Context: an optimization exercise on an open-source flow, tuned for small area. The choices shown serve that exercise and are no tape-out recipe.
In this exercise RTL edits were held to simulation tests only and were not proved equivalent to the original.
The series may have gaps, and a smaller design here may also do less where the tests do not look.

### run.sh
#!/bin/bash
# synth_recipe.tcl (not shown) runs the flow's synth.tcl, then flattens the netlist and writes it again
# the make line also repeats each setting of config.mk as NAME=value (left out here)
make -C /OpenROAD-flow-scripts/flow DESIGN_CONFIG=/design/flow/config.mk WORK_HOME=/design/flow/orfs CLKGATE_MAP_FILE= SYNTH_SCRIPT=/design/flow/synth_recipe.tcl finish
### config.mk
export PLATFORM = sky130hd
export DESIGN_NAME = top_mem_ctrl
export DESIGN_NICKNAME = top_mem_ctrl
export VERILOG_FILES = /design/flow/design.v
export SDC_FILE = /design/flow/constraint.sdc
export NUM_CORES = 4
export LEC_CHECK = 0
export CAP_MARGIN = 20
export CORE_MARGIN = 2
export CORE_UTILIZATION = 40
export SLEW_MARGIN = 20
### constraint.sdc
create_clock -name core_clock -period 10.0 [get_ports {HCLK}]
set_input_delay 2.0000 -clock core_clock [delete_from_list [all_inputs] [get_ports {HCLK}]]
set_output_delay 2.0000 -clock core_clock [all_outputs]
set_load 0.01 [all_outputs]
### design.v
module ahb (
  input wire HCLK,            
  input wire HRESETn,          
  input wire HREADYIN,         
  input wire HSEL,             
  input wire [31:0] HADDR,     
  input wire BUSYn,            
  input wire [31:0] HRDATA_R,  
  input wire [31:0] HWDATA,    
  input wire HWRITE,           
  output wire ENABLE,          
  output wire [1:0] MEM_BA,          
  output wire [11:0] MEM_ADDR, 
  output wire HREADYOUT,       
  output wire HRESP,           
  output wire [31:0] HRDATA,   
  output wire [31:0] MEM_WDATA, 
  output wire W_EN,            
  output wire R_EN             
);
wire i_enable;
assign ENABLE = i_enable;
assign i_enable = HREADYIN & HSEL;
assign MEM_BA = HADDR[13:12];
assign MEM_ADDR[11:0] = HADDR[11:0];
assign HREADYOUT = BUSYn;
assign HRESP = 1'b0;
assign W_EN = HWRITE & i_enable;
assign R_EN = (~HWRITE) & i_enable;
assign HRDATA = HRDATA_R;
assign MEM_WDATA = HWDATA;
endmodule
module cache(
  input wire clk,
  input wire n_rst,
  input wire addr_enable,
  input wire [11:0]addr_in,
  input wire [31:0]data_in,
  input wire write_enable,
  input wire [2:0]write_pointer,
  input wire read_enable,
  input wire [2:0]read_pointer,
  output wire [11:0]addr_out,
  output wire [31:0]data_out
  );
  reg [11:0]address;  
  wire [11:0]nextaddr;  
  reg [31:0]cache0;   
  reg [31:0]cache1;   
  reg [31:0]cache2;   
  reg [31:0]cache3;   
  reg [31:0]cache4;   
  reg [31:0]cache5;   
  reg [31:0]cache6;   
  reg [31:0]cache7;   
  wire [31:0]nextcache0;   
  wire [31:0]nextcache1;   
  wire [31:0]nextcache2;   
  wire [31:0]nextcache3;   
  wire [31:0]nextcache4;   
  wire [31:0]nextcache5;   
  wire [31:0]nextcache6;   
  wire [31:0]nextcache7;   
  always_ff @ (posedge clk,negedge n_rst)
  begin
    if(n_rst == 0)
    begin
      address <= 0;
    end
    else
    begin
      address <= nextaddr;    
    end
  end
  assign nextaddr = (addr_enable == 1'b1) ? addr_in : address;
  assign addr_out = address;    
  always_ff @ (posedge clk,negedge n_rst)
  begin
    if(n_rst == 0)
    begin
      cache0 <= 0;
      cache1 <= 0;
      cache2 <= 0;
      cache3 <= 0;
      cache4 <= 0;
      cache5 <= 0;
      cache6 <= 0;
      cache7 <= 0;
    end
    else
    begin
      cache0 <= nextcache0;
      cache1 <= nextcache1;
      cache2 <= nextcache2;
      cache3 <= nextcache3;
      cache4 <= nextcache4;
      cache5 <= nextcache5;
      cache6 <= nextcache6;
      cache7 <= nextcache7;    
    end
  end
  assign nextcache0 = (write_enable == 1'b0) ? cache0 : (write_pointer == 3'b000) ? data_in : cache0;
  assign nextcache1 = (write_enable == 1'b0) ? cache1 : (write_pointer == 3'b001) ? data_in : cache1;
  assign nextcache2 = (write_enable == 1'b0) ? cache2 : (write_pointer == 3'b010) ? data_in : cache2;
  assign nextcache3 = (write_enable == 1'b0) ? cache3 : (write_pointer == 3'b011) ? data_in : cache3;
  assign nextcache4 = (write_enable == 1'b0) ? cache4 : (write_pointer == 3'b100) ? data_in : cache4;
  assign nextcache5 = (write_enable == 1'b0) ? cache5 : (write_pointer == 3'b101) ? data_in : cache5;
  assign nextcache6 = (write_enable == 1'b0) ? cache6 : (write_pointer == 3'b110) ? data_in : cache6;
  assign nextcache7 = (write_enable == 1'b0) ? cache7 : (write_pointer == 3'b111) ? data_in : cache7;
  assign data_out = (read_enable == 1'b0)? 0 : 
                    (read_pointer == 3'b000) ? cache0 : 
                    (read_pointer == 3'b001) ? cache1 : 
                    (read_pointer == 3'b010) ? cache2 : 
                    (read_pointer == 3'b011) ? cache3 :
                    (read_pointer == 3'b100) ? cache4 :
                    (read_pointer == 3'b101) ? cache5 :
                    (read_pointer == 3'b110) ? cache6 :
                    (read_pointer == 3'b111) ? cache7 : 0;
endmodule
module flex_counter
#( parameter NUM_CNT_BITS = 12
)
(
  input wire clk, n_rst, clear, count_enable,
  input wire [NUM_CNT_BITS-1:0] rollover_val,
  output reg [NUM_CNT_BITS-1:0] count_out,
  output reg rollover_flag
);
  reg [NUM_CNT_BITS-1:0] next_count;
  reg next_flag;
  always_ff @ (posedge clk, negedge n_rst) begin
    if (n_rst == 1'b0) begin
      count_out <= '0;
      rollover_flag <= 1'b0;
    end
    else if (clear == 1'b1) begin
      count_out <= '0;
      rollover_flag <= 1'b0;
    end
    else if (count_enable == 1'b1) begin
      count_out <= next_count;
      rollover_flag <= next_flag;
    end
    else begin
      count_out <= count_out;
    end
  end  
  always_comb begin
    next_count =((count_out == rollover_val) ? 1'b1 : (count_out + 1));
    next_flag = (((count_out + 1) == rollover_val) ? 1'b1 : 1'b0);
  end  
endmodule
module memcontrol
(
  input wire hclk,                     
  input wire nrst,                     
  input wire [1:0] target_ba,          
  input wire [11:0] target_addr,       
  input wire enable,                   
  input wire w_en,                     
  input wire r_en,                     
  input wire [11:0] c_addr_o,          
  input wire rollover_flag,            
  output reg c_addr_en,                
  output reg [11:0] c_addr_i,          
  output reg c_w_en,                   
  output reg [2:0] c_w_addr,           
  output reg c_r_en,                   
  output reg [2:0] c_r_addr,           
  output reg BUSYn,                    
  output reg [1:0] mem_ba,              
  output reg [11:0] mem_addr,          
  output reg mem_cke,                  
  output reg mem_CSn,                  
  output reg mem_RASn,                 
  output reg mem_CASn,                 
  output reg mem_WEn,                  
  output reg [3:0] mem_DQM,                  
  output reg tim_clear,                
  output reg tim_EN,                   
  output reg [11:0] tim_ro_value       
);
  typedef enum logic [5:0] {
    INIT_WAIT0,          
    INIT_WAIT1,          
    INIT_PRE_C,          
    INIT_WAIT2,          
    INIT_AUTO_R1,        
    INIT_WAIT3,          
    INIT_AUTO_R2,        
    INIT_WAIT4,          
    INIT_SET_MODE,       
    INIT_WAIT5,          
    INIT_WAIT6,          
    INIT_WAIT7,          
    ACTIVE_IDLE,         
    RF_PRE_C,            
    RF_AUTO_R,           
    RF_WAIT1,            
    RF_WAIT2,            
    RF_WAIT3,            
    R_CHECK_HIT,         
    R_RELAY_DATA,        
    R_SET_PREP,          
    R_SET_CMD,           
    R_WAIT1,             
    R_WAIT2,             
    R_WAIT3,             
    R_WAIT4,             
    R_WAIT5,             
    R_WAIT6,             
    R_WAIT7,             
    R_WAIT8,             
    R_PRE_C,             
    W_SET_PREP,          
    W_SET_CMD,           
    W_WAIT,              
    W_PRE_C              
  } state_type;
  state_type state;
  state_type nextState;
  reg [2:0] offset;
  reg [2:0] offset_q;             
  reg next_BUSYn;
  always_ff @ (posedge hclk, negedge nrst) begin
    if (nrst == 1'b0) begin
      state <= INIT_WAIT0;
      BUSYn <= 1'b0;
    end
    else begin
    state <= nextState;
    BUSYn <= next_BUSYn;
    end
  end
  always_ff @ (posedge hclk, negedge nrst) begin
    if (nrst == 1'b0)
      offset_q <= 3'b000;
    else if (state == R_CHECK_HIT)
      offset_q <= offset;
  end
  always_comb begin
    nextState = state;
    case (state)
      INIT_WAIT0:
      begin
        nextState = ((rollover_flag == 1'b1)? INIT_WAIT1 : INIT_WAIT0);
      end
      INIT_WAIT1:
      begin
        nextState = INIT_WAIT2;
      end
      INIT_WAIT2:
      begin
        nextState = ((rollover_flag == 1'b1)? INIT_PRE_C: INIT_WAIT2);
      end
      INIT_PRE_C:
      begin
        nextState = INIT_WAIT3;
      end
      INIT_WAIT3:
      begin
        nextState = INIT_AUTO_R1;
      end
      INIT_AUTO_R1:
      begin
        nextState = INIT_WAIT4;
      end
      INIT_WAIT4:
      begin
        nextState = ((rollover_flag == 1'b1)? INIT_AUTO_R2: INIT_WAIT4); 
      end
      INIT_AUTO_R2:
      begin
        nextState = INIT_WAIT5;
      end
      INIT_WAIT5:
      begin
        nextState = ((rollover_flag == 1'b1)? INIT_SET_MODE: INIT_WAIT5);
      end
      INIT_SET_MODE:
      begin
        nextState = INIT_WAIT6;
      end
      INIT_WAIT6:
      begin
        nextState = INIT_WAIT7;
      end
      INIT_WAIT7:
      begin
        nextState = ACTIVE_IDLE;
      end
      ACTIVE_IDLE:
      begin
        if (rollover_flag == 1'b1)
          nextState = RF_PRE_C;
        else if ((w_en == 1'b1) & (r_en == 1'b0) & (enable == 1'b1))
          nextState = W_SET_PREP;
        else if ((w_en == 1'b0) & (r_en == 1'b1) & (enable == 1'b1))
          nextState = R_CHECK_HIT;
        else
          nextState = ACTIVE_IDLE;
      end
      RF_PRE_C:
      begin
        nextState = RF_AUTO_R;
      end
      RF_AUTO_R:
      begin
        nextState = RF_WAIT1;
      end
      RF_WAIT1:
      begin
        nextState = RF_WAIT2;
      end
      RF_WAIT2:
      begin
        nextState = RF_WAIT3;
      end
      RF_WAIT3:
      begin
        nextState = ACTIVE_IDLE;
      end
      R_CHECK_HIT:
      begin
        if (target_addr == c_addr_o)
          nextState = R_RELAY_DATA;
        else if (target_addr == (c_addr_o + 1))
          nextState = R_RELAY_DATA;
        else if (target_addr == (c_addr_o + 2))
          nextState = R_RELAY_DATA;
        else if (target_addr == (c_addr_o + 3))
          nextState = R_RELAY_DATA;
        else if (target_addr == (c_addr_o + 4))
          nextState = R_RELAY_DATA;
        else if (target_addr == (c_addr_o + 5))
          nextState = R_RELAY_DATA;
        else if (target_addr == (c_addr_o + 6))
          nextState = R_RELAY_DATA;
        else if (target_addr == (c_addr_o + 7))
          nextState = R_RELAY_DATA;
        else
          nextState = R_SET_PREP;
      end
      R_RELAY_DATA:
      begin
        nextState = ACTIVE_IDLE;
      end
      R_SET_PREP:
      begin
        nextState = R_SET_CMD;
      end
      R_SET_CMD:
      begin
        nextState = R_WAIT1;
      end
      R_WAIT1:
      begin
        nextState = R_WAIT2;
      end
      R_WAIT2:
      begin
        nextState = R_WAIT3;
      end
      R_WAIT3:
      begin
        nextState = R_WAIT4;
      end
      R_WAIT4:
      begin
        nextState = R_WAIT5;
      end
      R_WAIT5:
      begin
        nextState = R_WAIT6;
      end
      R_WAIT6:
      begin
        nextState = R_WAIT7;
      end
      R_WAIT7:
      begin
        nextState = R_WAIT8;
      end
      R_WAIT8:
      begin
        nextState = R_PRE_C;
      end
      R_PRE_C:
      begin
        nextState = R_RELAY_DATA;
      end
      W_SET_PREP:
      begin
        nextState = W_SET_CMD;
      end
      W_SET_CMD:
      begin
        nextState = W_WAIT;
      end
      W_WAIT:
      begin
        nextState = W_PRE_C;
      end
      W_PRE_C:
      begin
        nextState = ACTIVE_IDLE;
      end
      default:
      begin
        nextState = state;
      end
    endcase 
  end  
  always_comb begin
    mem_ba = target_ba;            
    mem_cke = 1'b1;                
    next_BUSYn = 1'b0;
    c_addr_en = 1'b0;              
    c_addr_i = 12'b000000000000;   
    c_w_en = 1'b0;                
    c_w_addr = 3'b000;
    c_r_en = 1'b0;
    c_r_addr = 3'b000;
    mem_addr = 12'b000000000000;
    mem_CSn = 1'b0;                
    mem_RASn = 1'b1;
    mem_CASn = 1'b1;
    mem_WEn = 1'b1;
    mem_DQM = 4'b1111;
    offset = 0;
    tim_EN = 1'b0;
    tim_clear = 1'b1;
    tim_ro_value = '0;
    case (state)
      INIT_WAIT0:
      begin
        mem_addr = 12'b000000000000;
        mem_cke = 1'b0;
        mem_CSn = 1'b0;
        mem_RASn = 1'b1;
        mem_CASn = 1'b1;
        mem_WEn = 1'b1;
        tim_clear = 1'b0;
        tim_EN = 1'b1;
        tim_ro_value = 2500;
      end
      INIT_WAIT1:
      begin
        mem_addr = 12'b000000000000;
        mem_cke = 1'b1;
        mem_CSn = 1'b0;
        mem_RASn = 1'b1;
        mem_CASn = 1'b1;
        mem_WEn = 1'b1;
        tim_clear = 1'b1;
        tim_EN = 1'b0;
        tim_ro_value = 2500;  
      end
      INIT_WAIT2:
      begin
        mem_addr = 12'b000000000000;
        mem_CSn = 1'b0;
        mem_RASn = 1'b1;
        mem_CASn = 1'b1;
        mem_WEn = 1'b1;
        tim_EN = 1'b1;
        tim_clear = 1'b0;
        tim_ro_value = 2500;    
      end
      INIT_PRE_C:
      begin
        mem_CSn = 1'b0;
        mem_RASn = 1'b0;
        mem_CASn = 1'b1;
        mem_WEn = 1'b0;
        tim_EN = 1'b0;
        tim_clear = 1'b1;    
      end
      INIT_WAIT3:
      begin
        mem_CSn = 1'b0;
        mem_RASn = 1'b1;
        mem_CASn = 1'b1;
        mem_WEn = 1'b1;
      end
      INIT_AUTO_R1:
      begin
        mem_CSn = 1'b0;
        mem_RASn = 1'b0;
        mem_CASn = 1'b0;
        mem_WEn = 1'b1;
        tim_clear = 1'b1;
        tim_EN = 1'b0;
      end
      INIT_WAIT4:
      begin
        mem_CSn = 1'b0;
        mem_RASn = 1'b1;
        mem_CASn = 1'b1;
        mem_WEn = 1'b1;
        tim_clear = 1'b0;
        tim_EN = 1'b1;
        tim_ro_value = 3;
      end
      INIT_AUTO_R2:
      begin
        mem_CSn = 1'b0;
        mem_RASn = 1'b0;
        mem_CASn = 1'b0;
        mem_WEn = 1'b1;
        tim_clear = 1'b1;
        tim_EN = 1'b0;
      end
      INIT_WAIT5:
      begin
        mem_CSn = 1'b0;
        mem_RASn = 1'b1;
        mem_CASn = 1'b1;
        mem_WEn = 1'b1;
        tim_clear = 1'b0;
        tim_EN = 1'b1;
        tim_ro_value = 3;
      end
      INIT_SET_MODE:
      begin
        mem_addr = 12'b001000010011;  
        mem_CSn = 1'b0;
        mem_RASn = 1'b0;
        mem_CASn = 1'b0;
        mem_WEn = 1'b0;
        tim_clear = 1'b1;
        tim_EN = 1'b0;
      end
      INIT_WAIT6:
      begin
        mem_CSn = 1'b0;
        mem_RASn = 1'b1;
        mem_CASn = 1'b1;
        mem_WEn = 1'b1;
        tim_clear = 1'b1;
        tim_EN = 1'b0;
      end
      INIT_WAIT7:
      begin
        mem_CSn = 1'b0;
        mem_RASn = 1'b1;
        mem_CASn = 1'b1;
        mem_WEn = 1'b1;
        tim_clear = 1'b1;
        tim_EN = 1'b0;
        tim_ro_value = 750;
      end
      ACTIVE_IDLE:
      begin
        next_BUSYn = 1'b1;
        tim_clear = 1'b0;
        tim_EN = 1'b1;
        tim_ro_value = 750;
        if (rollover_flag == 1'b1) begin
          next_BUSYn = 1'b0;
          mem_CSn = 1'b0;
          mem_RASn = 1'b0;
          mem_CASn = 1'b0;
          mem_WEn = 1'b1;
          end
        else if (((w_en == 1'b1) | (r_en == 1'b1)) & (enable == 1'b1)) begin
          next_BUSYn = 1'b0;
          mem_CSn = 1'b0;
          mem_RASn = 1'b1;
          mem_CASn = 1'b1;
          mem_WEn = 1'b1;
        end
        else begin
          next_BUSYn = 1'b1;
          mem_CSn = 1'b0;
          mem_RASn = 1'b1;
          mem_CASn = 1'b1;
          mem_WEn = 1'b1;
          end
      end
      RF_PRE_C:
      begin
        mem_CSn = 1'b0;
        mem_RASn = 1'b0;
        mem_CASn = 1'b1;
        mem_WEn = 1'b0;
        tim_clear = 1'b1;
        tim_EN = 1'b0;
      end
      RF_AUTO_R:
      begin
        mem_CSn = 1'b0;
        mem_RASn = 1'b0;
        mem_CASn = 1'b0;
        mem_WEn = 1'b1;
        tim_clear = 1'b1;
        tim_EN = 1'b0;
      end
      RF_WAIT1:
      begin
        mem_CSn = 1'b0;
        mem_RASn = 1'b1;
        mem_CASn = 1'b1;
        mem_WEn = 1'b1;
        tim_clear = 1'b1;
        tim_EN = 1'b0;
      end
      RF_WAIT2:
      begin
        mem_CSn = 1'b0;
        mem_RASn = 1'b1;
        mem_CASn = 1'b1;
        mem_WEn = 1'b1;
        tim_clear = 1'b1;
        tim_EN = 1'b0;
      end
      RF_WAIT3:
      begin
        mem_CSn = 1'b0;
        mem_RASn = 1'b1;
        mem_CASn = 1'b1;
        mem_WEn = 1'b1;
        tim_clear = 1'b1;
        tim_EN = 1'b0;
        tim_ro_value = 750;
      end
      R_CHECK_HIT:
      begin
        offset = 0;
        mem_addr = 12'b000000000000;
        mem_CSn = 1'b0;
        mem_RASn = 1'b1;
        mem_CASn = 1'b1;
        mem_WEn = 1'b1;
        if (target_addr == c_addr_o) begin
          offset = 0;
        end else if (target_addr == (c_addr_o + 1)) begin
          offset = 1;
        end else if (target_addr == (c_addr_o + 2)) begin
          offset = 2;
        end else if (target_addr == (c_addr_o + 3)) begin
          offset = 3;
        end else if (target_addr == (c_addr_o + 4)) begin
          offset = 4;
        end else if (target_addr == (c_addr_o + 5)) begin
          offset = 5;
        end else if (target_addr == (c_addr_o + 6)) begin
          offset = 6;
        end else if (target_addr == (c_addr_o + 7)) begin
          offset = 7;
        end
        if(nextState == R_RELAY_DATA) begin
          next_BUSYn = 1'b1;
        end
      end
      R_RELAY_DATA:
      begin
        next_BUSYn = 1'b1;
        c_r_en = 1'b1;
        c_r_addr = offset_q;
      end
      R_SET_PREP:
      begin
        mem_addr = target_addr;
        mem_CSn = 1'b0;
        mem_RASn = 1'b0;
        mem_CASn = 1'b1;
        mem_WEn = 1'b1;
      end
      R_SET_CMD:
      begin
        mem_addr = target_addr;
        mem_CSn = 1'b0;
        mem_RASn = 1'b1;
        mem_CASn = 1'b0;
        mem_WEn = 1'b1;
      end
      R_WAIT1:
      begin
        mem_addr = target_addr;
        c_w_en = 1'b1;
        c_w_addr = 3'b000;
        c_addr_i = target_addr;
        c_addr_en = 1'b1;
        mem_CSn = 1'b0;
        mem_RASn = 1'b1;
        mem_CASn = 1'b1;
        mem_WEn = 1'b1;
      end
      R_WAIT2:
      begin
        c_w_en = 1'b1;
        c_w_addr = 3'b001;
        c_addr_i = 12'b000000000000;
        c_addr_en = 1'b0;
        mem_CSn = 1'b0;
        mem_RASn = 1'b1;
        mem_CASn = 1'b1;
        mem_WEn = 1'b1;
      end
      R_WAIT3:
      begin
        c_w_en = 1'b1;
        c_w_addr = 3'b010;
        mem_CSn = 1'b0;
        mem_RASn = 1'b1;
        mem_CASn = 1'b1;
        mem_WEn = 1'b1;
      end
      R_WAIT4:
      begin
        c_w_en = 1'b1;
        c_w_addr = 3'b011;
        mem_CSn = 1'b0;
        mem_RASn = 1'b1;
        mem_CASn = 1'b1;
        mem_WEn = 1'b1;
      end
      R_WAIT5:
      begin
        c_w_en = 1'b1;
        c_w_addr = 3'b100;
        mem_CSn = 1'b0;
        mem_RASn = 1'b1;
        mem_CASn = 1'b1;
        mem_WEn = 1'b1;
      end
      R_WAIT6:
      begin
        c_w_en = 1'b1;
        c_w_addr = 3'b101;
        mem_CSn = 1'b0;
        mem_RASn = 1'b1;
        mem_CASn = 1'b1;
        mem_WEn = 1'b1;
      end
      R_WAIT7:
      begin
        c_w_en = 1'b1;
        c_w_addr = 3'b110;
        mem_CSn = 1'b0;
        mem_RASn = 1'b1;
        mem_CASn = 1'b1;
        mem_WEn = 1'b1;
      end
      R_WAIT8:
      begin
        c_w_en = 1'b1;
        c_w_addr = 3'b111;
        mem_CSn = 1'b0;
        mem_RASn = 1'b1;
        mem_CASn = 1'b1;
        mem_WEn = 1'b0;
      end
      R_PRE_C:
      begin
        next_BUSYn = 1'b1;
        mem_CSn = 1'b0;
        mem_RASn = 1'b0;
        mem_CASn = 1'b1;
        mem_WEn = 1'b0;
      end
      W_SET_PREP:
      begin
        mem_addr = target_addr;
        mem_CSn = 1'b0;
        mem_RASn = 1'b0;
        mem_CASn = 1'b1;
        mem_WEn = 1'b1;
      end
      W_SET_CMD:
      begin
        mem_addr = target_addr;
        mem_CSn = 1'b0;
        mem_RASn = 1'b1;
        mem_CASn = 1'b0;
        mem_WEn = 1'b0;
      end
      W_WAIT:
      begin
        next_BUSYn = 1'b1;
        mem_CSn = 1'b0;
        mem_RASn = 1'b1;
        mem_CASn = 1'b1;
        mem_WEn = 1'b0;
      end
      W_PRE_C:
      begin
        next_BUSYn = 1'b1;
        mem_CSn = 1'b0;
        mem_RASn = 1'b0;
        mem_CASn = 1'b1;
        mem_WEn = 1'b0;
      end
    endcase
  end  
endmodule     
module top_mem_ctrl
  (
    input wire HCLK,
    input wire HRESETn,
    input wire [31:0] HADDR,
    input wire [2:0] HBURST,
    input wire [3:0] HPROT,
    input wire [2:0] HSIZE,
    input wire [1:0] HTRANS,
    input wire [31:0] HWDATA,
    input wire HWRITE,
    input wire HREADYIN,
    input wire HSEL,
    output wire [31:0] HRDATA,
    output wire HRESP,
    output wire HREADYOUT,
    input wire [31:0] MEM_RDATA,
    output wire [31:0] MEM_WDATA,
    output wire [11:0] MEM_ADDR,
    output wire [1:0] MEM_BA,
    output wire MEM_CKE,
    output wire MEM_CSn,
    output wire MEM_RASn,
    output wire MEM_CASn,
    output wire MEM_WEn,
    output wire[3:0] MEM_DQM
  );
  wire MEM_CTRL_ENABLE;
  wire MEM_CTRL_W_EN;
  wire MEM_CTRL_R_EN;
  wire MEM_CTRL_BUSYn;
  wire [11:0] MEM_CTRL_ADDR;
  wire MEM_CTRL_REFRESH;
  wire [1:0] MEM_CTRL_BA;
  wire c_addr_en;
  wire [11:0] c_addr_in;
  wire [31:0] c_data_in;
  wire c_w_en;
  wire [2:0] c_w_ptr;
  wire c_r_en;
  wire [2:0] c_r_ptr;
  wire [11:0] c_addr_out;
  wire [31:0] c_data_out;
  wire tim_clear;
  wire tim_EN;
  wire [11:0] tim_ro_value;
  wire [11:0] tim_out;
  wire rollover_flag;
  ahb AHB_SLAVE
  (
    .HCLK(HCLK),
    .HRESETn(HRESETn),
    .HREADYIN(HREADYIN),
    .HSEL(HSEL),
    .HADDR(HADDR),
    .BUSYn(MEM_CTRL_BUSYn),
    .HRDATA_R(c_data_out),
    .HWDATA(HWDATA),
    .HWRITE(HWRITE),
    .ENABLE(MEM_CTRL_ENABLE),
    .MEM_BA(MEM_CTRL_BA),
    .MEM_ADDR(MEM_CTRL_ADDR),
    .HREADYOUT(HREADYOUT),
    .HRESP(HRESP),
    .HRDATA(HRDATA),
    .MEM_WDATA(MEM_WDATA),
    .W_EN(MEM_CTRL_W_EN),
    .R_EN(MEM_CTRL_R_EN)
  );
  cache CACHE
  (
    .clk(HCLK),
    .n_rst(HRESETn),
    .addr_enable(c_addr_en),
    .addr_in(c_addr_in),
    .data_in(MEM_RDATA),
    .write_enable(c_w_en),
    .write_pointer(c_w_ptr),
    .read_enable(c_r_en),
    .read_pointer(c_r_ptr),
    .addr_out(c_addr_out),
    .data_out(c_data_out) 
  );
  flex_counter #(12) INIT_REFRESH_TIMER
  (
    .clk(HCLK),
    .n_rst(HRESETn),
    .clear(tim_clear),
    .count_enable(tim_EN),
    .rollover_val(tim_ro_value),
    .count_out(tim_out),
    .rollover_flag(rollover_flag)
  ); 
  memcontrol MEM_CONTROLLER
  (
    .hclk(HCLK),
    .nrst(HRESETn),
    .target_ba(MEM_CTRL_BA),
    .target_addr(MEM_CTRL_ADDR),
    .enable(MEM_CTRL_ENABLE),
    .w_en(MEM_CTRL_W_EN),
    .r_en(MEM_CTRL_R_EN),
    .c_addr_o(c_addr_out),
    .rollover_flag(rollover_flag),
    .c_addr_en(c_addr_en),
    .c_addr_i(c_addr_in),
    .c_w_en(c_w_en),
    .c_w_addr(c_w_ptr),
    .c_r_en(c_r_en),
    .c_r_addr(c_r_ptr),
    .BUSYn(MEM_CTRL_BUSYn),
    .mem_ba(MEM_BA),
    .mem_addr(MEM_ADDR),
    .mem_cke(MEM_CKE),
    .mem_CSn(MEM_CSn),
    .mem_RASn(MEM_RASn),
    .mem_CASn(MEM_CASn),
    .mem_WEn(MEM_WEn),
    .mem_DQM(MEM_DQM),
    .tim_clear(tim_clear),
    .tim_EN(tim_EN),
    .tim_ro_value(tim_ro_value)
  );
endmodule
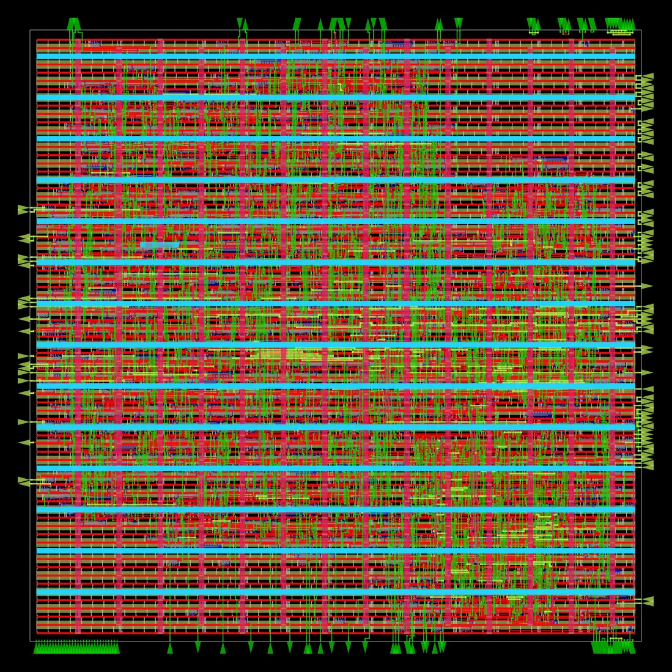
**Above:** run 1 (top view of the die).
die footprint: 40700 sq um
count of standard-cell rows: 72
horizontal die dimension: 202 um

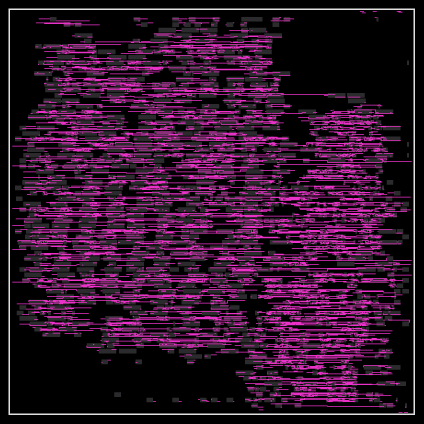
**Above:** run 1 (signal wires on met1).
(2 px per um) Cells faint in the background.
share of all routed wire: 47%
wire length on this layer: 19100 um
longest straight run: 54.7 um
total vias in the final route: 11400
total routed wirelength: 41100 um
met1 track demand over resource in global routing: 28.4%

==> run summary, run 1 <==
The startpoint identified for the worst hold timing path is CACHE.cache6[26]. The number of setup buffers added after CTS is 0. Counting along the longest clock path gives a buffer depth of 3. Adding up every negative setup slack in the final design gives 0 ns. In the layout the commonest cells are sky130_fd_sc_hd__dfrtp_1, sky130_fd_sc_hd__mux2_2, sky130_fd_sc_hd__clkdlybuf4s50_1. The run finished with no timing, DRC or antenna violations. For the clock buffer count from CTS, the log shows 34. The instance count of the mapped netlist is 1403, and the count of pins on the block boundary is 202.

The pre-antenna-repair detailed-routing pass consisted of 5 iterations. The average cell area after synthesis is 11.2 sq um. The clock arrives with 0.0183 ns of skew.

In the final layout, the multi-input gates occupy 7650 sq um. The maximum clock frequency was 145 MHz. After layout, the worst path uses 69.2% of the clock period. TritonCTS built the clock tree. The wire-length estimate of the detail-placed layout is 24200 um. The number of placed cells counting well taps came out at 1898.

The H-tree generated during clock tree synthesis spans 2 levels. The logs give 11500 for the number of global-route vias before repair and 0 for the post-cts gate resize count.

The number of inserted filler cells in the final layout is 3563. The transition time at the pin with the least slew margin is 1.13 ns. The routed design could run at a clock period as short as 6.92 ns. Cells with a size suffix above 1 make up 25.5% of the layout. For the reg-to-reg setup timing slack, the log shows 6.35 ns. Final hold violation count: 0. In this run the clock root is driven by a sky130_fd_sc_hd__clkbuf_16. Measured in cells, the most critical reg-to-reg path has a length of 9. Registers take 7280 sq um.

The core region is 38600 sq um. Number of unique standard cell types used by synthesis: 69. The register clock-pin slew on the reported worst setup and hold paths works out to 0.06 ns. The critical path's slowest cell is sky130_fd_sc_hd__buf_4.

Hold repair after CTS inserted 0 buffers. In this run the critical register-to-register path is launched from CACHE.address[3]. Yosys mapped a number of flops with a built-in enable equal to 0. The sort of element at the start of the critical path is a flip-flop.

For this block, the initial DRC count from the detailed router was 664. In this run the remaining antenna-violating nets after routing total 0. At the end of the flow, the number of nets in the layout was 1538.

After detailed routing, the number of remaining DRC violations is 0. Global routing consumed, over all layers together, 20.0% of the routing resources. The endpoint arrival time on the critical path came out at 4.92 ns. The quantity of I/O buffers inserted on ports was 97; the sequential element share of the synthesized area was 46.5%. The tree built by TritonCTS fans out to 291 sinks. Count of pins over their slew limit: 0. Most common library cell in the layout ignoring fill and taps: sky130_fd_sc_hd__dfrtp_1. By startpoint and endpoint, the worst setup path is classified as flip-flop to primary output.

For this run, the leading register cell type out of synthesis is sky130_fd_sc_hd__dfrtp_1. The endpoint of the worst setup timing path was HRDATA[24]. STA puts the critical path data required time at 8.00 ns. The detailed-route vias per instance was 5.82; the netlist area before placement was 15700 sq um.

Setup repair after global routing left no endpoint under its margin. Clock latency on the worst-skew pair, taken at its later pin, is 0.52 ns. The signal on the critical path passes through buf_4 -> nor2b_1 -> nand2_1 -> nor2_1 -> and3_2 -> buf_4 -> nor2b_1 -> a222oi_1 -> a21oi_1 -> clkdlybuf4s50_1. Share of synthesized flip-flops with an asynchronous set or reset: 100%. The logs give 0.903 for the final weighted congestion in routability-driven placement and 40.5% for the starting density of the core. After synthesis the netlist holds a flip-flop and latch count of 291.

The path category of the worst min-delay check is flip-flop to flip-flop. Entering global routing, the biggest net connects 174 pins. The routed wirelength normalized by instance count works out to 21.0 um. The largest single stage delay on the critical path is 0.67 ns. Summed over all layers, the global routing overflow is 0. Along the worst path, the maximum fanout reaches 57. The logs give 2 for the initial antenna violation count and 0 for the number of violations of the max-capacitance limit. STA classifies the critical path endpoint as a primary output. The hold path depth came out at 1. The worst register-to-register path ends at MEM_CONTROLLER.BUSYn. Compared with the post-synthesis result, the final layout area differs by 14.1%.

For the worst-case headroom to the max-slew limit, the log shows 24.7%. The source of the critical timing path was MEM_CONTROLLER.state[4]. Total of endpoints with negative setup slack in the final report: 0. The Yosys step of the flow raised 3 warnings. The first global-routing pass estimated 65300 um of wire.
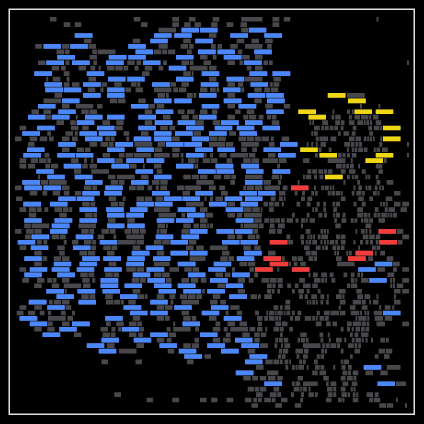
**Above:** run 1 (sequential cells coloured by instance or generate block).
(2 px per um) Other cells in grey.
legend:
  MEM_CONTROLLER:
    colour: red
    flops: 10
  INIT_REFRESH_TIMER:
    colour: yellow
    flops: 13
  CACHE:
    colour: blue
    flops: 268
Layout Utilization: 46.2%
final instance count without filler cells: 1959

-- run 1: layout make-up --
cell class	count	share of cell area, %
well taps	518	3.63
multi-input cells	957	42.8
diodes	1	0.0140
flip-flops and latches	291	40.8
repair buffers	118	6.42
clock buffers	50	5.45
clock inverters	10	0.561
inverters	14	0.294
-- run 1: metrics by stage --
| step | hold slack [ns] | setup slack [ns] | area, sq um | util (%) |
|---|---|---|---|---|
| after floorplan | 0.474 | 5.65 | 15700 | - |
| after global placement | 0.483 | 3.74 | 16800 | 43.4 |
| after detailed placement | 0.491 | 3.73 | 16800 | 43.4 |
| after CTS | 0.504 | 3.14 | 17900 | 46.2 |
| after global routing | 0.510 | 2.91 | 17900 | 46.2 |
| final | 0.503 | 3.08 | 17900 | 46.2 |
-- run 1: registers in the layout, indices dropped and copies added (netlist names) --
name,count
CACHE.address,12
CACHE.cache0,32
MEM_CONTROLLER.state,6
MEM_CONTROLLER.BUSYn,1
MEM_CONTROLLER.offset_q,3
CACHE.cache3,32
INIT_REFRESH_TIMER.rollover_flag,1
CACHE.cache4,32
CACHE.cache1,32
CACHE.cache6,32
INIT_REFRESH_TIMER.count_out,12
CACHE.cache2,32
CACHE.cache5,32
CACHE.cache7,32
-- run 1: logic make-up after synthesis --
group | Yosys count | share of synthesized area (%)
buf+inv | 159 | 4.92
simple gates | 308 | 10.3
compound gates | 289 | 13.0
other cells | 2 | 0.0480
fa+ha+maj | 9 | 0.719
xor+xnor | 59 | 3.35
mux | 286 | 21.1
flops | 291 | 46.5
-- run 1: metal layers --
metal	wire length [um]	GRT usage, %	part of all wire, %	vias up
li1	-	-	-	5197
met1	19100	28.4	47	5854
met2	18800	31.1	46	292
met3	2240	4.06	5.5	64
met4	908	5.44	2.2	2
met5	11	0	0.027	-
-- run 1: how the worst min path moves through the flow --
stage,end
floorplan,CACHE.cache2[10]
global placement,CACHE.cache2[30]
detailed placement,CACHE.cache4[30]
CTS,CACHE.cache4[30]
global route,CACHE.cache4[30]
finish,CACHE.cache6[26]
-- run 1: worst max-delay path: cells and delay by family, from the launching register on --
kind            cells  cell delay [ns]
buf+inv             3             1.61
simple gates        5             1.82
compound gates      2             0.62
flops               1             0.32
-- run 1: cells in the mapped netlist (all sizes together), types with 8 or more instances --
cell | number | area [sq um]
a21oi | 45 | 225
a22o | 56 | 490
a22oi | 57 | 428
a31oi | 38 | 238
and2 | 13 | 81.3
and3 | 10 | 62.6
buf | 75 | 455
clkbuf | 70 | 263
dfrtp | 291 | 7280
ha | 9 | 113
inv | 12 | 45.0
mux2 | 271 | 3050
mux4 | 8 | 180
nand2 | 65 | 244
nand2b | 13 | 81.3
nand3 | 29 | 145
nand4 | 9 | 77.6
nor2 | 50 | 188
nor2b | 12 | 75.1
nor3 | 55 | 275
nor3b | 8 | 60.1
nor4 | 14 | 87.6
o211ai | 8 | 60.1
o21ai | 34 | 170
o22ai | 8 | 50.1
xnor2 | 32 | 288
xor2 | 27 | 236
--- run 2 (changed files replaced; the others as in run 1) ---
==> design.v <==
module top_mem_ctrl
  (
    input wire HCLK,
    input wire HRESETn,
    input wire [31:0] HADDR,
    input wire [2:0] HBURST,
    input wire [3:0] HPROT,
    input wire [2:0] HSIZE,
    input wire [1:0] HTRANS,
    input wire [31:0] HWDATA,
    input wire HWRITE,
    input wire HREADYIN,
    input wire HSEL,
    output wire [31:0] HRDATA,
    output wire HRESP,
    output wire HREADYOUT,
    input wire [31:0] MEM_RDATA,
    output wire [31:0] MEM_WDATA,
    output wire [11:0] MEM_ADDR,
    output wire [1:0] MEM_BA,
    output wire MEM_CKE,
    output wire MEM_CSn,
    output wire MEM_RASn,
    output wire MEM_CASn,
    output wire MEM_WEn,
    output wire [3:0] MEM_DQM
  );
  localparam [5:0]
    INIT_WAIT0    = 6'd0,
    INIT_WAIT1    = 6'd1,
    INIT_PRE_C    = 6'd2,
    INIT_WAIT2    = 6'd3,
    INIT_AUTO_R1  = 6'd4,
    INIT_WAIT3    = 6'd5,
    INIT_AUTO_R2  = 6'd6,
    INIT_WAIT4    = 6'd7,
    INIT_SET_MODE = 6'd8,
    INIT_WAIT5    = 6'd9,
    INIT_WAIT6    = 6'd10,
    INIT_WAIT7    = 6'd11,
    ACTIVE_IDLE   = 6'd12,
    RF_PRE_C      = 6'd13,
    RF_AUTO_R     = 6'd14,
    RF_WAIT1      = 6'd15,
    RF_WAIT2      = 6'd16,
    RF_WAIT3      = 6'd17,
    R_CHECK_HIT   = 6'd18,
    R_RELAY_DATA  = 6'd19,
    R_SET_PREP    = 6'd20,
    R_SET_CMD     = 6'd21,
    R_WAIT1       = 6'd22,
    R_WAIT2       = 6'd23,
    R_WAIT3       = 6'd24,
    R_WAIT4       = 6'd25,
    R_WAIT5       = 6'd26,
    R_WAIT6       = 6'd27,
    R_WAIT7       = 6'd28,
    R_WAIT8       = 6'd29,
    R_PRE_C       = 6'd30,
    W_SET_PREP    = 6'd31,
    W_SET_CMD     = 6'd32,
    W_WAIT        = 6'd33,
    W_PRE_C       = 6'd34;
  reg [5:0]   state;
  reg [5:0]   next_state;
  reg [11:0]  cnt;           
  reg         busyn;         
  reg         next_busyn;
  reg         valid;         
  reg [11:0]  line_a;        
  reg [255:0] line_d;        
  reg [2:0]   offset_q;      
  wire enable = HSEL & HREADYIN;
  wire [12:0] diff = {1'b0, HADDR[11:0]} - {1'b0, line_a};
  wire hit = (diff[12:3] == 10'd0);
  wire ro_init = cnt[11] & cnt[8] & cnt[7] & cnt[6] & cnt[2];            
  wire ro_3    = cnt[1] & cnt[0];                                        
  wire ro_750  = cnt[9] & cnt[7] & cnt[6] & cnt[5] & cnt[3] & cnt[2] & cnt[1];  
  reg counting;
  reg rollover;
  reg ras, cas, we, cke, addr_sel, mode;
  always @* begin
    next_state = state;
    next_busyn = 1'b0;
    counting = 1'b0;
    rollover = 1'b0;
    ras = 1'b1; cas = 1'b1; we = 1'b1; cke = 1'b1;
    addr_sel = 1'b0; mode = 1'b0;
    case (state)
      INIT_WAIT0:    begin cke = 1'b0; counting = 1'b1; rollover = ro_init;
                           if (ro_init) next_state = INIT_WAIT1; end
      INIT_WAIT1:    next_state = INIT_WAIT2;
      INIT_WAIT2:    begin counting = 1'b1; rollover = ro_init;
                           if (ro_init) next_state = INIT_PRE_C; end
      INIT_PRE_C:    begin ras = 1'b0; we = 1'b0; next_state = INIT_WAIT3; end
      INIT_WAIT3:    next_state = INIT_AUTO_R1;
      INIT_AUTO_R1:  begin ras = 1'b0; cas = 1'b0; next_state = INIT_WAIT4; end
      INIT_WAIT4:    begin counting = 1'b1;
                           if (ro_3) next_state = INIT_AUTO_R2; end
      INIT_AUTO_R2:  begin ras = 1'b0; cas = 1'b0; next_state = INIT_WAIT5; end
      INIT_WAIT5:    begin counting = 1'b1;
                           if (ro_3) next_state = INIT_SET_MODE; end
      INIT_SET_MODE: begin ras = 1'b0; cas = 1'b0; we = 1'b0; mode = 1'b1;
                           next_state = INIT_WAIT6; end
      INIT_WAIT6:    next_state = INIT_WAIT7;
      INIT_WAIT7:    next_state = ACTIVE_IDLE;
      ACTIVE_IDLE: begin
        counting = 1'b1;
        if (ro_750) begin
          ras = 1'b0; cas = 1'b0;
          next_state = RF_PRE_C;
        end else if (enable) begin
          next_state = HWRITE ? W_SET_PREP : R_CHECK_HIT;
        end else
          next_busyn = 1'b1;
      end
      RF_PRE_C:      begin ras = 1'b0; we = 1'b0; next_state = RF_AUTO_R; end
      RF_AUTO_R:     begin ras = 1'b0; cas = 1'b0; next_state = RF_WAIT1; end
      RF_WAIT1:      next_state = RF_WAIT2;
      RF_WAIT2:      next_state = RF_WAIT3;
      RF_WAIT3:      next_state = ACTIVE_IDLE;
      R_CHECK_HIT:   begin next_busyn = hit;
                           next_state = hit ? R_RELAY_DATA : R_SET_PREP; end
      R_RELAY_DATA:  begin next_busyn = 1'b1; next_state = ACTIVE_IDLE; end
      R_SET_PREP:    begin ras = 1'b0; addr_sel = 1'b1; next_state = R_SET_CMD; end
      R_SET_CMD:     begin cas = 1'b0; addr_sel = 1'b1; next_state = R_WAIT1; end
      R_WAIT1:       begin addr_sel = 1'b1; next_state = R_WAIT2; end
      R_WAIT2:       next_state = R_WAIT3;
      R_WAIT3:       next_state = R_WAIT4;
      R_WAIT4:       next_state = R_WAIT5;
      R_WAIT5:       next_state = R_WAIT6;
      R_WAIT6:       next_state = R_WAIT7;
      R_WAIT7:       next_state = R_WAIT8;
      R_WAIT8:       begin we = 1'b0; next_state = R_PRE_C; end
      R_PRE_C:       begin ras = 1'b0; we = 1'b0; next_busyn = 1'b1;
                           next_state = R_RELAY_DATA; end
      W_SET_PREP:    begin ras = 1'b0; addr_sel = 1'b1; next_state = W_SET_CMD; end
      W_SET_CMD:     begin cas = 1'b0; we = 1'b0; addr_sel = 1'b1; next_state = W_WAIT; end
      W_WAIT:        begin we = 1'b0; next_busyn = 1'b1; next_state = W_PRE_C; end
      W_PRE_C:       begin ras = 1'b0; we = 1'b0; next_busyn = 1'b1;
                           next_state = ACTIVE_IDLE; end
      default:       ;
    endcase
  end
  always @(posedge HCLK or negedge HRESETn) begin
    if (!HRESETn) begin
      state <= INIT_WAIT0;
      busyn <= 1'b0;
      cnt   <= 12'd0;
      valid <= 1'b0;
      line_a <= 12'd0;
    end else begin
      state <= next_state;
      busyn <= next_busyn;
      cnt   <= counting ? cnt + 12'd1 : 12'd0;
      if (state == R_WAIT1) begin
        valid  <= 1'b1;
        line_a <= HADDR[11:0];
      end
    end
  end
  always @(posedge HCLK) begin
    if (state == R_WAIT1) line_d[ 31:  0] <= MEM_RDATA;
    if (state == R_WAIT2) line_d[ 63: 32] <= MEM_RDATA;
    if (state == R_WAIT3) line_d[ 95: 64] <= MEM_RDATA;
    if (state == R_WAIT4) line_d[127: 96] <= MEM_RDATA;
    if (state == R_WAIT5) line_d[159:128] <= MEM_RDATA;
    if (state == R_WAIT6) line_d[191:160] <= MEM_RDATA;
    if (state == R_WAIT7) line_d[223:192] <= MEM_RDATA;
    if (state == R_WAIT8) line_d[255:224] <= MEM_RDATA;
    offset_q <= (state == R_CHECK_HIT) ? diff[2:0] : 3'd0;
  end
  wire relay = (state == R_RELAY_DATA) & valid;
  assign HRDATA    = relay ? line_d[offset_q*32 +: 32] : 32'd0;
  assign HRESP     = 1'b0;
  assign HREADYOUT = busyn;
  assign MEM_WDATA = HWDATA;
  assign MEM_BA    = HADDR[13:12];
  assign MEM_ADDR  = mode ? 12'h213 : (addr_sel ? HADDR[11:0] : 12'd0);
  assign MEM_CKE   = cke;
  assign MEM_CSn   = 1'b0;
  assign MEM_RASn  = ras;
  assign MEM_CASn  = cas;
  assign MEM_WEn   = we;
  assign MEM_DQM   = 4'b1111;
endmodule
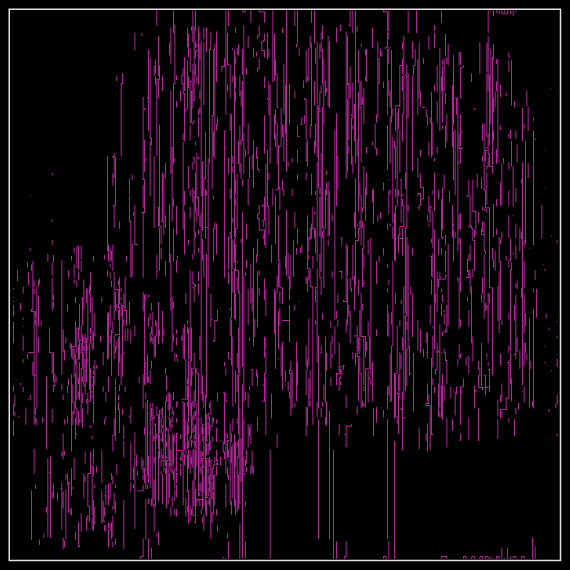
**Above:** run 2 (M2 wires).
(3 px per um)
longest straight run: 74.1 um
nets with wire on the layer: 828
met2 Usage GRT: 26.2%
total vias in the final route: 7102
total routed wirelength: 26500 um

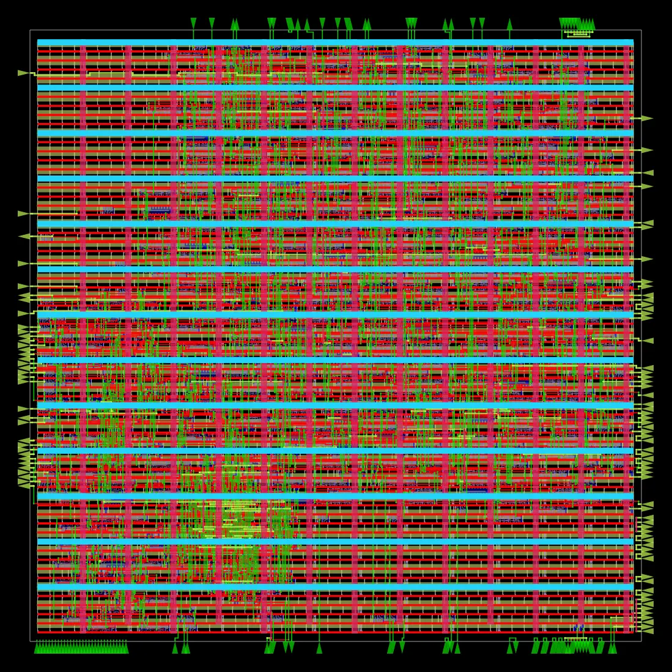
**Above:** run 2 (top view of the die).
die footprint: 33600 sq um
Layout Utilization: 47.4%

==> run 2 against run 1 <==
Sequential cell count did not move. First-iteration DRC count fell by 19%. Clock skew shrank 0.0046 ns. Die area shrank 18%. Fmax up 10%. Final cell count down 32%. Core utilization grew 1.2 points. Non-clock buffer count down 7. Sequential share of layout area up 16 points.
==> run summary, run 2 <==
The logs give 14000 sq um for the cell area reported after detailed placement and 2765 for the number of inserted filler cells in the final layout. The hold-fix buffer count after cts was 0; the residual antenna-violating net count after detailed routing was 0. The number of remaining DRC errors is 0, and the post-layout minimum cycle time is 6.28 ns. The count of pins on the block boundary came out at 202. The floorplan has 65 rows. Data arrives at the worst endpoint at 4.28 ns.

Setup repair after global routing left no endpoint under its margin. Summing the sequential cell areas from Yosys gives 66.5% of the chip area. The post-layout net count was 1029. The tree built by TritonCTS fans out to 291 sinks.

During placement, the flow inserted port buffers numbering 97. The tools report the post-route worst setup slack as 3.72 ns. For the worst setup path, the data required time is 8.00 ns.

The starting DRC count in detailed routing came out at 541. In the final routed layout, each cell accounts on average for 19.9 um. Wire segments on met3 add up to 1340 um in the final route. Global routing used 16.1% of the available tracks across all layers. After synthesis, the largest area contributor takes up 59.8% of total cell area. Number of violations of the max-capacitance limit: 0. The starting density of the core was 40.7%. The maximum clock frequency is 159 MHz. Setup total negative slack on the finished layout was measured at 0 ns. The met1 layer wirelength in the final routing was 12000 um; the fraction of layout cells with a size suffix above 1 was 15.6%.

After routing the design area is 14900 sq um. Sorting the synthesized cells by how often they occur yields sky130_fd_sc_hd__edfxtp_1, sky130_fd_sc_hd__nor2_1, sky130_fd_sc_hd__mux4_2, sky130_fd_sc_hd__nand2_1, sky130_fd_sc_hd__buf_4. Synthesis-to-layout area growth: 16.3%.

The clock buffer count from CTS came out at 31. Of all nets on the critical path, the largest fanout is 23. Sort of element at the start of the critical path: a flip-flop. The tools report the initial antenna violation count as 2. The detailed-route vias per instance came out at 5.34.

The critical path is of the flip-flop to primary output type. The worst slack at placement was 4.27 ns. The count of pins over their slew limit was 0.

The final critical path takes up 62.8% of the cycle. Total of endpoints with negative setup slack in the final report: 0. The run finished with no timing, DRC or antenna violations.

The highest layer touched by signal routing is met4. The share of synthesized flip-flops with an asynchronous set or reset works out to 11.0%. Routability-driven placement finished with a final weighted congestion of 0.873. Entering global routing, the biggest net connects 65 pins. The worst setup path is captured at a primary output. The transition time at the pin with the least slew margin was 1.03 ns; the final hold violation count was 0.

The average cell area after synthesis is 15.4 sq um, and the total setup buffers inserted after CTS is 0. The later pin in the worst-skew pair is clocked with a latency of 0.56 ns. The tools report the wire length of the first global-routing pass as 41500 um. Length of the first detailed-routing pass in iterations: 4. The instance count of the mapped netlist was 837. The most common cell in the synthesized netlist is sky130_fd_sc_hd__edfxtp_1. The number of enable flip-flop cells after synthesis is 256, and the number of warning messages in the yosys log is 1.

The biggest area contributor in the post-synthesis netlist is sky130_fd_sc_hd__edfxtp_1. In this run the deepest clock path goes through 3 buffers. The register with the most flip-flops in the layout has 256 of them. Most common library cell in the layout ignoring fill and taps: sky130_fd_sc_hd__edfxtp_1. The register with the most flip-flops was line_d. Clock skew on the completed layout was measured at 0.0137 ns. The run gives 31.3% as the worst-case headroom to the max-slew limit. The register clock-pin slew on the reported worst setup and hold paths came out at 0.06 ns. In the final layout, the registers with the most flip-flops are line_d (256), cnt (12), line_a (12). The run gives 12700 um as the met2 routed wirelength. For the netlist area before placement, the log shows 12800 sq um. The number of gates resized after CTS was 0. The min-delay analysis places its worst path in the category flip-flop to flip-flop. The number of H-tree levels was 1. The flip-flop cell with the highest count after synthesis is sky130_fd_sc_hd__edfxtp_1. In the layout the commonest cells are sky130_fd_sc_hd__edfxtp_1, sky130_fd_sc_hd__clkdlybuf4s50_1, sky130_fd_sc_hd__nor2_1.

HPWL after detailed placement: 15000 um.

The synthesized netlist contains 60 unique library cells. The tools report the number of global-route vias before repair as 7219.
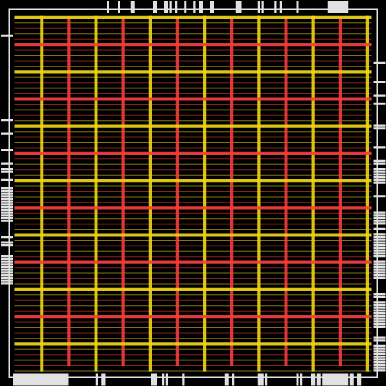
**Above:** run 2 (supply network).
(2 px per um) Pins as bars on the die edge.
legend:
  VSS:
    colour: yellow
  VDD:
    colour: red
signal pins: 202
rows: 65
horizontal die dimension: 183 um
Core Region: 31600 sq um
die height: 183 um

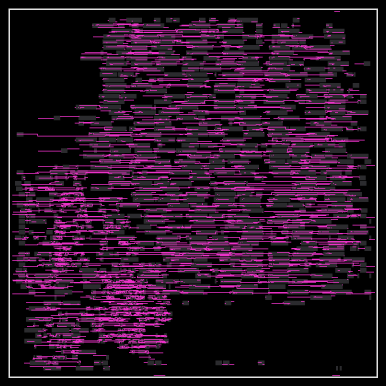
**Above:** run 2 (signal wires on met1).
(2 px per um) Cells faint in the background.
share of all routed wire: 45%
main direction: horizontal
wire length on this layer: 12000 um
longest straight run: 40.5 um
met1 track demand over resource in global routing: 22.5%

run 2: changes by cell type in the layout (fill, tap and decap cells not counted), moves of 17 or more:
cell / delta
sky130_fd_sc_hd__nor3_1: -44
sky130_fd_sc_hd__nor2_1: +26
sky130_fd_sc_hd__a22o_1: -56
sky130_fd_sc_hd__edfxtp_1: +256
sky130_fd_sc_hd__a22oi_1: -54
sky130_fd_sc_hd__mux2i_1: +28
sky130_fd_sc_hd__xnor2_1: -26
sky130_fd_sc_hd__a21oi_1: -22
sky130_fd_sc_hd__xor2_1: -17
sky130_fd_sc_hd__mux4_2: +56
sky130_fd_sc_hd__mux2_2: -271
sky130_fd_sc_hd__dfrtp_1: -258
sky130_fd_sc_hd__a31oi_1: -30
run 2: metrics by stage:
step | cells | hold slack, ns
after global routing | 1330 | 0.494
after floorplan | 841 | 0.434
after detailed placement | 1271 | 0.460
after global placement | 1271 | 0.454
final | 1331 | 0.479
after CTS | 1329 | 0.480
run 2: per-layer routing:
metal	up-vias	GRT usage, %
met5	-	0
met4	0	4.13
met3	43	2.78
met2	197	26.2
met1	3550	22.5
li1	3312	-
run 2: cell type report:
| type | count | area (sq um) | share of cell area (%) |
|---|---|---|---|
| flip-flops and latches | 291 | 8550 | 57.2 |
| multi-input cells | 444 | 3790 | 25.4 |
| repair buffers | 111 | 1080 | 7.20 |
| clock buffers | 36 | 795 | 5.32 |
| well taps | 402 | 503 | 3.36 |
| clock inverters | 22 | 135 | 0.904 |
| inverters | 23 | 86.3 | 0.578 |
| diodes | 2 | 5.00 | 0.0335 |
run 2: logic make-up (layout without fill, tap and decap cells):
| kind of cell | count (synthesis) | count (layout) | share of synthesized area, % |
|---|---|---|---|
| flops | 291 | 291 | 66.5 |
| simple gates | 205 | 205 | 7.31 |
| buf+inv | 106 | 192 | 4.38 |
| compound gates | 105 | 105 | 5.33 |
| mux | 99 | 99 | 13.9 |
| xor+xnor | 15 | 15 | 1.02 |
| fa+ha+maj | 14 | 14 | 1.42 |
| other cells | 2 | 8 | 0.0585 |
run 2: final timing paths:
path                       startpoint    endpoint  slack [ns]  cells after the start
setup reg to reg             state[4]  line_d[95]        7.05                      5
setup / recovery             state[4]   HRDATA[0]        3.72                      6
max in group asynchronous     HRESETn    state[2]        7.83                      2
hold / removal                  valid       valid        0.48                      1
hold reg to reg                 valid       valid        0.48                      1
min in group asynchronous     HRESETn   line_a[4]        1.85                      2
run 2: worst max-delay path: stages (launching register included):
cell and delay [ns]:
sky130_fd_sc_hd__dfrtp_1 0.81, sky130_fd_sc_hd__inv_1 0.29, sky130_fd_sc_hd__nor2_1 0.44, sky130_fd_sc_hd__nand4_1 0.81
sky130_fd_sc_hd__buf_4 0.53, sky130_fd_sc_hd__nor2_1 0.25, sky130_fd_sc_hd__clkdlybuf4s50_1 0.58
## Run 3: what changed since run 2
--- a/design.v
+++ b/design.v
@@ -69,7 +69,6 @@
   reg         valid;         
   reg [11:0]  line_a;        
   reg [255:0] line_d;        
-  reg [2:0]   offset_q;      
   wire enable = HSEL & HREADYIN;
   wire [12:0] diff = {1'b0, HADDR[11:0]} - {1'b0, line_a};
   wire hit = (diff[12:3] == 10'd0);
@@ -159,19 +158,35 @@
       end
     end
   end
+  reg shift_q, hold_q;
+  wire shift_next = (next_state >= R_WAIT1) && (next_state <= R_WAIT8);
   always @(posedge HCLK) begin
-    if (state == R_WAIT1) line_d[ 31:  0] <= MEM_RDATA;
-    if (state == R_WAIT2) line_d[ 63: 32] <= MEM_RDATA;
-    if (state == R_WAIT3) line_d[ 95: 64] <= MEM_RDATA;
-    if (state == R_WAIT4) line_d[127: 96] <= MEM_RDATA;
-    if (state == R_WAIT5) line_d[159:128] <= MEM_RDATA;
-    if (state == R_WAIT6) line_d[191:160] <= MEM_RDATA;
-    if (state == R_WAIT7) line_d[223:192] <= MEM_RDATA;
-    if (state == R_WAIT8) line_d[255:224] <= MEM_RDATA;
-    offset_q <= (state == R_CHECK_HIT) ? diff[2:0] : 3'd0;
-  end
-  wire relay = (state == R_RELAY_DATA) & valid;
-  assign HRDATA    = relay ? line_d[offset_q*32 +: 32] : 32'd0;
+    shift_q <= shift_next;
+    hold_q  <= ~shift_next;
+  end
+  wire [255:0] line_in = {MEM_RDATA, line_d[255:32]};
+  always @(posedge HCLK)
+    line_d <= ({256{shift_q}} & line_in) | ({256{hold_q}} & line_d);
+  reg [7:0] sel_q;
+  wire [7:0] hit_sel = (8'd1 << diff[2:0]);
+  always @(posedge HCLK or negedge HRESETn) begin
+    if (!HRESETn)
+      sel_q <= 8'd0;
+    else if (state == R_CHECK_HIT)
+      sel_q <= (hit & valid) ? hit_sel : 8'd0;
+    else if (state == R_PRE_C)
+      sel_q <= 8'd1;
+    else
+      sel_q <= 8'd0;
+  end
+  reg [31:0] rdata;
+  integer k;
+  always @* begin
+    rdata = 32'd0;
+    for (k = 0; k < 8; k = k + 1)
+      rdata = rdata | ({32{sel_q[k]}} & line_d[k*32 +: 32]);
+  end
+  assign HRDATA    = rdata;
   assign HRESP     = 1'b0;
   assign HREADYOUT = busyn;
   assign MEM_WDATA = HWDATA;
--- a/config.mk
+++ b/config.mk
@@ -7,5 +7,6 @@
 export LEC_CHECK = 0
 export CAP_MARGIN = 20
 export CORE_MARGIN = 2
-export CORE_UTILIZATION = 40
+export CORE_UTILIZATION = 60
+export CTS_BUF_LIST = sky130_fd_sc_hd__clkbuf_4 sky130_fd_sc_hd__clkbuf_8
 export SLEW_MARGIN = 20
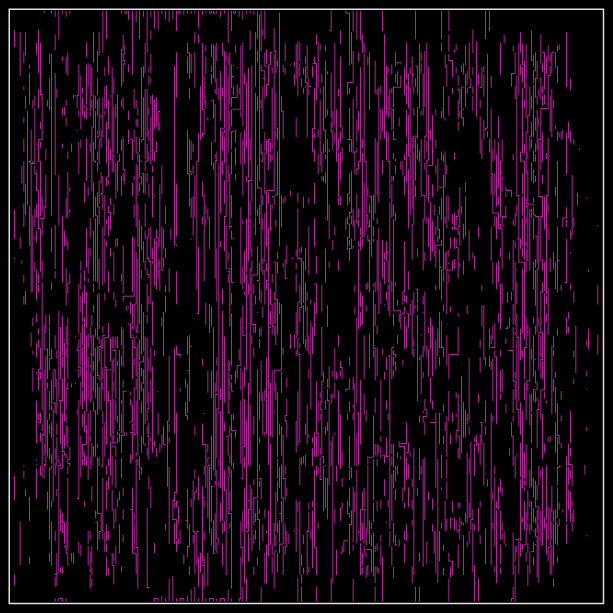
**Above:** run 3 (M2 wires).
(4 px per um)
longest straight run: 61.2 um
main direction: vertical
nets with wire on the layer: 1133
total vias in the final route: 9731
total routed wirelength: 28400 um

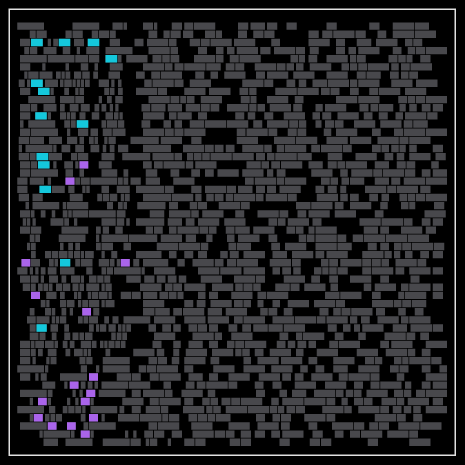
**Above:** run 3 (logic cells by family).
(3 px per um)
legend:
  multiplexers:
    colour: cyan
    cells: 13
  XOR/XNOR gates:
    colour: purple
    cells: 16
fraction of area in multi-input gates: 38.9%
final instance count without filler cells: 1514

==> run 3 against run 2 <==
Clock-buffer cell count increased by 34. Core utilization increased by 22 points. Die area decreased by 35%. Critical path depth decreased by 1. Setup slack improved by 0.81 ns. Synthesized cell count increased by 43%. Via count increased by 37%.
==> run summary, run 3 <==
Maximum clock frequency: 183 MHz. Among all flip-flop cells after synthesis, the most frequent one is sky130_fd_sc_hd__dfxtp_1. The tools report the sequential element share of the synthesized area as 49.4%.

The HPWL after detailed placement is 15400 um. For the largest net degree at the start of global routing, the log shows 114. The final standard cell utilization of the core is 69.4%. Counting distinct cell types in the post-synthesis netlist gives 73.

Synthesis inferred 298 register bits. The number of H-tree levels was 2; the accumulated negative setup slack was 0 ns. The flow ran to the end and the layout has no timing, DRC or antenna violations.

For the worst setup path, the data arrival time is 3.46 ns. In the routed layout, each cell is associated on average with a via count of 6.43. Register clock-pin slew on the reported worst setup and hold paths: 0.06 ns. Global routing finished with a remaining overflow of 0. The post-route netlist has 10.3% of its cells at a drive strength greater than 1.

The logs give 0 for the count of pins over their slew limit and 0 for the initial antenna violation count. The data required time of the critical path came out at 8.00 ns. Of all cell types, the one taking the most synthesized area is sky130_fd_sc_hd__dfxtp_1. Gates resized during post-CTS repair numbered 0. After synthesis, the cell types taking the most area are sky130_fd_sc_hd__dfxtp_1, sky130_fd_sc_hd__a22o_1, sky130_fd_sc_hd__dfrtp_1, sky130_fd_sc_hd__a22oi_1, sky130_fd_sc_hd__clkbuf_1. Setup repair after global routing left no endpoint under its margin. Dividing the final minimum period by the clock period gives 54.6%. The critical path is of the flip-flop to primary output type. The routed wirelength normalized by instance count is 18.8 um. The total of endpoints with negative setup slack in the final report was 0; the quantity of I/O buffers inserted on ports was 97. The mapped netlist covers 12500 sq um. The placeable core area came out at 20300 sq um. Once detail routing completed, the nets flagged for antenna violations numbered 0.

The clock arrives with 0.0235 ns of skew. The number of antenna diodes in the final layout is 0. The clock latency at the later pin of the worst-skew pair was 0.56 ns; the number of placed cells counting well taps was 1435. Area share of the leading cell type in the synthesized netlist: 41.4%.

The clock root buffer was sky130_fd_sc_hd__clkbuf_8. Of all flip-flops after synthesis, the portion carrying an async set or reset was 13.4%. The logs give 1 for the number of warning messages in the yosys log and 0 for the number of remaining DRC errors. In this run, the number of DRC markers left after iteration 0 of detailed routing was 863. The post-layout net count was 1342.

The first global-routing pass estimated 46100 um of wire. Fill cells in the final layout number 1619. The instance count of the mapped netlist is 1201.

The path category of the worst min-delay check is flip-flop to flip-flop. The run gives 52 as the number of cell rows. In this run the tightest slew margin relative to its limit is 28.2%.
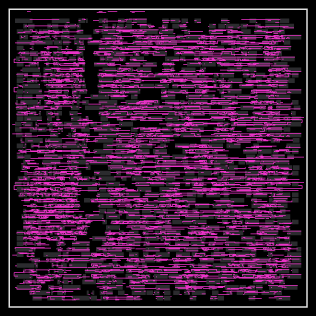
**Above:** run 3 (signal wires on met1).
(2 px per um) Cells faint in the background.
wire length on this layer: 12900 um
longest straight run: 34.5 um
nets with wire on the layer: 1186
met1 track demand over resource in global routing: 35.6%

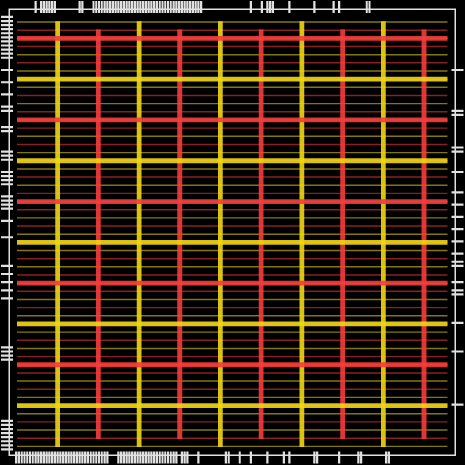
**Above:** run 3 (supply network).
(3 px per um) Pins as bars on the die edge.
legend:
  VSS:
    colour: yellow
  VDD:
    colour: red
rows: 52
signal pins: 202
met4 straps: 10
met1 rails: 53
met5 straps: 10
horizontal die dimension: 148 um
die height: 148 um

==> run 3: changes by cell type in the layout (fill, tap and decap cells not counted), sizes merged, moves of 32 or more <==
cell / delta
clkbuf: +34
nand4: +32
edfxtp: -256
mux2i: -33
nor2: -42
mux4: -64
a22oi: +127
dfxtp: +255
a22o: +256
==> run 3: metal layers <==
metal / vias to the layer above / global-route usage, % / wire length (um)
li1: 4637 / - / -
met1: 4734 / 35.6 / 12900
met2: 322 / 38.9 / 13200
met3: 38 / 5.67 / 1970
met4: 0 / 7.10 / 388
met5: - / 0 / 0
==> run 3: critical path, stage by stage, from the launching register on <==
cell	delay (ns)
sky130_fd_sc_hd__dfrtp_1	0.85
sky130_fd_sc_hd__and2_1	0.38
sky130_fd_sc_hd__nand3_1	0.15
sky130_fd_sc_hd__o22ai_1	0.73
sky130_fd_sc_hd__and2_1	0.25
sky130_fd_sc_hd__clkdlybuf4s50_1	0.54
==> run 3: final timing paths <==
| check | start | end | slack [ns] | cells past startpoint |
|---|---|---|---|---|
| min in group asynchronous | HRESETn | state[5] | 1.50 | 2 |
| worst max register to register | line_a[0] | state[1] | 6.94 | 9 |
| worst min register to register | line_d[11] | line_d[11] | 0.48 | 1 |
| worst max-delay path | state[0] | MEM_ADDR[11] | 4.54 | 5 |
| max in group asynchronous | HRESETn | sel_q[3] | 8.10 | 2 |
| worst min-delay path | line_d[11] | line_d[11] | 0.48 | 1 |
==> run 3: kinds of logic (layout without fill, tap and decap cells) <==
| family | after synthesis | in the layout | synth area share [%] |
|---|---|---|---|
| flops | 298 | 298 | 49.4 |
| fa+ha+maj | 14 | 14 | 1.46 |
| mux | 13 | 13 | 1.15 |
| xor+xnor | 16 | 16 | 1.12 |
| other cells | 2 | 6 | 0.0602 |
| compound gates | 494 | 494 | 31.7 |
| simple gates | 189 | 189 | 8.25 |
| buf+inv | 175 | 214 | 6.78 |
==> run 3: cell type report <==
cell class	instances	area, sq um	area share [%]
inverters	30	113	0.799
multi-input cells	732	5480	38.9
clock buffers	70	876	6.22
clock inverters	8	56.3	0.400
repair buffers	106	1050	7.43
well taps	270	338	2.40
flip-flops and latches	298	6180	43.9
==> run 3: per-stage QoR <==
step	setup WS [ns]	hold WS (ns)
3_5_place_dp	4.77	0.456
4_1_cts	4.45	0.477
5_1_grt	4.15	0.490
2_1_floorplan	5.85	0.440
3_3_place_gp	4.79	0.457
6_report	4.54	0.476
## Run 4: what changed since run 3
--- a/config.mk
+++ b/config.mk
@@ -8,5 +8,7 @@
 export CAP_MARGIN = 20
 export CORE_MARGIN = 2
 export CORE_UTILIZATION = 60
-export CTS_BUF_LIST = sky130_fd_sc_hd__clkbuf_4 sky130_fd_sc_hd__clkbuf_8
+export CTS_BUF_LIST = sky130_fd_sc_hd__clkbuf_16
+export CTS_CLUSTER_DIAMETER = 80
+export CTS_CLUSTER_SIZE = 35
 export SLEW_MARGIN = 20
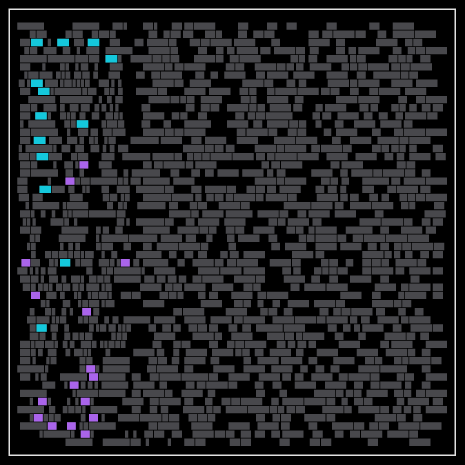
**Above:** run 4 (logic cells by family).
(3 px per um)
legend:
  XOR/XNOR gates:
    colour: purple
    cells: 16
    where: south-west
  multiplexers:
    colour: cyan
    cells: 13
final instance count without filler cells: 1459
fraction of area in multi-input gates: 40.1%

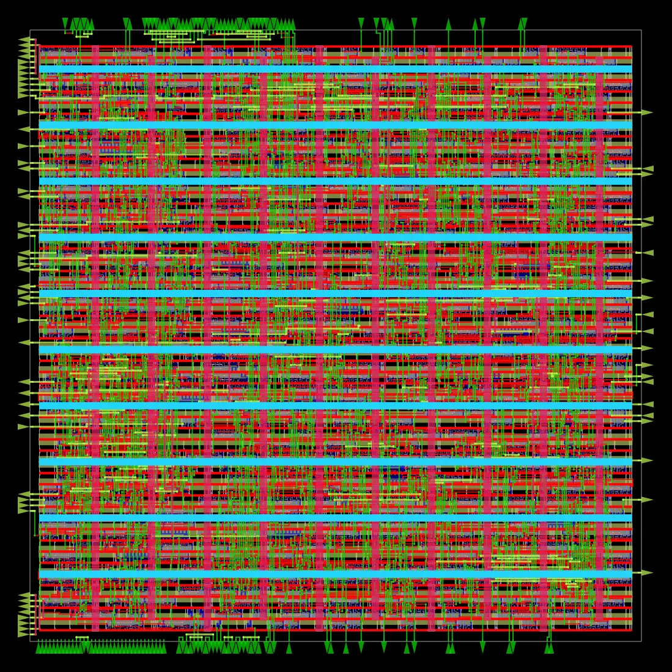
**Above:** run 4 (top view of the die).
die footprint: 22000 sq um
final non-filler cell area: 13600 sq um
total routed wirelength: 27400 um
Layout Utilization: 67.2%

==> run 4 against run 3 <==
Final cell count is 3.6% lower. Critical endpoint unchanged. Synthesized cell count stayed put. Via count is 1.9% lower. Sequential cell count is the same. Critical path depth unchanged. Global-route usage decreased by 0.88 points. Setup slack improved by 0.078 ns.
==> run summary, run 4 <==
For the final hold violation count, the log shows 0. The average cell area after synthesis was 10.4 sq um. The cell family contributing the most delay on the critical path is flip-flops. For this design, the CTS-stage hold fixing added 0 buffers.

Counting buffers and inverters, the worst setup path is 5 cells deep. For this design, the sink count on the clock tree is 298. Number of H-tree levels: 1. The tree is rooted in a sky130_fd_sc_hd__clkbuf_16.

The count of pins on the block boundary was 202; the transition time at the pin with the least slew margin was 1.08 ns. Most prevalent standard cell on the critical path: sky130_fd_sc_hd__and2_1. No sink is reached through more buffers than the 3 on the longest clock path. The most common cell in the synthesized netlist is sky130_fd_sc_hd__dfxtp_1. The clock arrives with 0.0231 ns of skew. The flip-flop cell with the highest count after synthesis was sky130_fd_sc_hd__dfxtp_1. Setup violations remaining at the end of the flow were counted as 0. The area share of the leading cell type in the synthesized netlist works out to 41.4%.

In the layout the commonest cells are sky130_fd_sc_hd__a22o_1, sky130_fd_sc_hd__dfxtp_1, sky130_fd_sc_hd__a22oi_1. The critical path goes through and2_1 -> nand3_1 -> o22ai_1 -> and2_1 -> clkdlybuf4s50_1. The final clock period utilization by the worst path was 53.9%.

The floorplan has 52 rows. For the maximum clock frequency, the log shows 186 MHz. For this run, the slowest stage of the critical path takes 0.86 ns.

The repair_antennas step left the layout with diodes totalling 0. For the worst flop-to-flop path, the logic depth is 9. Using the TritonRoute via totals, the vias-per-cell ratio works out to 6.54. The worst path in the final design needs a cycle of 5.39 ns, including I/O delays and setup. The quantity of I/O buffers inserted on ports works out to 97. The largest registers in the layout are line_d (256), cnt (12), line_a (12). The residual antenna-violating net count after detailed routing is 0. Count of pins over their slew limit: 0. The number of setup buffers added after CTS is 0.

Adding up every negative setup slack in the final design gives 0 ns. At the end of routability-driven placement, the weighted congestion stood at 0.889. The total overflow left after global routing is 0.

The path class of the tightest hold or removal check is flip-flop to flip-flop. Wire length of the first global-routing pass: 44900 um. Relative to the synthesized area, the layout overhead comes to 9.37%. The fraction of layout cells with a size suffix above 1 is 6.14%. The horizontal extent of the die came out at 148 um.

Ranked by flip-flop count, first place goes to line_d. Post-cts gate resize count: 0. The tool flagged a number of max-cap violations equal to 0. The logs give 0 for the initial antenna violation count and 0.50 ns for the clock latency at the later pin of the worst-skew pair. The count of buffering cells on the critical path with inverters included is 1. STA classifies the critical path endpoint as a primary output. Counting flops with an async set or reset pin after synthesis yields a share of 13.4%. The hold path depth came out at 1. The pre-antenna-repair detailed-routing pass consisted of 5 iterations. The number of synthesized register bits was 298.

The run gives 8775 as the number of global-route vias before repair. For this configuration, the core starts out at a cell density of 61.4%. By count the netlist is led by sky130_fd_sc_hd__dfxtp_1, sky130_fd_sc_hd__a22o_1, sky130_fd_sc_hd__a22oi_1, sky130_fd_sc_hd__clkbuf_1. In this run the standard cell core region covers 20300 sq um. TritonCTS built the clock tree. Clock-pin slew was measured on the worst setup and hold paths at 0.12 ns.

The flip-flop count of the largest register after layout is 256. The run gives 73 as the number of unique standard cell types used by synthesis. The cell taking the most area after synthesis was sky130_fd_sc_hd__dfxtp_1. For this run, the total global-route usage over all layers was measured as 24.3%. The slowest stage of the critical path belongs to the cell sky130_fd_sc_hd__dfrtp_1. The endpoint arrival time on the critical path is 3.39 ns. After synthesis, the cell types taking the most area are sky130_fd_sc_hd__dfxtp_1, sky130_fd_sc_hd__a22o_1, sky130_fd_sc_hd__dfrtp_1, sky130_fd_sc_hd__a22oi_1, sky130_fd_sc_hd__clkbuf_1. The run finished with no timing, DRC or antenna violations.

In the final routed layout, each cell accounts on average for 18.8 um. Entering global routing, the biggest net connects 114 pins. The die is 148 um tall. Of the synthesized area, sequential elements account for 49.4%.

STA classifies the critical path startpoint as a flip-flop. The cell count after synthesis came out at 1201. The number of enable flip-flop cells after synthesis came out at 0.
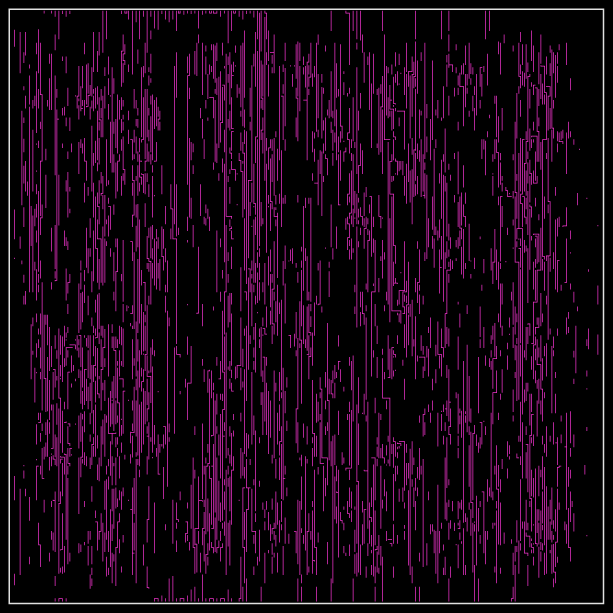
**Above:** run 4 (M2 wires).
(4 px per um)
longest straight run: 58.1 um
main direction: vertical
share of all routed wire: 46%
nets with wire on the layer: 1104
wire length on this layer: 12700 um
total vias in the final route: 9545
met2 Usage GRT: 38.0%

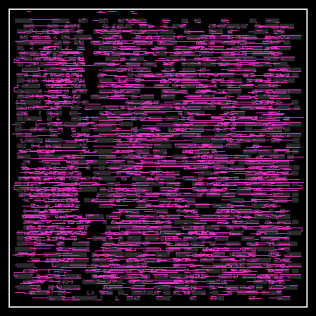
**Above:** run 4 (signal wires on met1).
(2 px per um) Cells faint in the background.
share of all routed wire: 46%
nets with wire on the layer: 1152
met1 track demand over resource in global routing: 35.7%

==> run 4: logic make-up (layout without fill, tap and decap cells) <==
| kind of cell | Yosys count | count (layout) | synth area share (%) |
|---|---|---|---|
| xor gates and xnor gates | 16 | 16 | 1.12 |
| buffers and inverters | 175 | 159 | 6.78 |
| other | 2 | 6 | 0.0602 |
| adders and majority gates | 14 | 14 | 1.46 |
| and+or+nand+nor | 189 | 189 | 8.25 |
| DFF | 298 | 298 | 49.4 |
| muxes | 13 | 13 | 1.15 |
| AOI/OAI and AO/OA | 494 | 494 | 31.7 |
==> run 4: area by class of cell <==
type	count	area [sq um]
Fill cell	1640	6660
Sequential cell	298	6180
Multi-Input combinational cell	732	5480
Timing Repair Buffer	106	1050
Clock buffer	15	375
Tap cell	270	338
Inverter	30	113
Clock inverter	8	110
==> run 4: path summary, 6_finish.rpt <==
kind | from | end | slack, ns
min in group asynchronous | HRESETn | line_a[6] | 1.55
worst max-delay path | state[0] | MEM_ADDR[11] | 4.61
worst min-delay path | line_d[28] | line_d[28] | 0.49
max in group asynchronous | HRESETn | sel_q[7] | 8.06
worst min register to register | line_d[28] | line_d[28] | 0.49
worst max register to register | line_a[0] | sel_q[1] | 7.00
==> run 4: per-stage QoR <==
step                      instance area (sq um)  instances  worst slack [ns]  util, %
after CTS                                 13600       1458              4.53     67.1
after detailed placement                  13100       1435              4.77     64.7
after floorplan                           12500       1205              5.85        -
after global placement                    13100       1435              4.79     64.7
final                                     13600       1459              4.61     67.2
after global routing                      13600       1459              4.22     67.2
==> run 4: metal layers <==
metal / routed length (um) / GRT usage, %
met1: 12600 / 35.7
met2: 12700 / 38.0
met3: 1650 / 4.02
met4: 519 / 5.05
met5: 0 / 0
==> run 4: worst register-to-register path, stage by stage, from the launching register on <==
cell and delay (ns):
sky130_fd_sc_hd__dfrtp_1 0.39, sky130_fd_sc_hd__ha_1 0.21, sky130_fd_sc_hd__fa_1 0.40, sky130_fd_sc_hd__and2b_1 0.27
sky130_fd_sc_hd__o31a_1 0.22, sky130_fd_sc_hd__o31ai_1 0.11, sky130_fd_sc_hd__nor4b_1 0.66, sky130_fd_sc_hd__and2b_1 0.27
sky130_fd_sc_hd__nand4_1 0.18, sky130_fd_sc_hd__nor3_1 0.22
## Run 5: what changed since run 4
--- a/config.mk
+++ b/config.mk
@@ -8,7 +8,7 @@
 export CAP_MARGIN = 20
 export CORE_MARGIN = 2
 export CORE_UTILIZATION = 60
-export CTS_BUF_LIST = sky130_fd_sc_hd__clkbuf_16
-export CTS_CLUSTER_DIAMETER = 80
-export CTS_CLUSTER_SIZE = 35
+export CTS_BUF_LIST = sky130_fd_sc_hd__clkbuf_8
+export CTS_CLUSTER_DIAMETER = 60
+export CTS_CLUSTER_SIZE = 20
 export SLEW_MARGIN = 20
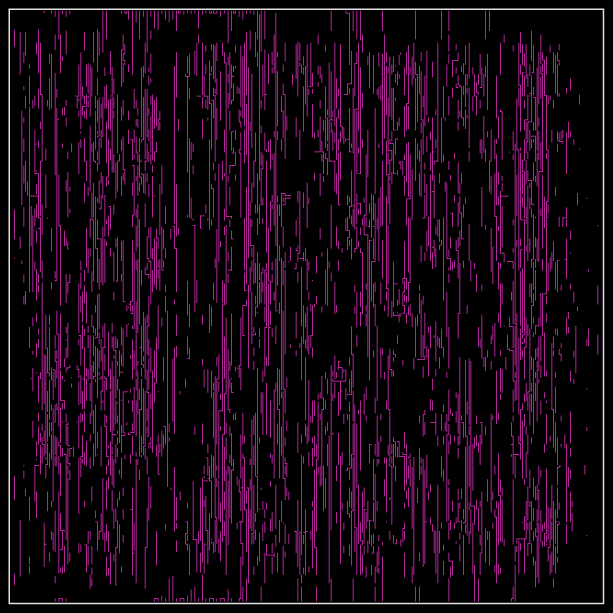
**Above:** run 5 (M2 wires).
(4 px per um)
main direction: vertical
longest straight run: 58.1 um
share of all routed wire: 46%
nets with wire on the layer: 1112
total vias in the final route: 9572
met2 Usage GRT: 38.4%

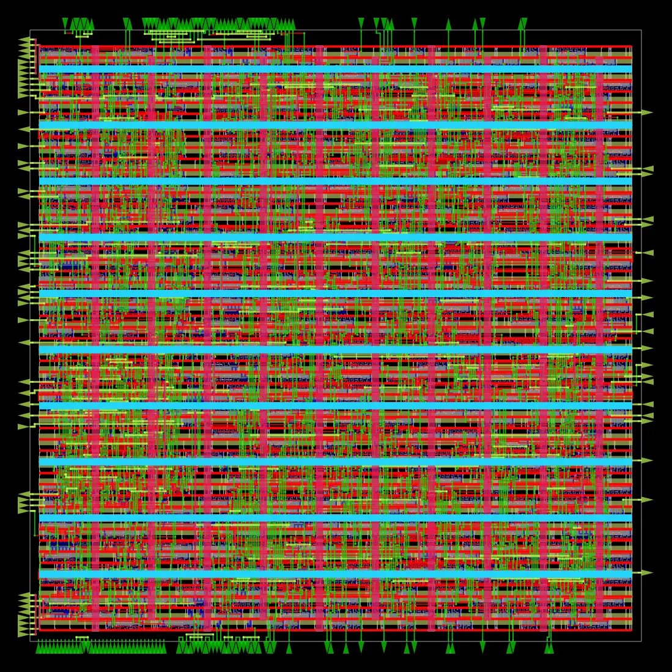
**Above:** run 5 (top view of the die).
total routed wirelength: 27700 um
final instance count without filler cells: 1471
Layout Utilization: 67.1%
# IOs: 202

==> run 5 against run 4 <==
Final area down 0.14%. Highest routed layer unchanged. Global-route usage increased by 0.27 points. Critical path depth did not move. Synthesized cell count unchanged. Register-to-register slack about the same. Still clean on timing, DRC and antenna. Clock skew up 0.0024 ns. First-iteration DRC count decreased by 3.6%. Setup slack got worse by 0.10 ns. Routed wire length is 0.90% higher. Synthesized area stayed put.
==> run summary, run 5 <==
Most prevalent standard cell on the critical path: sky130_fd_sc_hd__and2_1. The worst min-delay path endpoint was line_d[16]. The largest stage delay on the critical path came out at 0.88 ns. Dividing the detail-routed wire length by the instance count gives 18.8 um. sky130_fd_sc_hd__dfxtp_1 takes more of the synthesized area than any other cell.

In the final layout, the registers with the most flip-flops are line_d (256), cnt (12), line_a (12). The final hold violation count is 0. Counting the buffers created by CTS gives 22. In this run the remaining antenna-violating nets after routing total 0. The starting density of the core came out at 61.4%.

The tools report the final weighted congestion in routability-driven placement as 0.889. Setup violations remaining at the end of the flow were counted as 0. The clock arrives with 0.0255 ns of skew. The post-layout minimum cycle time is 5.49 ns. The run finished with no timing, DRC or antenna violations. The post-cts gate resize count was 0; the number of cell rows was 52. Based on the critical path, the design can be clocked at up to 182 MHz.

The overall die area is 22000 sq um. The worst setup path is captured at a primary output. Kind of cell adding the most delay to the critical path: flip-flops. The horizontal extent of the die was 148 um; the register clock-pin slew on the reported worst setup and hold paths was 0.11 ns. Hold-fix buffer count after cts: 0.

The share of the Yosys chip area taken by registers is 49.4%. The worst-case headroom to the max-slew limit is 27.6%. The length of the first detailed-routing pass in iterations is 5. The top cell types in the final layout, fill and taps aside, are sky130_fd_sc_hd__a22o_1, sky130_fd_sc_hd__dfxtp_1, sky130_fd_sc_hd__a22oi_1. The logs give 751 for the starting DRC count in detailed routing and 0 for the number of remaining DRC errors. The tool flagged a number of max-cap violations equal to 0. The number of global-route vias before repair was 8851. The tools report the post-route worst setup slack as 4.51 ns. Setup slack on the worst reg-to-reg path comes out at 7.01 ns.

TritonCTS built the clock tree. In the final routing, the length of wire on met1 measures 12700 um. The number of warning messages in the yosys log was 1; the initial antenna violation count was 0. Among all flip-flop cells after synthesis, the most frequent one is sky130_fd_sc_hd__dfxtp_1. Cells with a size suffix above 1 make up 6.91% of the layout.

The detailed-route vias per instance is 6.51, and the clock latency at the later pin of the worst-skew pair is 0.57 ns. For the number of unique standard cell types used by synthesis, the log shows 73. The count of pins over their slew limit is 0. The path category of the worst min-delay check is flip-flop to flip-flop. The hold path depth is 1. After synthesis, the mean cell area works out to 10.4 sq um.

The number of enable flip-flop cells after synthesis works out to 0. Detailed placement finished with a half-perimeter wire length of 15400 um.
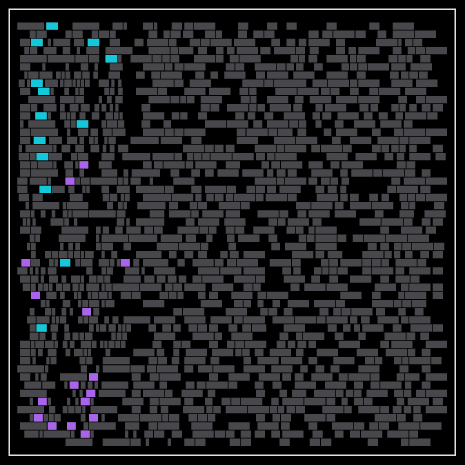
**Above:** run 5 (logic cells by family).
(3 px per um)
legend:
  multiplexers:
    colour: cyan
    cells: 13
  XOR/XNOR gates:
    colour: purple
    cells: 16
fraction of area in multi-input gates: 40.2%

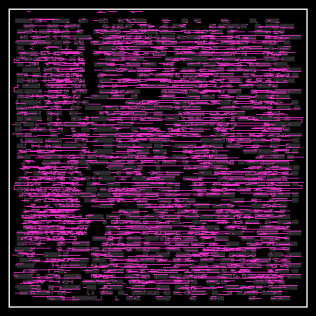
**Above:** run 5 (signal wires on met1).
(2 px per um) Cells faint in the background.
nets with wire on the layer: 1161
wire length on this layer: 12700 um
longest straight run: 34.5 um
main direction: horizontal
share of all routed wire: 46%
met1 track demand over resource in global routing: 35.6%

==> run 5: cell count changes in the layout (fill, tap and decap cells not counted) <==
cell / previous run / this run
sky130_fd_sc_hd__bufinv_16: 0 / 1
sky130_fd_sc_hd__clkinv_16: 1 / 0
sky130_fd_sc_hd__clkbuf_8: 0 / 24
sky130_fd_sc_hd__inv_16: 1 / 0
sky130_fd_sc_hd__inv_6: 1 / 2
sky130_fd_sc_hd__inv_12: 0 / 3
sky130_fd_sc_hd__inv_8: 1 / 0
sky130_fd_sc_hd__inv_1: 27 / 29
sky130_fd_sc_hd__clkinvlp_4: 2 / 1
sky130_fd_sc_hd__clkbuf_16: 15 / 0
==> run 5: layout make-up <==
cell class,instances,area [sq um]
timing repair buffer,106,1050
multi-input combinational,732,5480
sequential,298,6180
fill,1668,6680
inverter,30,113
tap,270,338
clock buffer,24,330
clock inverter,11,136
==> run 5: metal layers <==
metal / GRT usage (%) / vias up
met1: 35.6 / 4644
met5: 0 / -
met2: 38.4 / 313
met4: 5.24 / 0
met3: 4.63 / 46
li1: - / 4569
==> run 5: kinds of logic after synthesis <==
group           synth area share (%)
compound gates                  31.7
xor+xnor                        1.12
fa+ha+maj                       1.46
buf+inv                         6.78
flops                           49.4
mux                             1.15
other cells                   0.0602
simple gates                    8.25
==> run 5: per-stage QoR <==
| step | hold slack, ns | std cells | cell area [sq um] |
|---|---|---|---|
| finish | 0.490 | 1471 | 13600 |
| global placement | 0.457 | 1435 | 13100 |
| floorplan | 0.440 | 1205 | 12500 |
| CTS | 0.490 | 1470 | 13600 |
| detailed placement | 0.456 | 1435 | 13100 |
| global route | 0.506 | 1471 | 13600 |
==> run 5: worst max path at each step <==
stage | endpoint | slack (ns) | cells after the start
2_1_floorplan | MEM_ADDR[10] | 5.85 | 1
3_3_place_gp | MEM_ADDR[1] | 4.79 | 4
3_5_place_dp | MEM_ADDR[1] | 4.77 | 4
4_1_cts | MEM_ADDR[11] | 4.42 | 5
5_1_grt | MEM_ADDR[9] | 4.12 | 6
6_report | MEM_ADDR[11] | 4.51 | 5
## Run 6: what changed since run 5
--- a/config.mk
+++ b/config.mk
@@ -7,8 +7,5 @@
 export LEC_CHECK = 0
 export CAP_MARGIN = 20
 export CORE_MARGIN = 2
-export CORE_UTILIZATION = 60
-export CTS_BUF_LIST = sky130_fd_sc_hd__clkbuf_8
-export CTS_CLUSTER_DIAMETER = 60
-export CTS_CLUSTER_SIZE = 20
+export CORE_UTILIZATION = 40
 export SLEW_MARGIN = 20
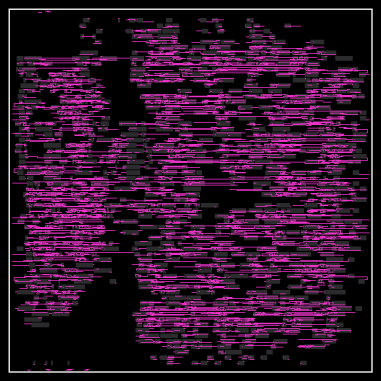
**Above:** run 6 (signal wires on met1).
(2 px per um) Cells faint in the background.
longest straight run: 53.8 um
main direction: horizontal
share of all routed wire: 49%
nets with wire on the layer: 1199
wire length on this layer: 14700 um
met1 track demand over resource in global routing: 25.9%
total routed wirelength: 30200 um
total vias in the final route: 9626

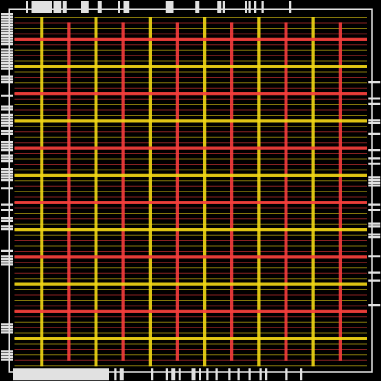
**Above:** run 6 (supply network).
(2 px per um) Pins as bars on the die edge.
legend:
  VSS:
    colour: yellow
  VDD:
    colour: red
met1 rails: 65
met4 straps: 12
signal pins: 202
met5 straps: 12
horizontal die dimension: 181 um
Core Region: 30700 sq um

==> run 6 against run 5 <==
Still clean on timing, DRC and antenna. Critical path depth is the same. Final area rose by 6.4%. Synthesized cell count stayed put. Worst hold slack got worse by 0.013 ns. Setup slack got worse by 0.014 ns. Global-route usage fell by 6.9 points. Fmax down 0.26%. Sequential cell count unchanged. Highest routed layer is now met5.
==> run summary, run 6 <==
For the accumulated negative setup slack, the log shows 0 ns. The tools report the register cell area after layout as 6170 sq um. STA puts the critical path data arrival time at 3.50 ns. In this design, the stage delay of the slowest critical-path cell is 0.93 ns.

The worst pin sits at a relative slew slack of 29.3%. Counting flops with a built-in enable in the synthesized netlist gives 0. Global routing consumed, over all layers together, 17.7% of the routing resources. Counting flops with an async set or reset pin after synthesis yields a share of 13.4%. Ranked by flip-flop count, first place goes to line_d.

Yosys attributes the largest share of cell area to sky130_fd_sc_hd__dfxtp_1, sky130_fd_sc_hd__a22o_1, sky130_fd_sc_hd__dfrtp_1, sky130_fd_sc_hd__a22oi_1, sky130_fd_sc_hd__clkbuf_1. The number of H-tree levels was 2; the clock latency at the later pin of the worst-skew pair was 0.52 ns. In the final layout, the share of cells above drive strength 1 is 8.19%. The logs give 0 for the final hold violation count and 0 for the post-cts gate resize count. Global routing finished with a remaining overflow of 0. For the HPWL after detailed placement, the log shows 16500 um.

The tools report the count of pins over their slew limit as 0. Between clock sinks in the finished design, the worst skew comes to 0.0189 ns. After detailed routing, the number of vias per cell comes to 5.91.

Across the run, the number of max-cap violations was 0. Entering global routing, the biggest net connects 113 pins. At the pin with the least slew margin, the transition time is 1.06 ns. In this run the post-CTS setup repair buffer count came out at 0. Hold path depth: 1.

The origin of the worst min-delay path is line_d[3]. After synthesis the netlist holds a flip-flop and latch count of 298. The number of warning messages in the yosys log was 1. The initial antenna violation count came out at 2. The total of endpoints with negative setup slack in the final report is 0, and the wire length of the first global-routing pass is 48300 um. The count of nets left with antenna violations once routing finished came out at 0. In the final routed layout, each cell accounts on average for 18.5 um. The tree is rooted in a sky130_fd_sc_hd__clkbuf_16.

For the number of cell rows, the log shows 64. Path category of the worst min-delay check: flip-flop to flip-flop. Hold-fix buffer count after cts: 0.

The post-layout minimum cycle time came out at 5.50 ns. The flip-flop count of the largest register after layout is 256, and the starting DRC count in detailed routing is 631. Hold timing on the final database bottoms out at a slack of 0.476 ns. The clock buffer count from CTS is 34.

The flip-flop cell with the highest count after synthesis was sky130_fd_sc_hd__dfxtp_1. The slowest stage of the critical path is the sky130_fd_sc_hd__dfrtp_1 cell. The cell area that synthesis handed to floorplanning was 12500 sq um. The count of pins on the block boundary came out at 202. The synthesis-to-layout area growth was 16.3%; the average cell area after synthesis was 10.4 sq um. The worst setup path is launched from a flip-flop. The register clock-pin slew on the reported worst setup and hold paths came out at 0.06 ns. The run gives 298 as the clock sink count. Number of buffers on the longest clock path: 3. sky130_fd_sc_hd__dfxtp_1 takes more of the synthesized area than any other cell.

The tools report the starting density of the core as 40.7%. The logs give 9020 for the number of global-route vias before repair and 49.4% for the sequential element share of the synthesized area. Most prevalent standard cell on the critical path: sky130_fd_sc_hd__and2_1. TritonCTS built the clock tree. The count of buffers added on input and output ports is 97. The signal on the critical path passes through and2_1 -> nand3_1 -> o22ai_1 -> and2_1 -> clkdlybuf4s50_1. The final layout contains 1335 nets. Ranked by instance count, the synthesized netlist is headed by sky130_fd_sc_hd__dfxtp_1, sky130_fd_sc_hd__a22o_1, sky130_fd_sc_hd__a22oi_1, sky130_fd_sc_hd__clkbuf_1. The first detailed-routing pass ran for 5 iterations.

The largest registers in the layout are line_d (256), cnt (12), line_a (12). The number of inserted filler cells in the final layout is 2884, and the maximum clock frequency is 182 MHz. The flow ran to the end and the layout has no timing, DRC or antenna violations. The die covers 32600 sq um. The setup path with the least slack is of type flip-flop to primary output. The area share of the leading cell type in the synthesized netlist is 41.4%, and the path depth of the worst reg2reg path is 5. The most frequent cell after synthesis is sky130_fd_sc_hd__dfxtp_1. The tools report the data required time of the critical path as 8.00 ns.

The highest fanout seen on the critical path came out at 30. The worst hold path terminates at line_d[3]. The multi-input combinational cells in the finished layout cover a total of 5480 sq um.

The worst register-to-register path begins at state[1]. The congestion estimate from routability-driven global placement came to 0.853. In the routed design, unresolved DRC markers number 0. The reg-to-reg setup timing slack was 7.03 ns.

In this run the critical register-to-register path is captured at sel_q[1]. The logs give 1201 for the instance count of the mapped netlist and 73 for the number of unique standard cell types used by synthesis. The top cell types in the final layout, fill and taps aside, are sky130_fd_sc_hd__a22o_1, sky130_fd_sc_hd__dfxtp_1, sky130_fd_sc_hd__a22oi_1. The worst setup path is captured at a primary output. For the final standard cell utilization of the core, the log shows 47.3%. After layout, the worst path uses 55.0% of the clock period. Setup repair after global routing left no endpoint under its margin.
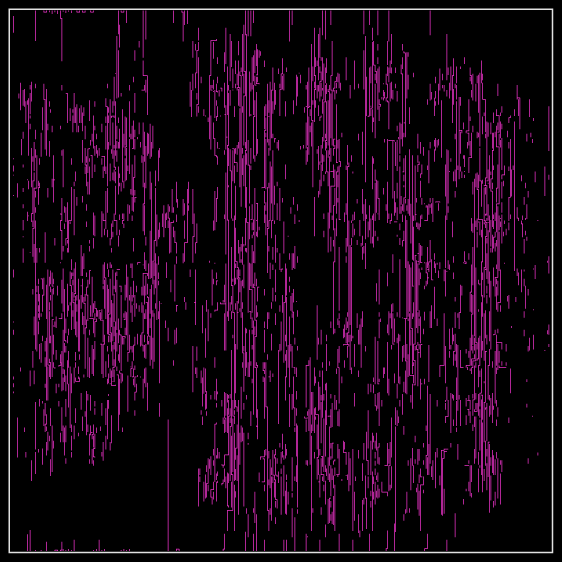
**Above:** run 6 (M2 wires).
(3 px per um)
wire length on this layer: 13300 um
share of all routed wire: 44%
met2 Usage GRT: 26.2%

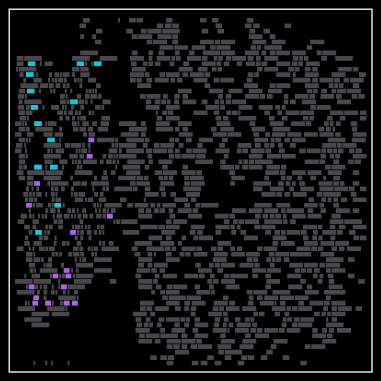
**Above:** run 6 (logic cells by family).
(2 px per um)
legend:
  multiplexers:
    colour: cyan
    cells: 13
  XOR/XNOR gates:
    colour: purple
    cells: 16
fraction of area in multi-input gates: 37.8%
final instance count without filler cells: 1630

==> run 6: cell counts after synthesis <==
No cell type changed its count.
==> run 6: metal layers <==
metal	up-vias	track usage (%)	routed length [um]	share of wire (%)
met5	-	0	16	0.053
met4	2	4.74	543	1.8
met3	54	3.70	1630	5.4
met2	228	26.2	13300	44
met1	4723	25.9	14700	49
li1	4619	-	-	-
==> run 6: layout make-up <==
class                      instances  share of cell area (%)
antenna                            1                  0.0173
clock buffer                      52                    7.18
clock inverter                     9                   0.803
inverter                          30                   0.777
multi-input combinational        732                    37.8
sequential                       298                    42.6
tap                              396                    3.42
timing repair buffer             112                    7.46
==> run 6: worst max-delay path by stage <==
| stage | to | start | slack (ns) |
|---|---|---|---|
| floorplan | MEM_ADDR[10] | HADDR[10] | 5.85 |
| global placement | MEM_ADDR[1] | HADDR[1] | 4.78 |
| detailed placement | MEM_ADDR[1] | HADDR[1] | 4.78 |
| CTS | MEM_ADDR[9] | state[1] | 4.47 |
| global route | MEM_ADDR[0] | state[1] | 4.16 |
| finish | MEM_ADDR[10] | state[1] | 4.50 |
==> run 6: stage by stage <==
| step | worst slack (ns) | cells | area (sq um) |
|---|---|---|---|
| floorplan | 5.85 | 1205 | 12500 |
| global placement | 4.78 | 1568 | 13300 |
| detailed placement | 4.78 | 1568 | 13300 |
| CTS | 4.47 | 1629 | 14500 |
| global route | 4.16 | 1629 | 14500 |
| finish | 4.50 | 1630 | 14500 |
==> run 6: kinds of logic (layout without fill, tap and decap cells) <==
family                   count (synthesis)  in the layout  synth area share (%)
flip-flops                             298            298                  49.4
adder cells (fa/ha/maj)                 14             14                  1.46
XOR/XNOR                                16             16                  1.12
multiplexers                            13             13                  1.15
buffers and inverters                  175            203                  6.78
AND/OR/NAND/NOR                        189            189                  8.25
AO/OA/AOI/OAI                          494            494                  31.7
other                                    2              7                0.0602
==> run 6: worst max-delay path, delay by kind of cell, from the launching register on <==
| family | cells | cell delay, ns |
|---|---|---|
| flip-flops | 1 | 0.93 |
| AND/OR/NAND/NOR | 3 | 0.78 |
| AO/OA/AOI/OAI | 1 | 0.73 |
| buffers and inverters | 1 | 0.54 |
## Run 7: what changed since run 6
--- a/design.v
+++ b/design.v
@@ -158,24 +158,27 @@
       end
     end
   end
-  reg shift_q, hold_q;
-  wire shift_next = (next_state >= R_WAIT1) && (next_state <= R_WAIT8);
+  reg fill_q, keep_q;
+  wire fill_next = (next_state >= R_WAIT1) && (next_state <= R_WAIT8);
   always @(posedge HCLK) begin
-    shift_q <= shift_next;
-    hold_q  <= ~shift_next;
-  end
-  wire [255:0] line_in = {MEM_RDATA, line_d[255:32]};
+    fill_q <= fill_next;
+    keep_q <= ~fill_next;
+  end
+  wire [31:0] word7_in = ({32{fill_q}} & MEM_RDATA) | ({32{keep_q}} & line_d[31:0]);
   always @(posedge HCLK)
-    line_d <= ({256{shift_q}} & line_in) | ({256{hold_q}} & line_d);
+    line_d <= {word7_in, line_d[255:32]};
+  reg [2:0] ptr;
+  always @(posedge HCLK)
+    ptr <= (state == R_WAIT8) ? 3'd0 : ptr - 3'd1;
   reg [7:0] sel_q;
-  wire [7:0] hit_sel = (8'd1 << diff[2:0]);
+  wire [2:0] rel_off = (state == R_CHECK_HIT) ? diff[2:0] : 3'd0;
+  wire [2:0] rel_pos = ptr - 3'd1 + rel_off;
+  wire [7:0] rel_sel = (8'd1 << rel_pos);
   always @(posedge HCLK or negedge HRESETn) begin
     if (!HRESETn)
       sel_q <= 8'd0;
-    else if (state == R_CHECK_HIT)
-      sel_q <= (hit & valid) ? hit_sel : 8'd0;
-    else if (state == R_PRE_C)
-      sel_q <= 8'd1;
+    else if (((state == R_CHECK_HIT) && hit && valid) || (state == R_PRE_C))
+      sel_q <= rel_sel;
     else
       sel_q <= 8'd0;
   end
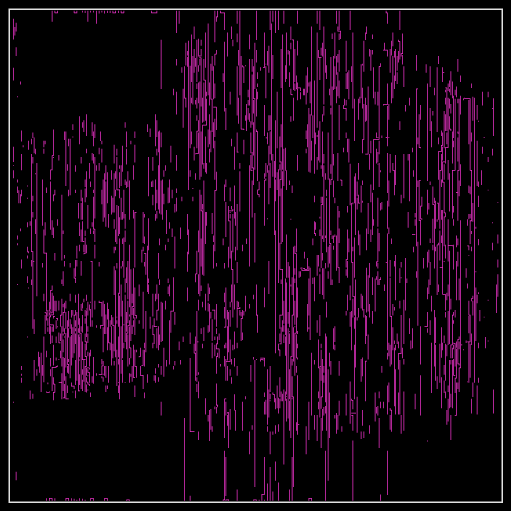
**Above:** run 7 (M2 wires).
(3 px per um)
longest straight run: 94.9 um
main direction: vertical
wire length on this layer: 10100 um
share of all routed wire: 44%
nets with wire on the layer: 893
total vias in the final route: 7015
met2 Usage GRT: 26.7%

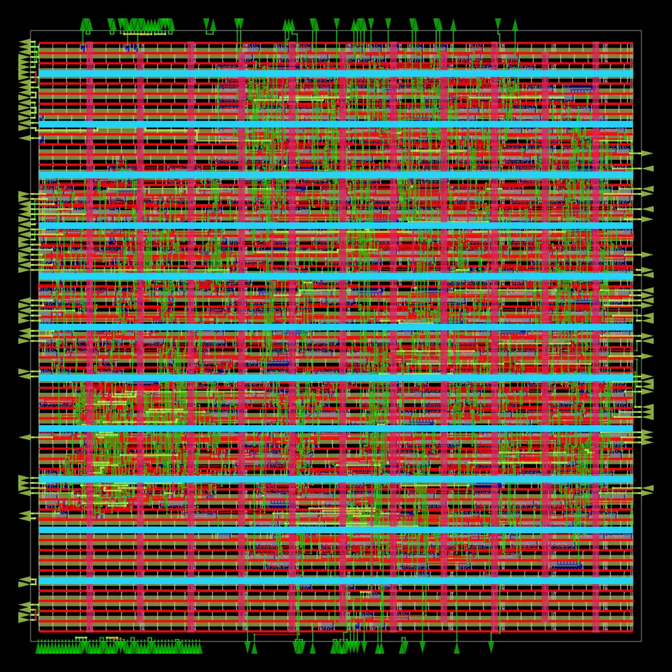
**Above:** run 7 (top view of the die).
die footprint: 26800 sq um
final instance count without filler cells: 1315

==> run 7 against run 6 <==
Still clean on timing, DRC and antenna. Setup slack gained 0.25 ns. Core utilization grew 0.59 points. Worst hold slack lost 0.15 ns. Final area shrank 17%. First-iteration DRC count shrank 14%. Clock skew grew 0.0066 ns. Sequential share of layout area grew 9.3 points. Critical endpoint is now MEM_ADDR[1]. Largest cell class unchanged.
==> run summary, run 7 <==
The run finished with no timing, DRC or antenna violations. Wire segments on met2 add up to 10100 um in the final route. Grouping stages by cell kind, the critical path spends the most delay in buffers and inverters. In this run the remaining antenna-violating nets after routing total 0. Ranked by flip-flop count, first place goes to line_d. In the final layout, the multi-input gates occupy 3430 sq um. The clock latency at the later pin of the worst-skew pair was 0.55 ns; the combined global-route utilization of all metal layers was 17.1%.

The run gives 190 MHz as the maximum clock frequency. The sequential element share of the synthesized area was 60.9%. The largest registers in the layout are line_d (256), cnt (12), line_a (12). Main combinational cell family by area after synthesis: compound AO/OA/AOI/OAI gates.

The clock sink count is 301. After legalization and detailed placement, the total HPWL measured 13600 um. The synthesis-to-layout area growth is 17.6%. The slowest stage of the critical path belongs to the cell sky130_fd_sc_hd__clkdlybuf4s50_1.

For the starting density of the core, the log shows 40.7%. The tools report the number of global-route vias before repair as 6895. Leaving out fill and tap cells, the most frequent cells in the layout are sky130_fd_sc_hd__dfxtp_1, sky130_fd_sc_hd__a22oi_1, sky130_fd_sc_hd__clkdlybuf4s50_1. The count of pins over their slew limit is 0. Highest routing layer actually used: met4.

The run gives 0 as the hold-fix buffer count after cts. After the last flow step, the layout net total stands at 1100. The area share of the leading cell type in the synthesized netlist was 51.1%.

At the end of routability-driven placement, the weighted congestion stood at 0.837. After routing, the total negative slack on setup checks comes to 0 ns. The start-to-end type of the worst setup path was primary input to primary output. Detailed-route vias per instance: 5.33. In the detailed route, the total length drawn on met3 is 1360 um. The quantity of I/O buffers inserted on ports works out to 97. Yosys mapped the design onto 58 distinct sky130hd cell types. In the final layout, flip-flops and latches occupy 6230 sq um.

The number of warning messages in the yosys log came out at 1. For this run, asynchronously set or reset flops after synthesis account for 13.3%. The flip-flop cell with the highest count after synthesis was sky130_fd_sc_hd__dfxtp_1.

At the pin with the least slew margin, the transition time is 0.902 ns. The count of pins on the block boundary is 202, and the routed wirelength normalized by instance count is 17.3 um. Counting flops with a built-in enable in the synthesized netlist gives 0. The clock root buffer is sky130_fd_sc_hd__clkbuf_16. Setup repair after global routing left no endpoint under its margin.

Summing the areas of all compound-gate instances in the mapped netlist gives 17.4% of the synthesized area. In this run the horizontal extent of the chip is 164 um. The signal on the critical path passes through clkdlybuf4s50_1 -> nand2_1 -> nand2_1 -> clkdlybuf4s50_1. The total overflow left after global routing is 0. The register clock-pin slew on the reported worst setup and hold paths is 0.06 ns, and the number of synthesized register bits is 301. Measured against its own limit, the worst slew margin works out to 39.8%.

The tools report the data required time of the critical path as 8.00 ns. STA classifies the critical path endpoint as a primary output. The first global-routing pass estimated 36900 um of wire.

The floorplan has 58 rows. After synthesis, the mean cell area works out to 11.1 sq um. Buffers inserted during clock tree synthesis total 28. The run gives 0.0255 ns as the final clock skew. Most frequent cell after synthesis: sky130_fd_sc_hd__dfxtp_1.

The clock passes through at most 3 buffers. The worst setup path is launched from a primary input. Counting cells, the worst reg-to-reg path comes to 10. After the first detailed-routing iteration, the DRC count stood at 541.

The largest stage delay on the critical path came out at 0.56 ns. Synthesis produced 924 cells. The final hold violation count was 0.

Of all cell types, the one taking the most synthesized area is sky130_fd_sc_hd__dfxtp_1. The clock period could shrink to 5.25 ns. The logs give 1270 for the number of placed cells counting well taps and 0 for the number of violations of the max-capacitance limit. The pre-antenna-repair detailed-routing pass consisted of 5 iterations. For the number of H-tree levels, the log shows 1. The floorplan step defined a core boundary enclosing 25100 sq um. The total of endpoints with negative setup slack in the final report is 0, and the highest fanout seen on the critical path is 3. The critical path contains buffers and inverters numbering 2 combined.

The initial antenna violation count was 0; the post-cts gate resize count was 0. The fraction of layout cells with a size suffix above 1 came out at 7.11%. TritonCTS built the clock tree. The worst hold path belongs to the class flip-flop to flip-flop. At the worst endpoint, the arrival time is 3.25 ns. Area share of and/or/nand/nor cells after synthesis: 10.6%. Sorting the synthesized cells by area gives the leading types as sky130_fd_sc_hd__dfxtp_1, sky130_fd_sc_hd__dfrtp_1, sky130_fd_sc_hd__a22oi_1, sky130_fd_sc_hd__buf_4, sky130_fd_sc_hd__a22o_1. Measured against the total synthesized area, the mux share comes to 1.52%. The worst hold path passes through 0 cells.

The synthesized netlist occupies a cell area of 10200 sq um. The total setup buffers inserted after CTS is 0.
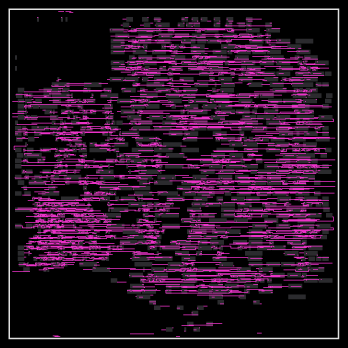
**Above:** run 7 (signal wires on met1).
(2 px per um) Cells faint in the background.
wire length on this layer: 11000 um
main direction: horizontal
share of all routed wire: 48%
longest straight run: 59.3 um
total routed wirelength: 22800 um
met1 track demand over resource in global routing: 24.7%

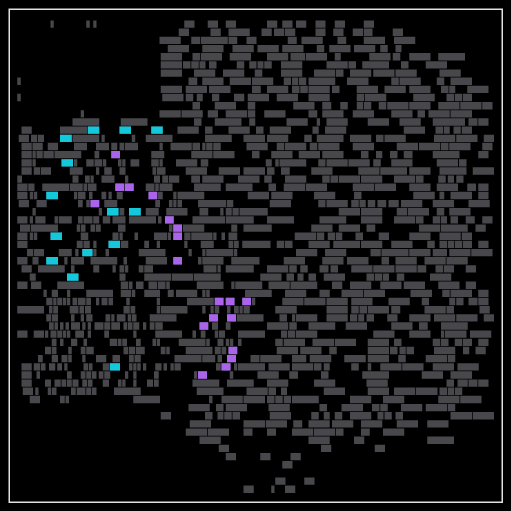
**Above:** run 7 (logic cells by family).
(3 px per um)
legend:
  multiplexers:
    colour: cyan
    cells: 14
    where: west
  XOR/XNOR gates:
    colour: purple
    cells: 19
most frequent standard cell in the layout excluding fill and tap cells: sky130_fd_sc_hd__dfxtp_1
fraction of area in multi-input gates: 28.5%

-- run 7: changes by cell type after synthesis, moves of 9 or more --
cell	before	now
sky130_fd_sc_hd__clkbuf_1	87	47
sky130_fd_sc_hd__a22o_1	256	34
sky130_fd_sc_hd__nand3_1	21	9
sky130_fd_sc_hd__nor3_1	9	18
sky130_fd_sc_hd__nor2_1	38	47
sky130_fd_sc_hd__nand2_1	33	55
sky130_fd_sc_hd__a21oi_1	30	21
-- run 7: metrics by stage --
stage                     setup WS, ns  hold WS (ns)  cell area, sq um  utilization, %
after floorplan                   5.47         0.331             10200               -
after global placement            4.67         0.333             11200            44.5
after detailed placement          4.68         0.337             11200            44.5
after CTS                         4.47         0.326             12000            47.9
after global routing              4.40         0.339             12000            47.9
final                             4.75         0.329             12000            47.9
-- run 7: final timing paths --
kind / start / endpoint / slack, ns
max reg2reg: state[4] / sel_q[3] / 6.54
min: line_d[38] / line_d[6] / 0.33
min in group asynchronous: HRESETn / state[5] / 1.59
min reg2reg: line_d[38] / line_d[6] / 0.33
max in group asynchronous: HRESETn / sel_q[3] / 7.78
max: HADDR[1] / MEM_ADDR[1] / 4.75
-- run 7: final cells by class --
type	instances	area share [%]
Clock buffer	40	6.45
Inverter	25	0.781
Tap cell	330	3.44
Sequential cell	301	51.9
Timing Repair Buffer	101	8.29
Multi-Input combinational cell	513	28.5
Clock inverter	5	0.645
-- run 7: kinds of logic (layout without fill, tap and decap cells) --
family          after synthesis  count (layout)
flops                       301             301
compound gates              241             241
simple gates                216             216
buf+inv                     114             171
xor+xnor                     19              19
fa+ha+maj                    17              17
mux                          14              14
other cells                   2               6
-- run 7: routing by layer --
metal,vias up,GRT usage [%]
li1,3400,-
met1,3352,24.7
met2,223,26.7
met3,40,2.95
met4,0,3.91
met5,-,0
## Run 8: what changed since run 7
--- a/config.mk
+++ b/config.mk
@@ -7,5 +7,8 @@
 export LEC_CHECK = 0
 export CAP_MARGIN = 20
 export CORE_MARGIN = 2
-export CORE_UTILIZATION = 40
+export CORE_UTILIZATION = 65
+export CTS_BUF_LIST = sky130_fd_sc_hd__clkbuf_16
+export CTS_CLUSTER_DIAMETER = 80
+export CTS_CLUSTER_SIZE = 35
 export SLEW_MARGIN = 20
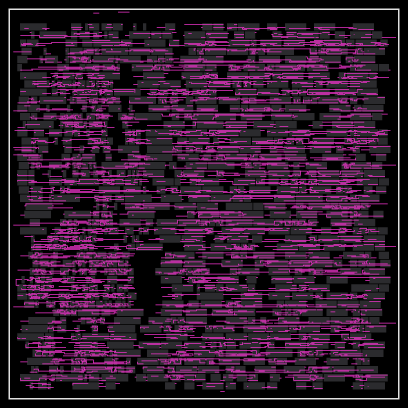
**Above:** run 8 (signal wires on met1).
(3 px per um) Cells faint in the background.
wire length on this layer: 9580 um
share of all routed wire: 42%
total routed wirelength: 23000 um
total vias in the final route: 7139
met1 track demand over resource in global routing: 34.7%

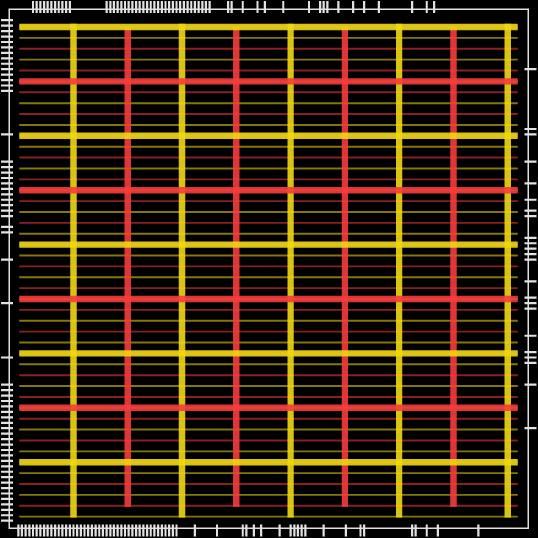
**Above:** run 8 (supply network).
(4 px per um) Pins as bars on the die edge.
legend:
  VSS:
    colour: yellow
  VDD:
    colour: red
met5 straps: 9
met4 straps: 9
signal pins: 202
die height: 129 um
horizontal die dimension: 129 um

==> run 8 against run 7 <==
Clock-buffer cell count shrank 27. First-iteration DRC count is 12% lower. Worst hold slack improved by 0.016 ns. Critical path type is now flip-flop to primary output. Fmax rose by 0.39%. Die area is 38% lower. Still clean on timing, DRC and antenna. Critical endpoint is now MEM_ADDR[6]. Setup slack improved by 0.021 ns.
==> run summary, run 8 <==
The flow ran to the end and the layout has no timing, DRC or antenna violations. At the pin with the least slew margin, the transition time is 0.905 ns. The number of H-tree levels is 1, and the number of enable flip-flop cells after synthesis is 0. The wire length of the first global-routing pass is 36400 um. For hold timing, the worst endpoint is line_d[191].

The smallest clock period supported by the final layout is computed as 5.23 ns. In this design, the stage delay of the slowest critical-path cell is 0.65 ns. After synthesis, flip-flops and latches occupy 60.9% of the total area.

The worst flop-to-flop path startpoint is state[0]. The library cells used most frequently in the layout, excluding fill and tap cells, are sky130_fd_sc_hd__dfxtp_1, sky130_fd_sc_hd__a22oi_1, sky130_fd_sc_hd__clkdlybuf4s50_1. Across the routed clock network, the largest skew measured is 0.0157 ns. The tools report the number of unique standard cell types used by synthesis as 58. Gates resized during post-CTS repair numbered 0. The number of violations of the max-capacitance limit was 0. Timing would allow up to 191 MHz.

In this run the worst hold path is classified as flip-flop to flip-flop. The number of inserted filler cells in the final layout is 1047, and the number of global-route vias before repair is 7266. For this run, design rule violations remaining after detail routing come to 0.

The setup path with the least slack is of type flip-flop to primary output. Number of warning messages in the yosys log: 1. TritonCTS built the clock tree.

Yosys attributes the largest share of cell area to sky130_fd_sc_hd__dfxtp_1, sky130_fd_sc_hd__dfrtp_1, sky130_fd_sc_hd__a22oi_1, sky130_fd_sc_hd__buf_4, sky130_fd_sc_hd__a22o_1. After clock tree synthesis, the clock-pin slew on the worst setup and hold paths is 0.12 ns. For the worst setup path, the data required time is 8.00 ns. Clock sink count: 301. The worst path uses 52.3% of the clock period.

In the final timing run, aggregate negative setup slack is 0 ns. The pre-antenna-repair detailed-routing pass consisted of 5 iterations. The share of synthesized flip-flops with an asynchronous set or reset came out at 13.3%. Setup repair after global routing left no endpoint under its margin. The register with the most flip-flops is line_d.

The flip-flop count of the largest register after layout came out at 256. The overall die area is 16700 sq um. For the post-route standard cell area excluding fillers, the log shows 11400 sq um. The hold path depth was 0. After floorplanning, the core was sized to cover 15300 sq um. In this run the remaining antenna-violating nets after routing total 0. The number of synthesized register bits is 301.

In this run the count of I/O pins placed on the die edge is 202. The final hold violation count came out at 0. The total setup buffers inserted after CTS is 0. Across every metal layer, demand over resource in global routing totals 27.1%. For this block, the initial DRC count from the detailed router was 475. In the post-synthesis netlist, the cell with the most instances is sky130_fd_sc_hd__dfxtp_1. Summing every instance area after synthesis gives 10200 sq um. The sort of element at the end of the critical path was a primary output. The logs give 14600 um for the HPWL after detailed placement and 41 for the largest net degree at the start of global routing.

The total overflow left after global routing is 0. The sort of element at the start of the critical path was a flip-flop. The area share of the leading cell type in the synthesized netlist is 51.1%. The number of cell rows is 45, and the post-route worst setup slack is 4.77 ns. Setup violations remaining at the end of the flow were counted as 0. The most common library cell in the layout ignoring fill and taps is sky130_fd_sc_hd__dfxtp_1.

Clock root buffer: sky130_fd_sc_hd__clkbuf_16. The largest registers in the layout are line_d (256), cnt (12), line_a (12). The initial antenna violation count was 0. The clock latency at the later pin of the worst-skew pair was 0.49 ns; the highest fanout seen on the critical path was 21. The starting density of the core came out at 67.0%.

The endpoint identified for the worst register-to-register timing path is sel_q[3]. Average cell area after synthesis: 11.1 sq um.

The number of buffers on the longest clock path was 3. The logs give 0 for the final antenna diode count and 39.7% for the worst-case headroom to the max-slew limit. Measured in cells, the most critical reg-to-reg path has a length of 11.

The critical path goes through nor2_1 -> nand2_1 -> nor3_1 -> a31oi_1 -> o21ai_1 -> and2_1 -> clkdlybuf4s50_1. The cell area reported after detailed placement was 11100 sq um. The synthesis-to-layout area growth is 12.0%. The number of hold buffers added after CTS was 0. The most used flip-flop cell after synthesis is sky130_fd_sc_hd__dfxtp_1.

Count of pins over their slew limit: 0. sky130_fd_sc_hd__dfxtp_1 takes more of the synthesized area than any other cell. Dividing the detail-routed wire length by the instance count gives 19.5 um. Input and output buffers added on the ports amount to 97. In the final layout, the share of cells above drive strength 1 is 5.19%. Reg-to-reg setup timing slack: 6.70 ns.

The worst hold path begins at line_d[223]. The worst slack at placement is 4.71 ns, and the detailed-route vias per instance is 6.08. For this design, the slowest cell found on the critical path is sky130_fd_sc_hd__dfrtp_1. By count the netlist is led by sky130_fd_sc_hd__dfxtp_1, sky130_fd_sc_hd__a22oi_1, sky130_fd_sc_hd__nand2_1, sky130_fd_sc_hd__clkbuf_1, sky130_fd_sc_hd__nor2_1. In the final design database the tool counted 1091 nets. STA puts the critical path data arrival time at 3.23 ns.

TritonCTS created 13 clock buffers. Counting every instance in the synthesized netlist gives 924. Once layout is complete, the utilization of the core stands at 75.0%.

At the end of routability-driven placement, the weighted congestion stood at 0.865.
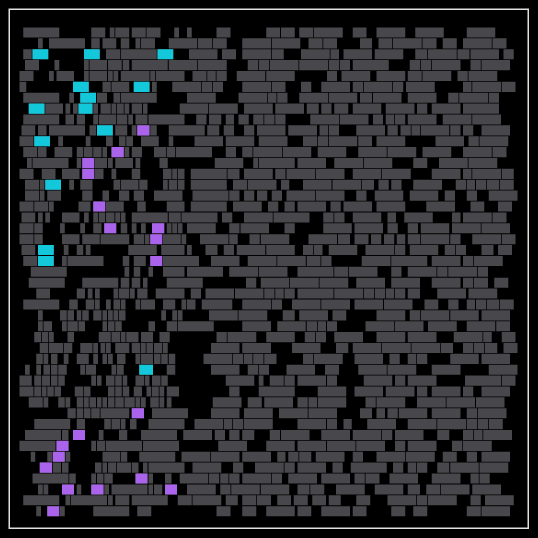
**Above:** run 8 (logic cells by family).
(4 px per um)
legend:
  multiplexers:
    colour: cyan
    cells: 14
    where: north-west
  XOR/XNOR gates:
    colour: purple
    cells: 19
final instance count without filler cells: 1175
fraction of area in multi-input gates: 30.0%

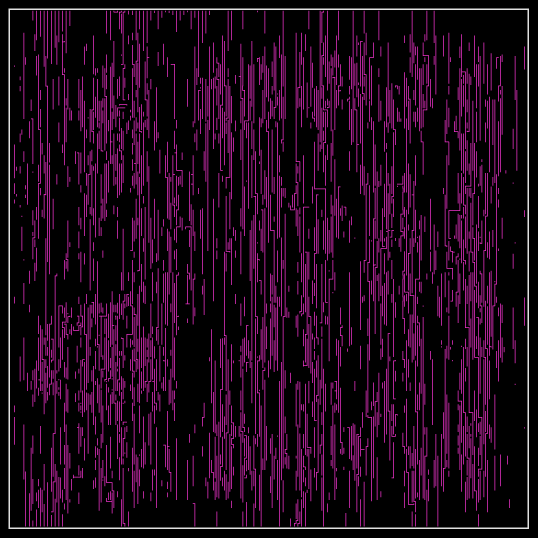
**Above:** run 8 (M2 wires).
(4 px per um)
wire length on this layer: 11400 um
nets with wire on the layer: 943
met2 Usage GRT: 48.0%

## run 8: cell counts after synthesis
No cell type changed its count.
## run 8: metal layers
layer | vias up | part of all wire (%) | GRT usage [%]
met3 | 47 | 6.5 | 4.25
met1 | 3465 | 42 | 34.7
met4 | 0 | 1.9 | 7.10
met5 | - | 0 | 0
met2 | 260 | 50 | 48.0
li1 | 3367 | - | -
## run 8: worst max-delay path by stage
stage / from / end
2_1_floorplan: HADDR[0] / fill_q
3_3_place_gp: HADDR[0] / fill_q
3_5_place_dp: HADDR[0] / fill_q
4_1_cts: state[0] / MEM_ADDR[0]
5_1_grt: state[0] / MEM_ADDR[0]
6_report: state[0] / MEM_ADDR[6]
## run 8: worst max-delay path: cells and delay by family, from the launching register on
family                 cells  cell delay (ns)
AO/OA/AOI/OAI              2             0.68
flip-flops                 1             0.65
AND/OR/NAND/NOR            4             0.88
buffers and inverters      1             0.54
## run 8: kinds of logic (layout without fill, tap and decap cells)
logic type / after synthesis / count (layout) / share of synthesized area, %
DFF: 301 / 301 / 60.9
AOI/OAI and AO/OA: 241 / 241 / 17.4
and+or+nand+nor: 216 / 216 / 10.6
buffers and inverters: 114 / 150 / 5.66
xor gates and xnor gates: 19 / 19 / 1.63
adders and majority gates: 17 / 17 / 2.23
muxes: 14 / 14 / 1.52
other: 2 / 6 / 0.0735
## run 8: metrics by stage
stage | std cells | hold WS [ns]
after floorplan | 928 | 0.331
after global placement | 1157 | 0.333
after detailed placement | 1157 | 0.337
after CTS | 1175 | 0.351
after global routing | 1175 | 0.354
final | 1175 | 0.345
## run 8: cell type report
class                      instances  area [sq um]  share of cell area [%]
clock buffer                      13           325                    2.84
clock inverter                     5          63.8                   0.558
inverter                          25          93.8                   0.820
multi-input combinational        513          3430                    30.0
sequential                       301          6230                    54.4
tap                              211           264                    2.31
timing repair buffer             107          1040                    9.10

afterwards: timing with drivers on the ports:
The flow's constraints put no driver on any port. The routed layouts listed below were extracted and timed again, unchanged, in two steps.
Step 1 assumes that a clkbuf_16 drives the clock port and a buf_2 every other input.
Step 2 also shifts input and output timing later by t, the mid clock arrival at the registers, as if the neighbouring blocks saw the same clock.
Slacks: no drivers / after step 1 / after step 2; pairs: no drivers / after step 1.
run	t, ns	setup slack, ns	worst hold slack (ns)	worst register clock-pin slew, ns
run 1	0.570	3.085 / 3.028 / 3.598	0.503 / 0.503 / 0.503	0.07 / 0.07
run 2	0.604	3.722 / 3.671 / 4.275	0.479 / 0.479 / 0.479	0.06 / 0.06
run 3	0.591	4.536 / 4.495 / 4.742	0.476 / 0.476 / 0.476	0.07 / 0.07
run 4	0.534	4.614 / 4.568 / 4.765	0.489 / 0.489 / 0.489	0.12 / 0.12
run 5	0.591	4.514 / 4.474 / 4.765	0.490 / 0.490 / 0.490	0.12 / 0.12
run 6	0.555	4.500 / 4.451 / 4.756	0.476 / 0.476 / 0.476	0.06 / 0.06
run 7	0.585	4.748 / 4.722 / 4.671	0.329 / 0.329 / 0.329	0.06 / 0.06
run 8	0.526	4.768 / 4.724 / 4.719	0.345 / 0.345 / 0.345	0.12 / 0.12
After both steps every run listed still meets setup and hold. The setup slack of run 7, which loses most, moves by -0.026 ns with the drivers and by -0.077 ns with both steps.
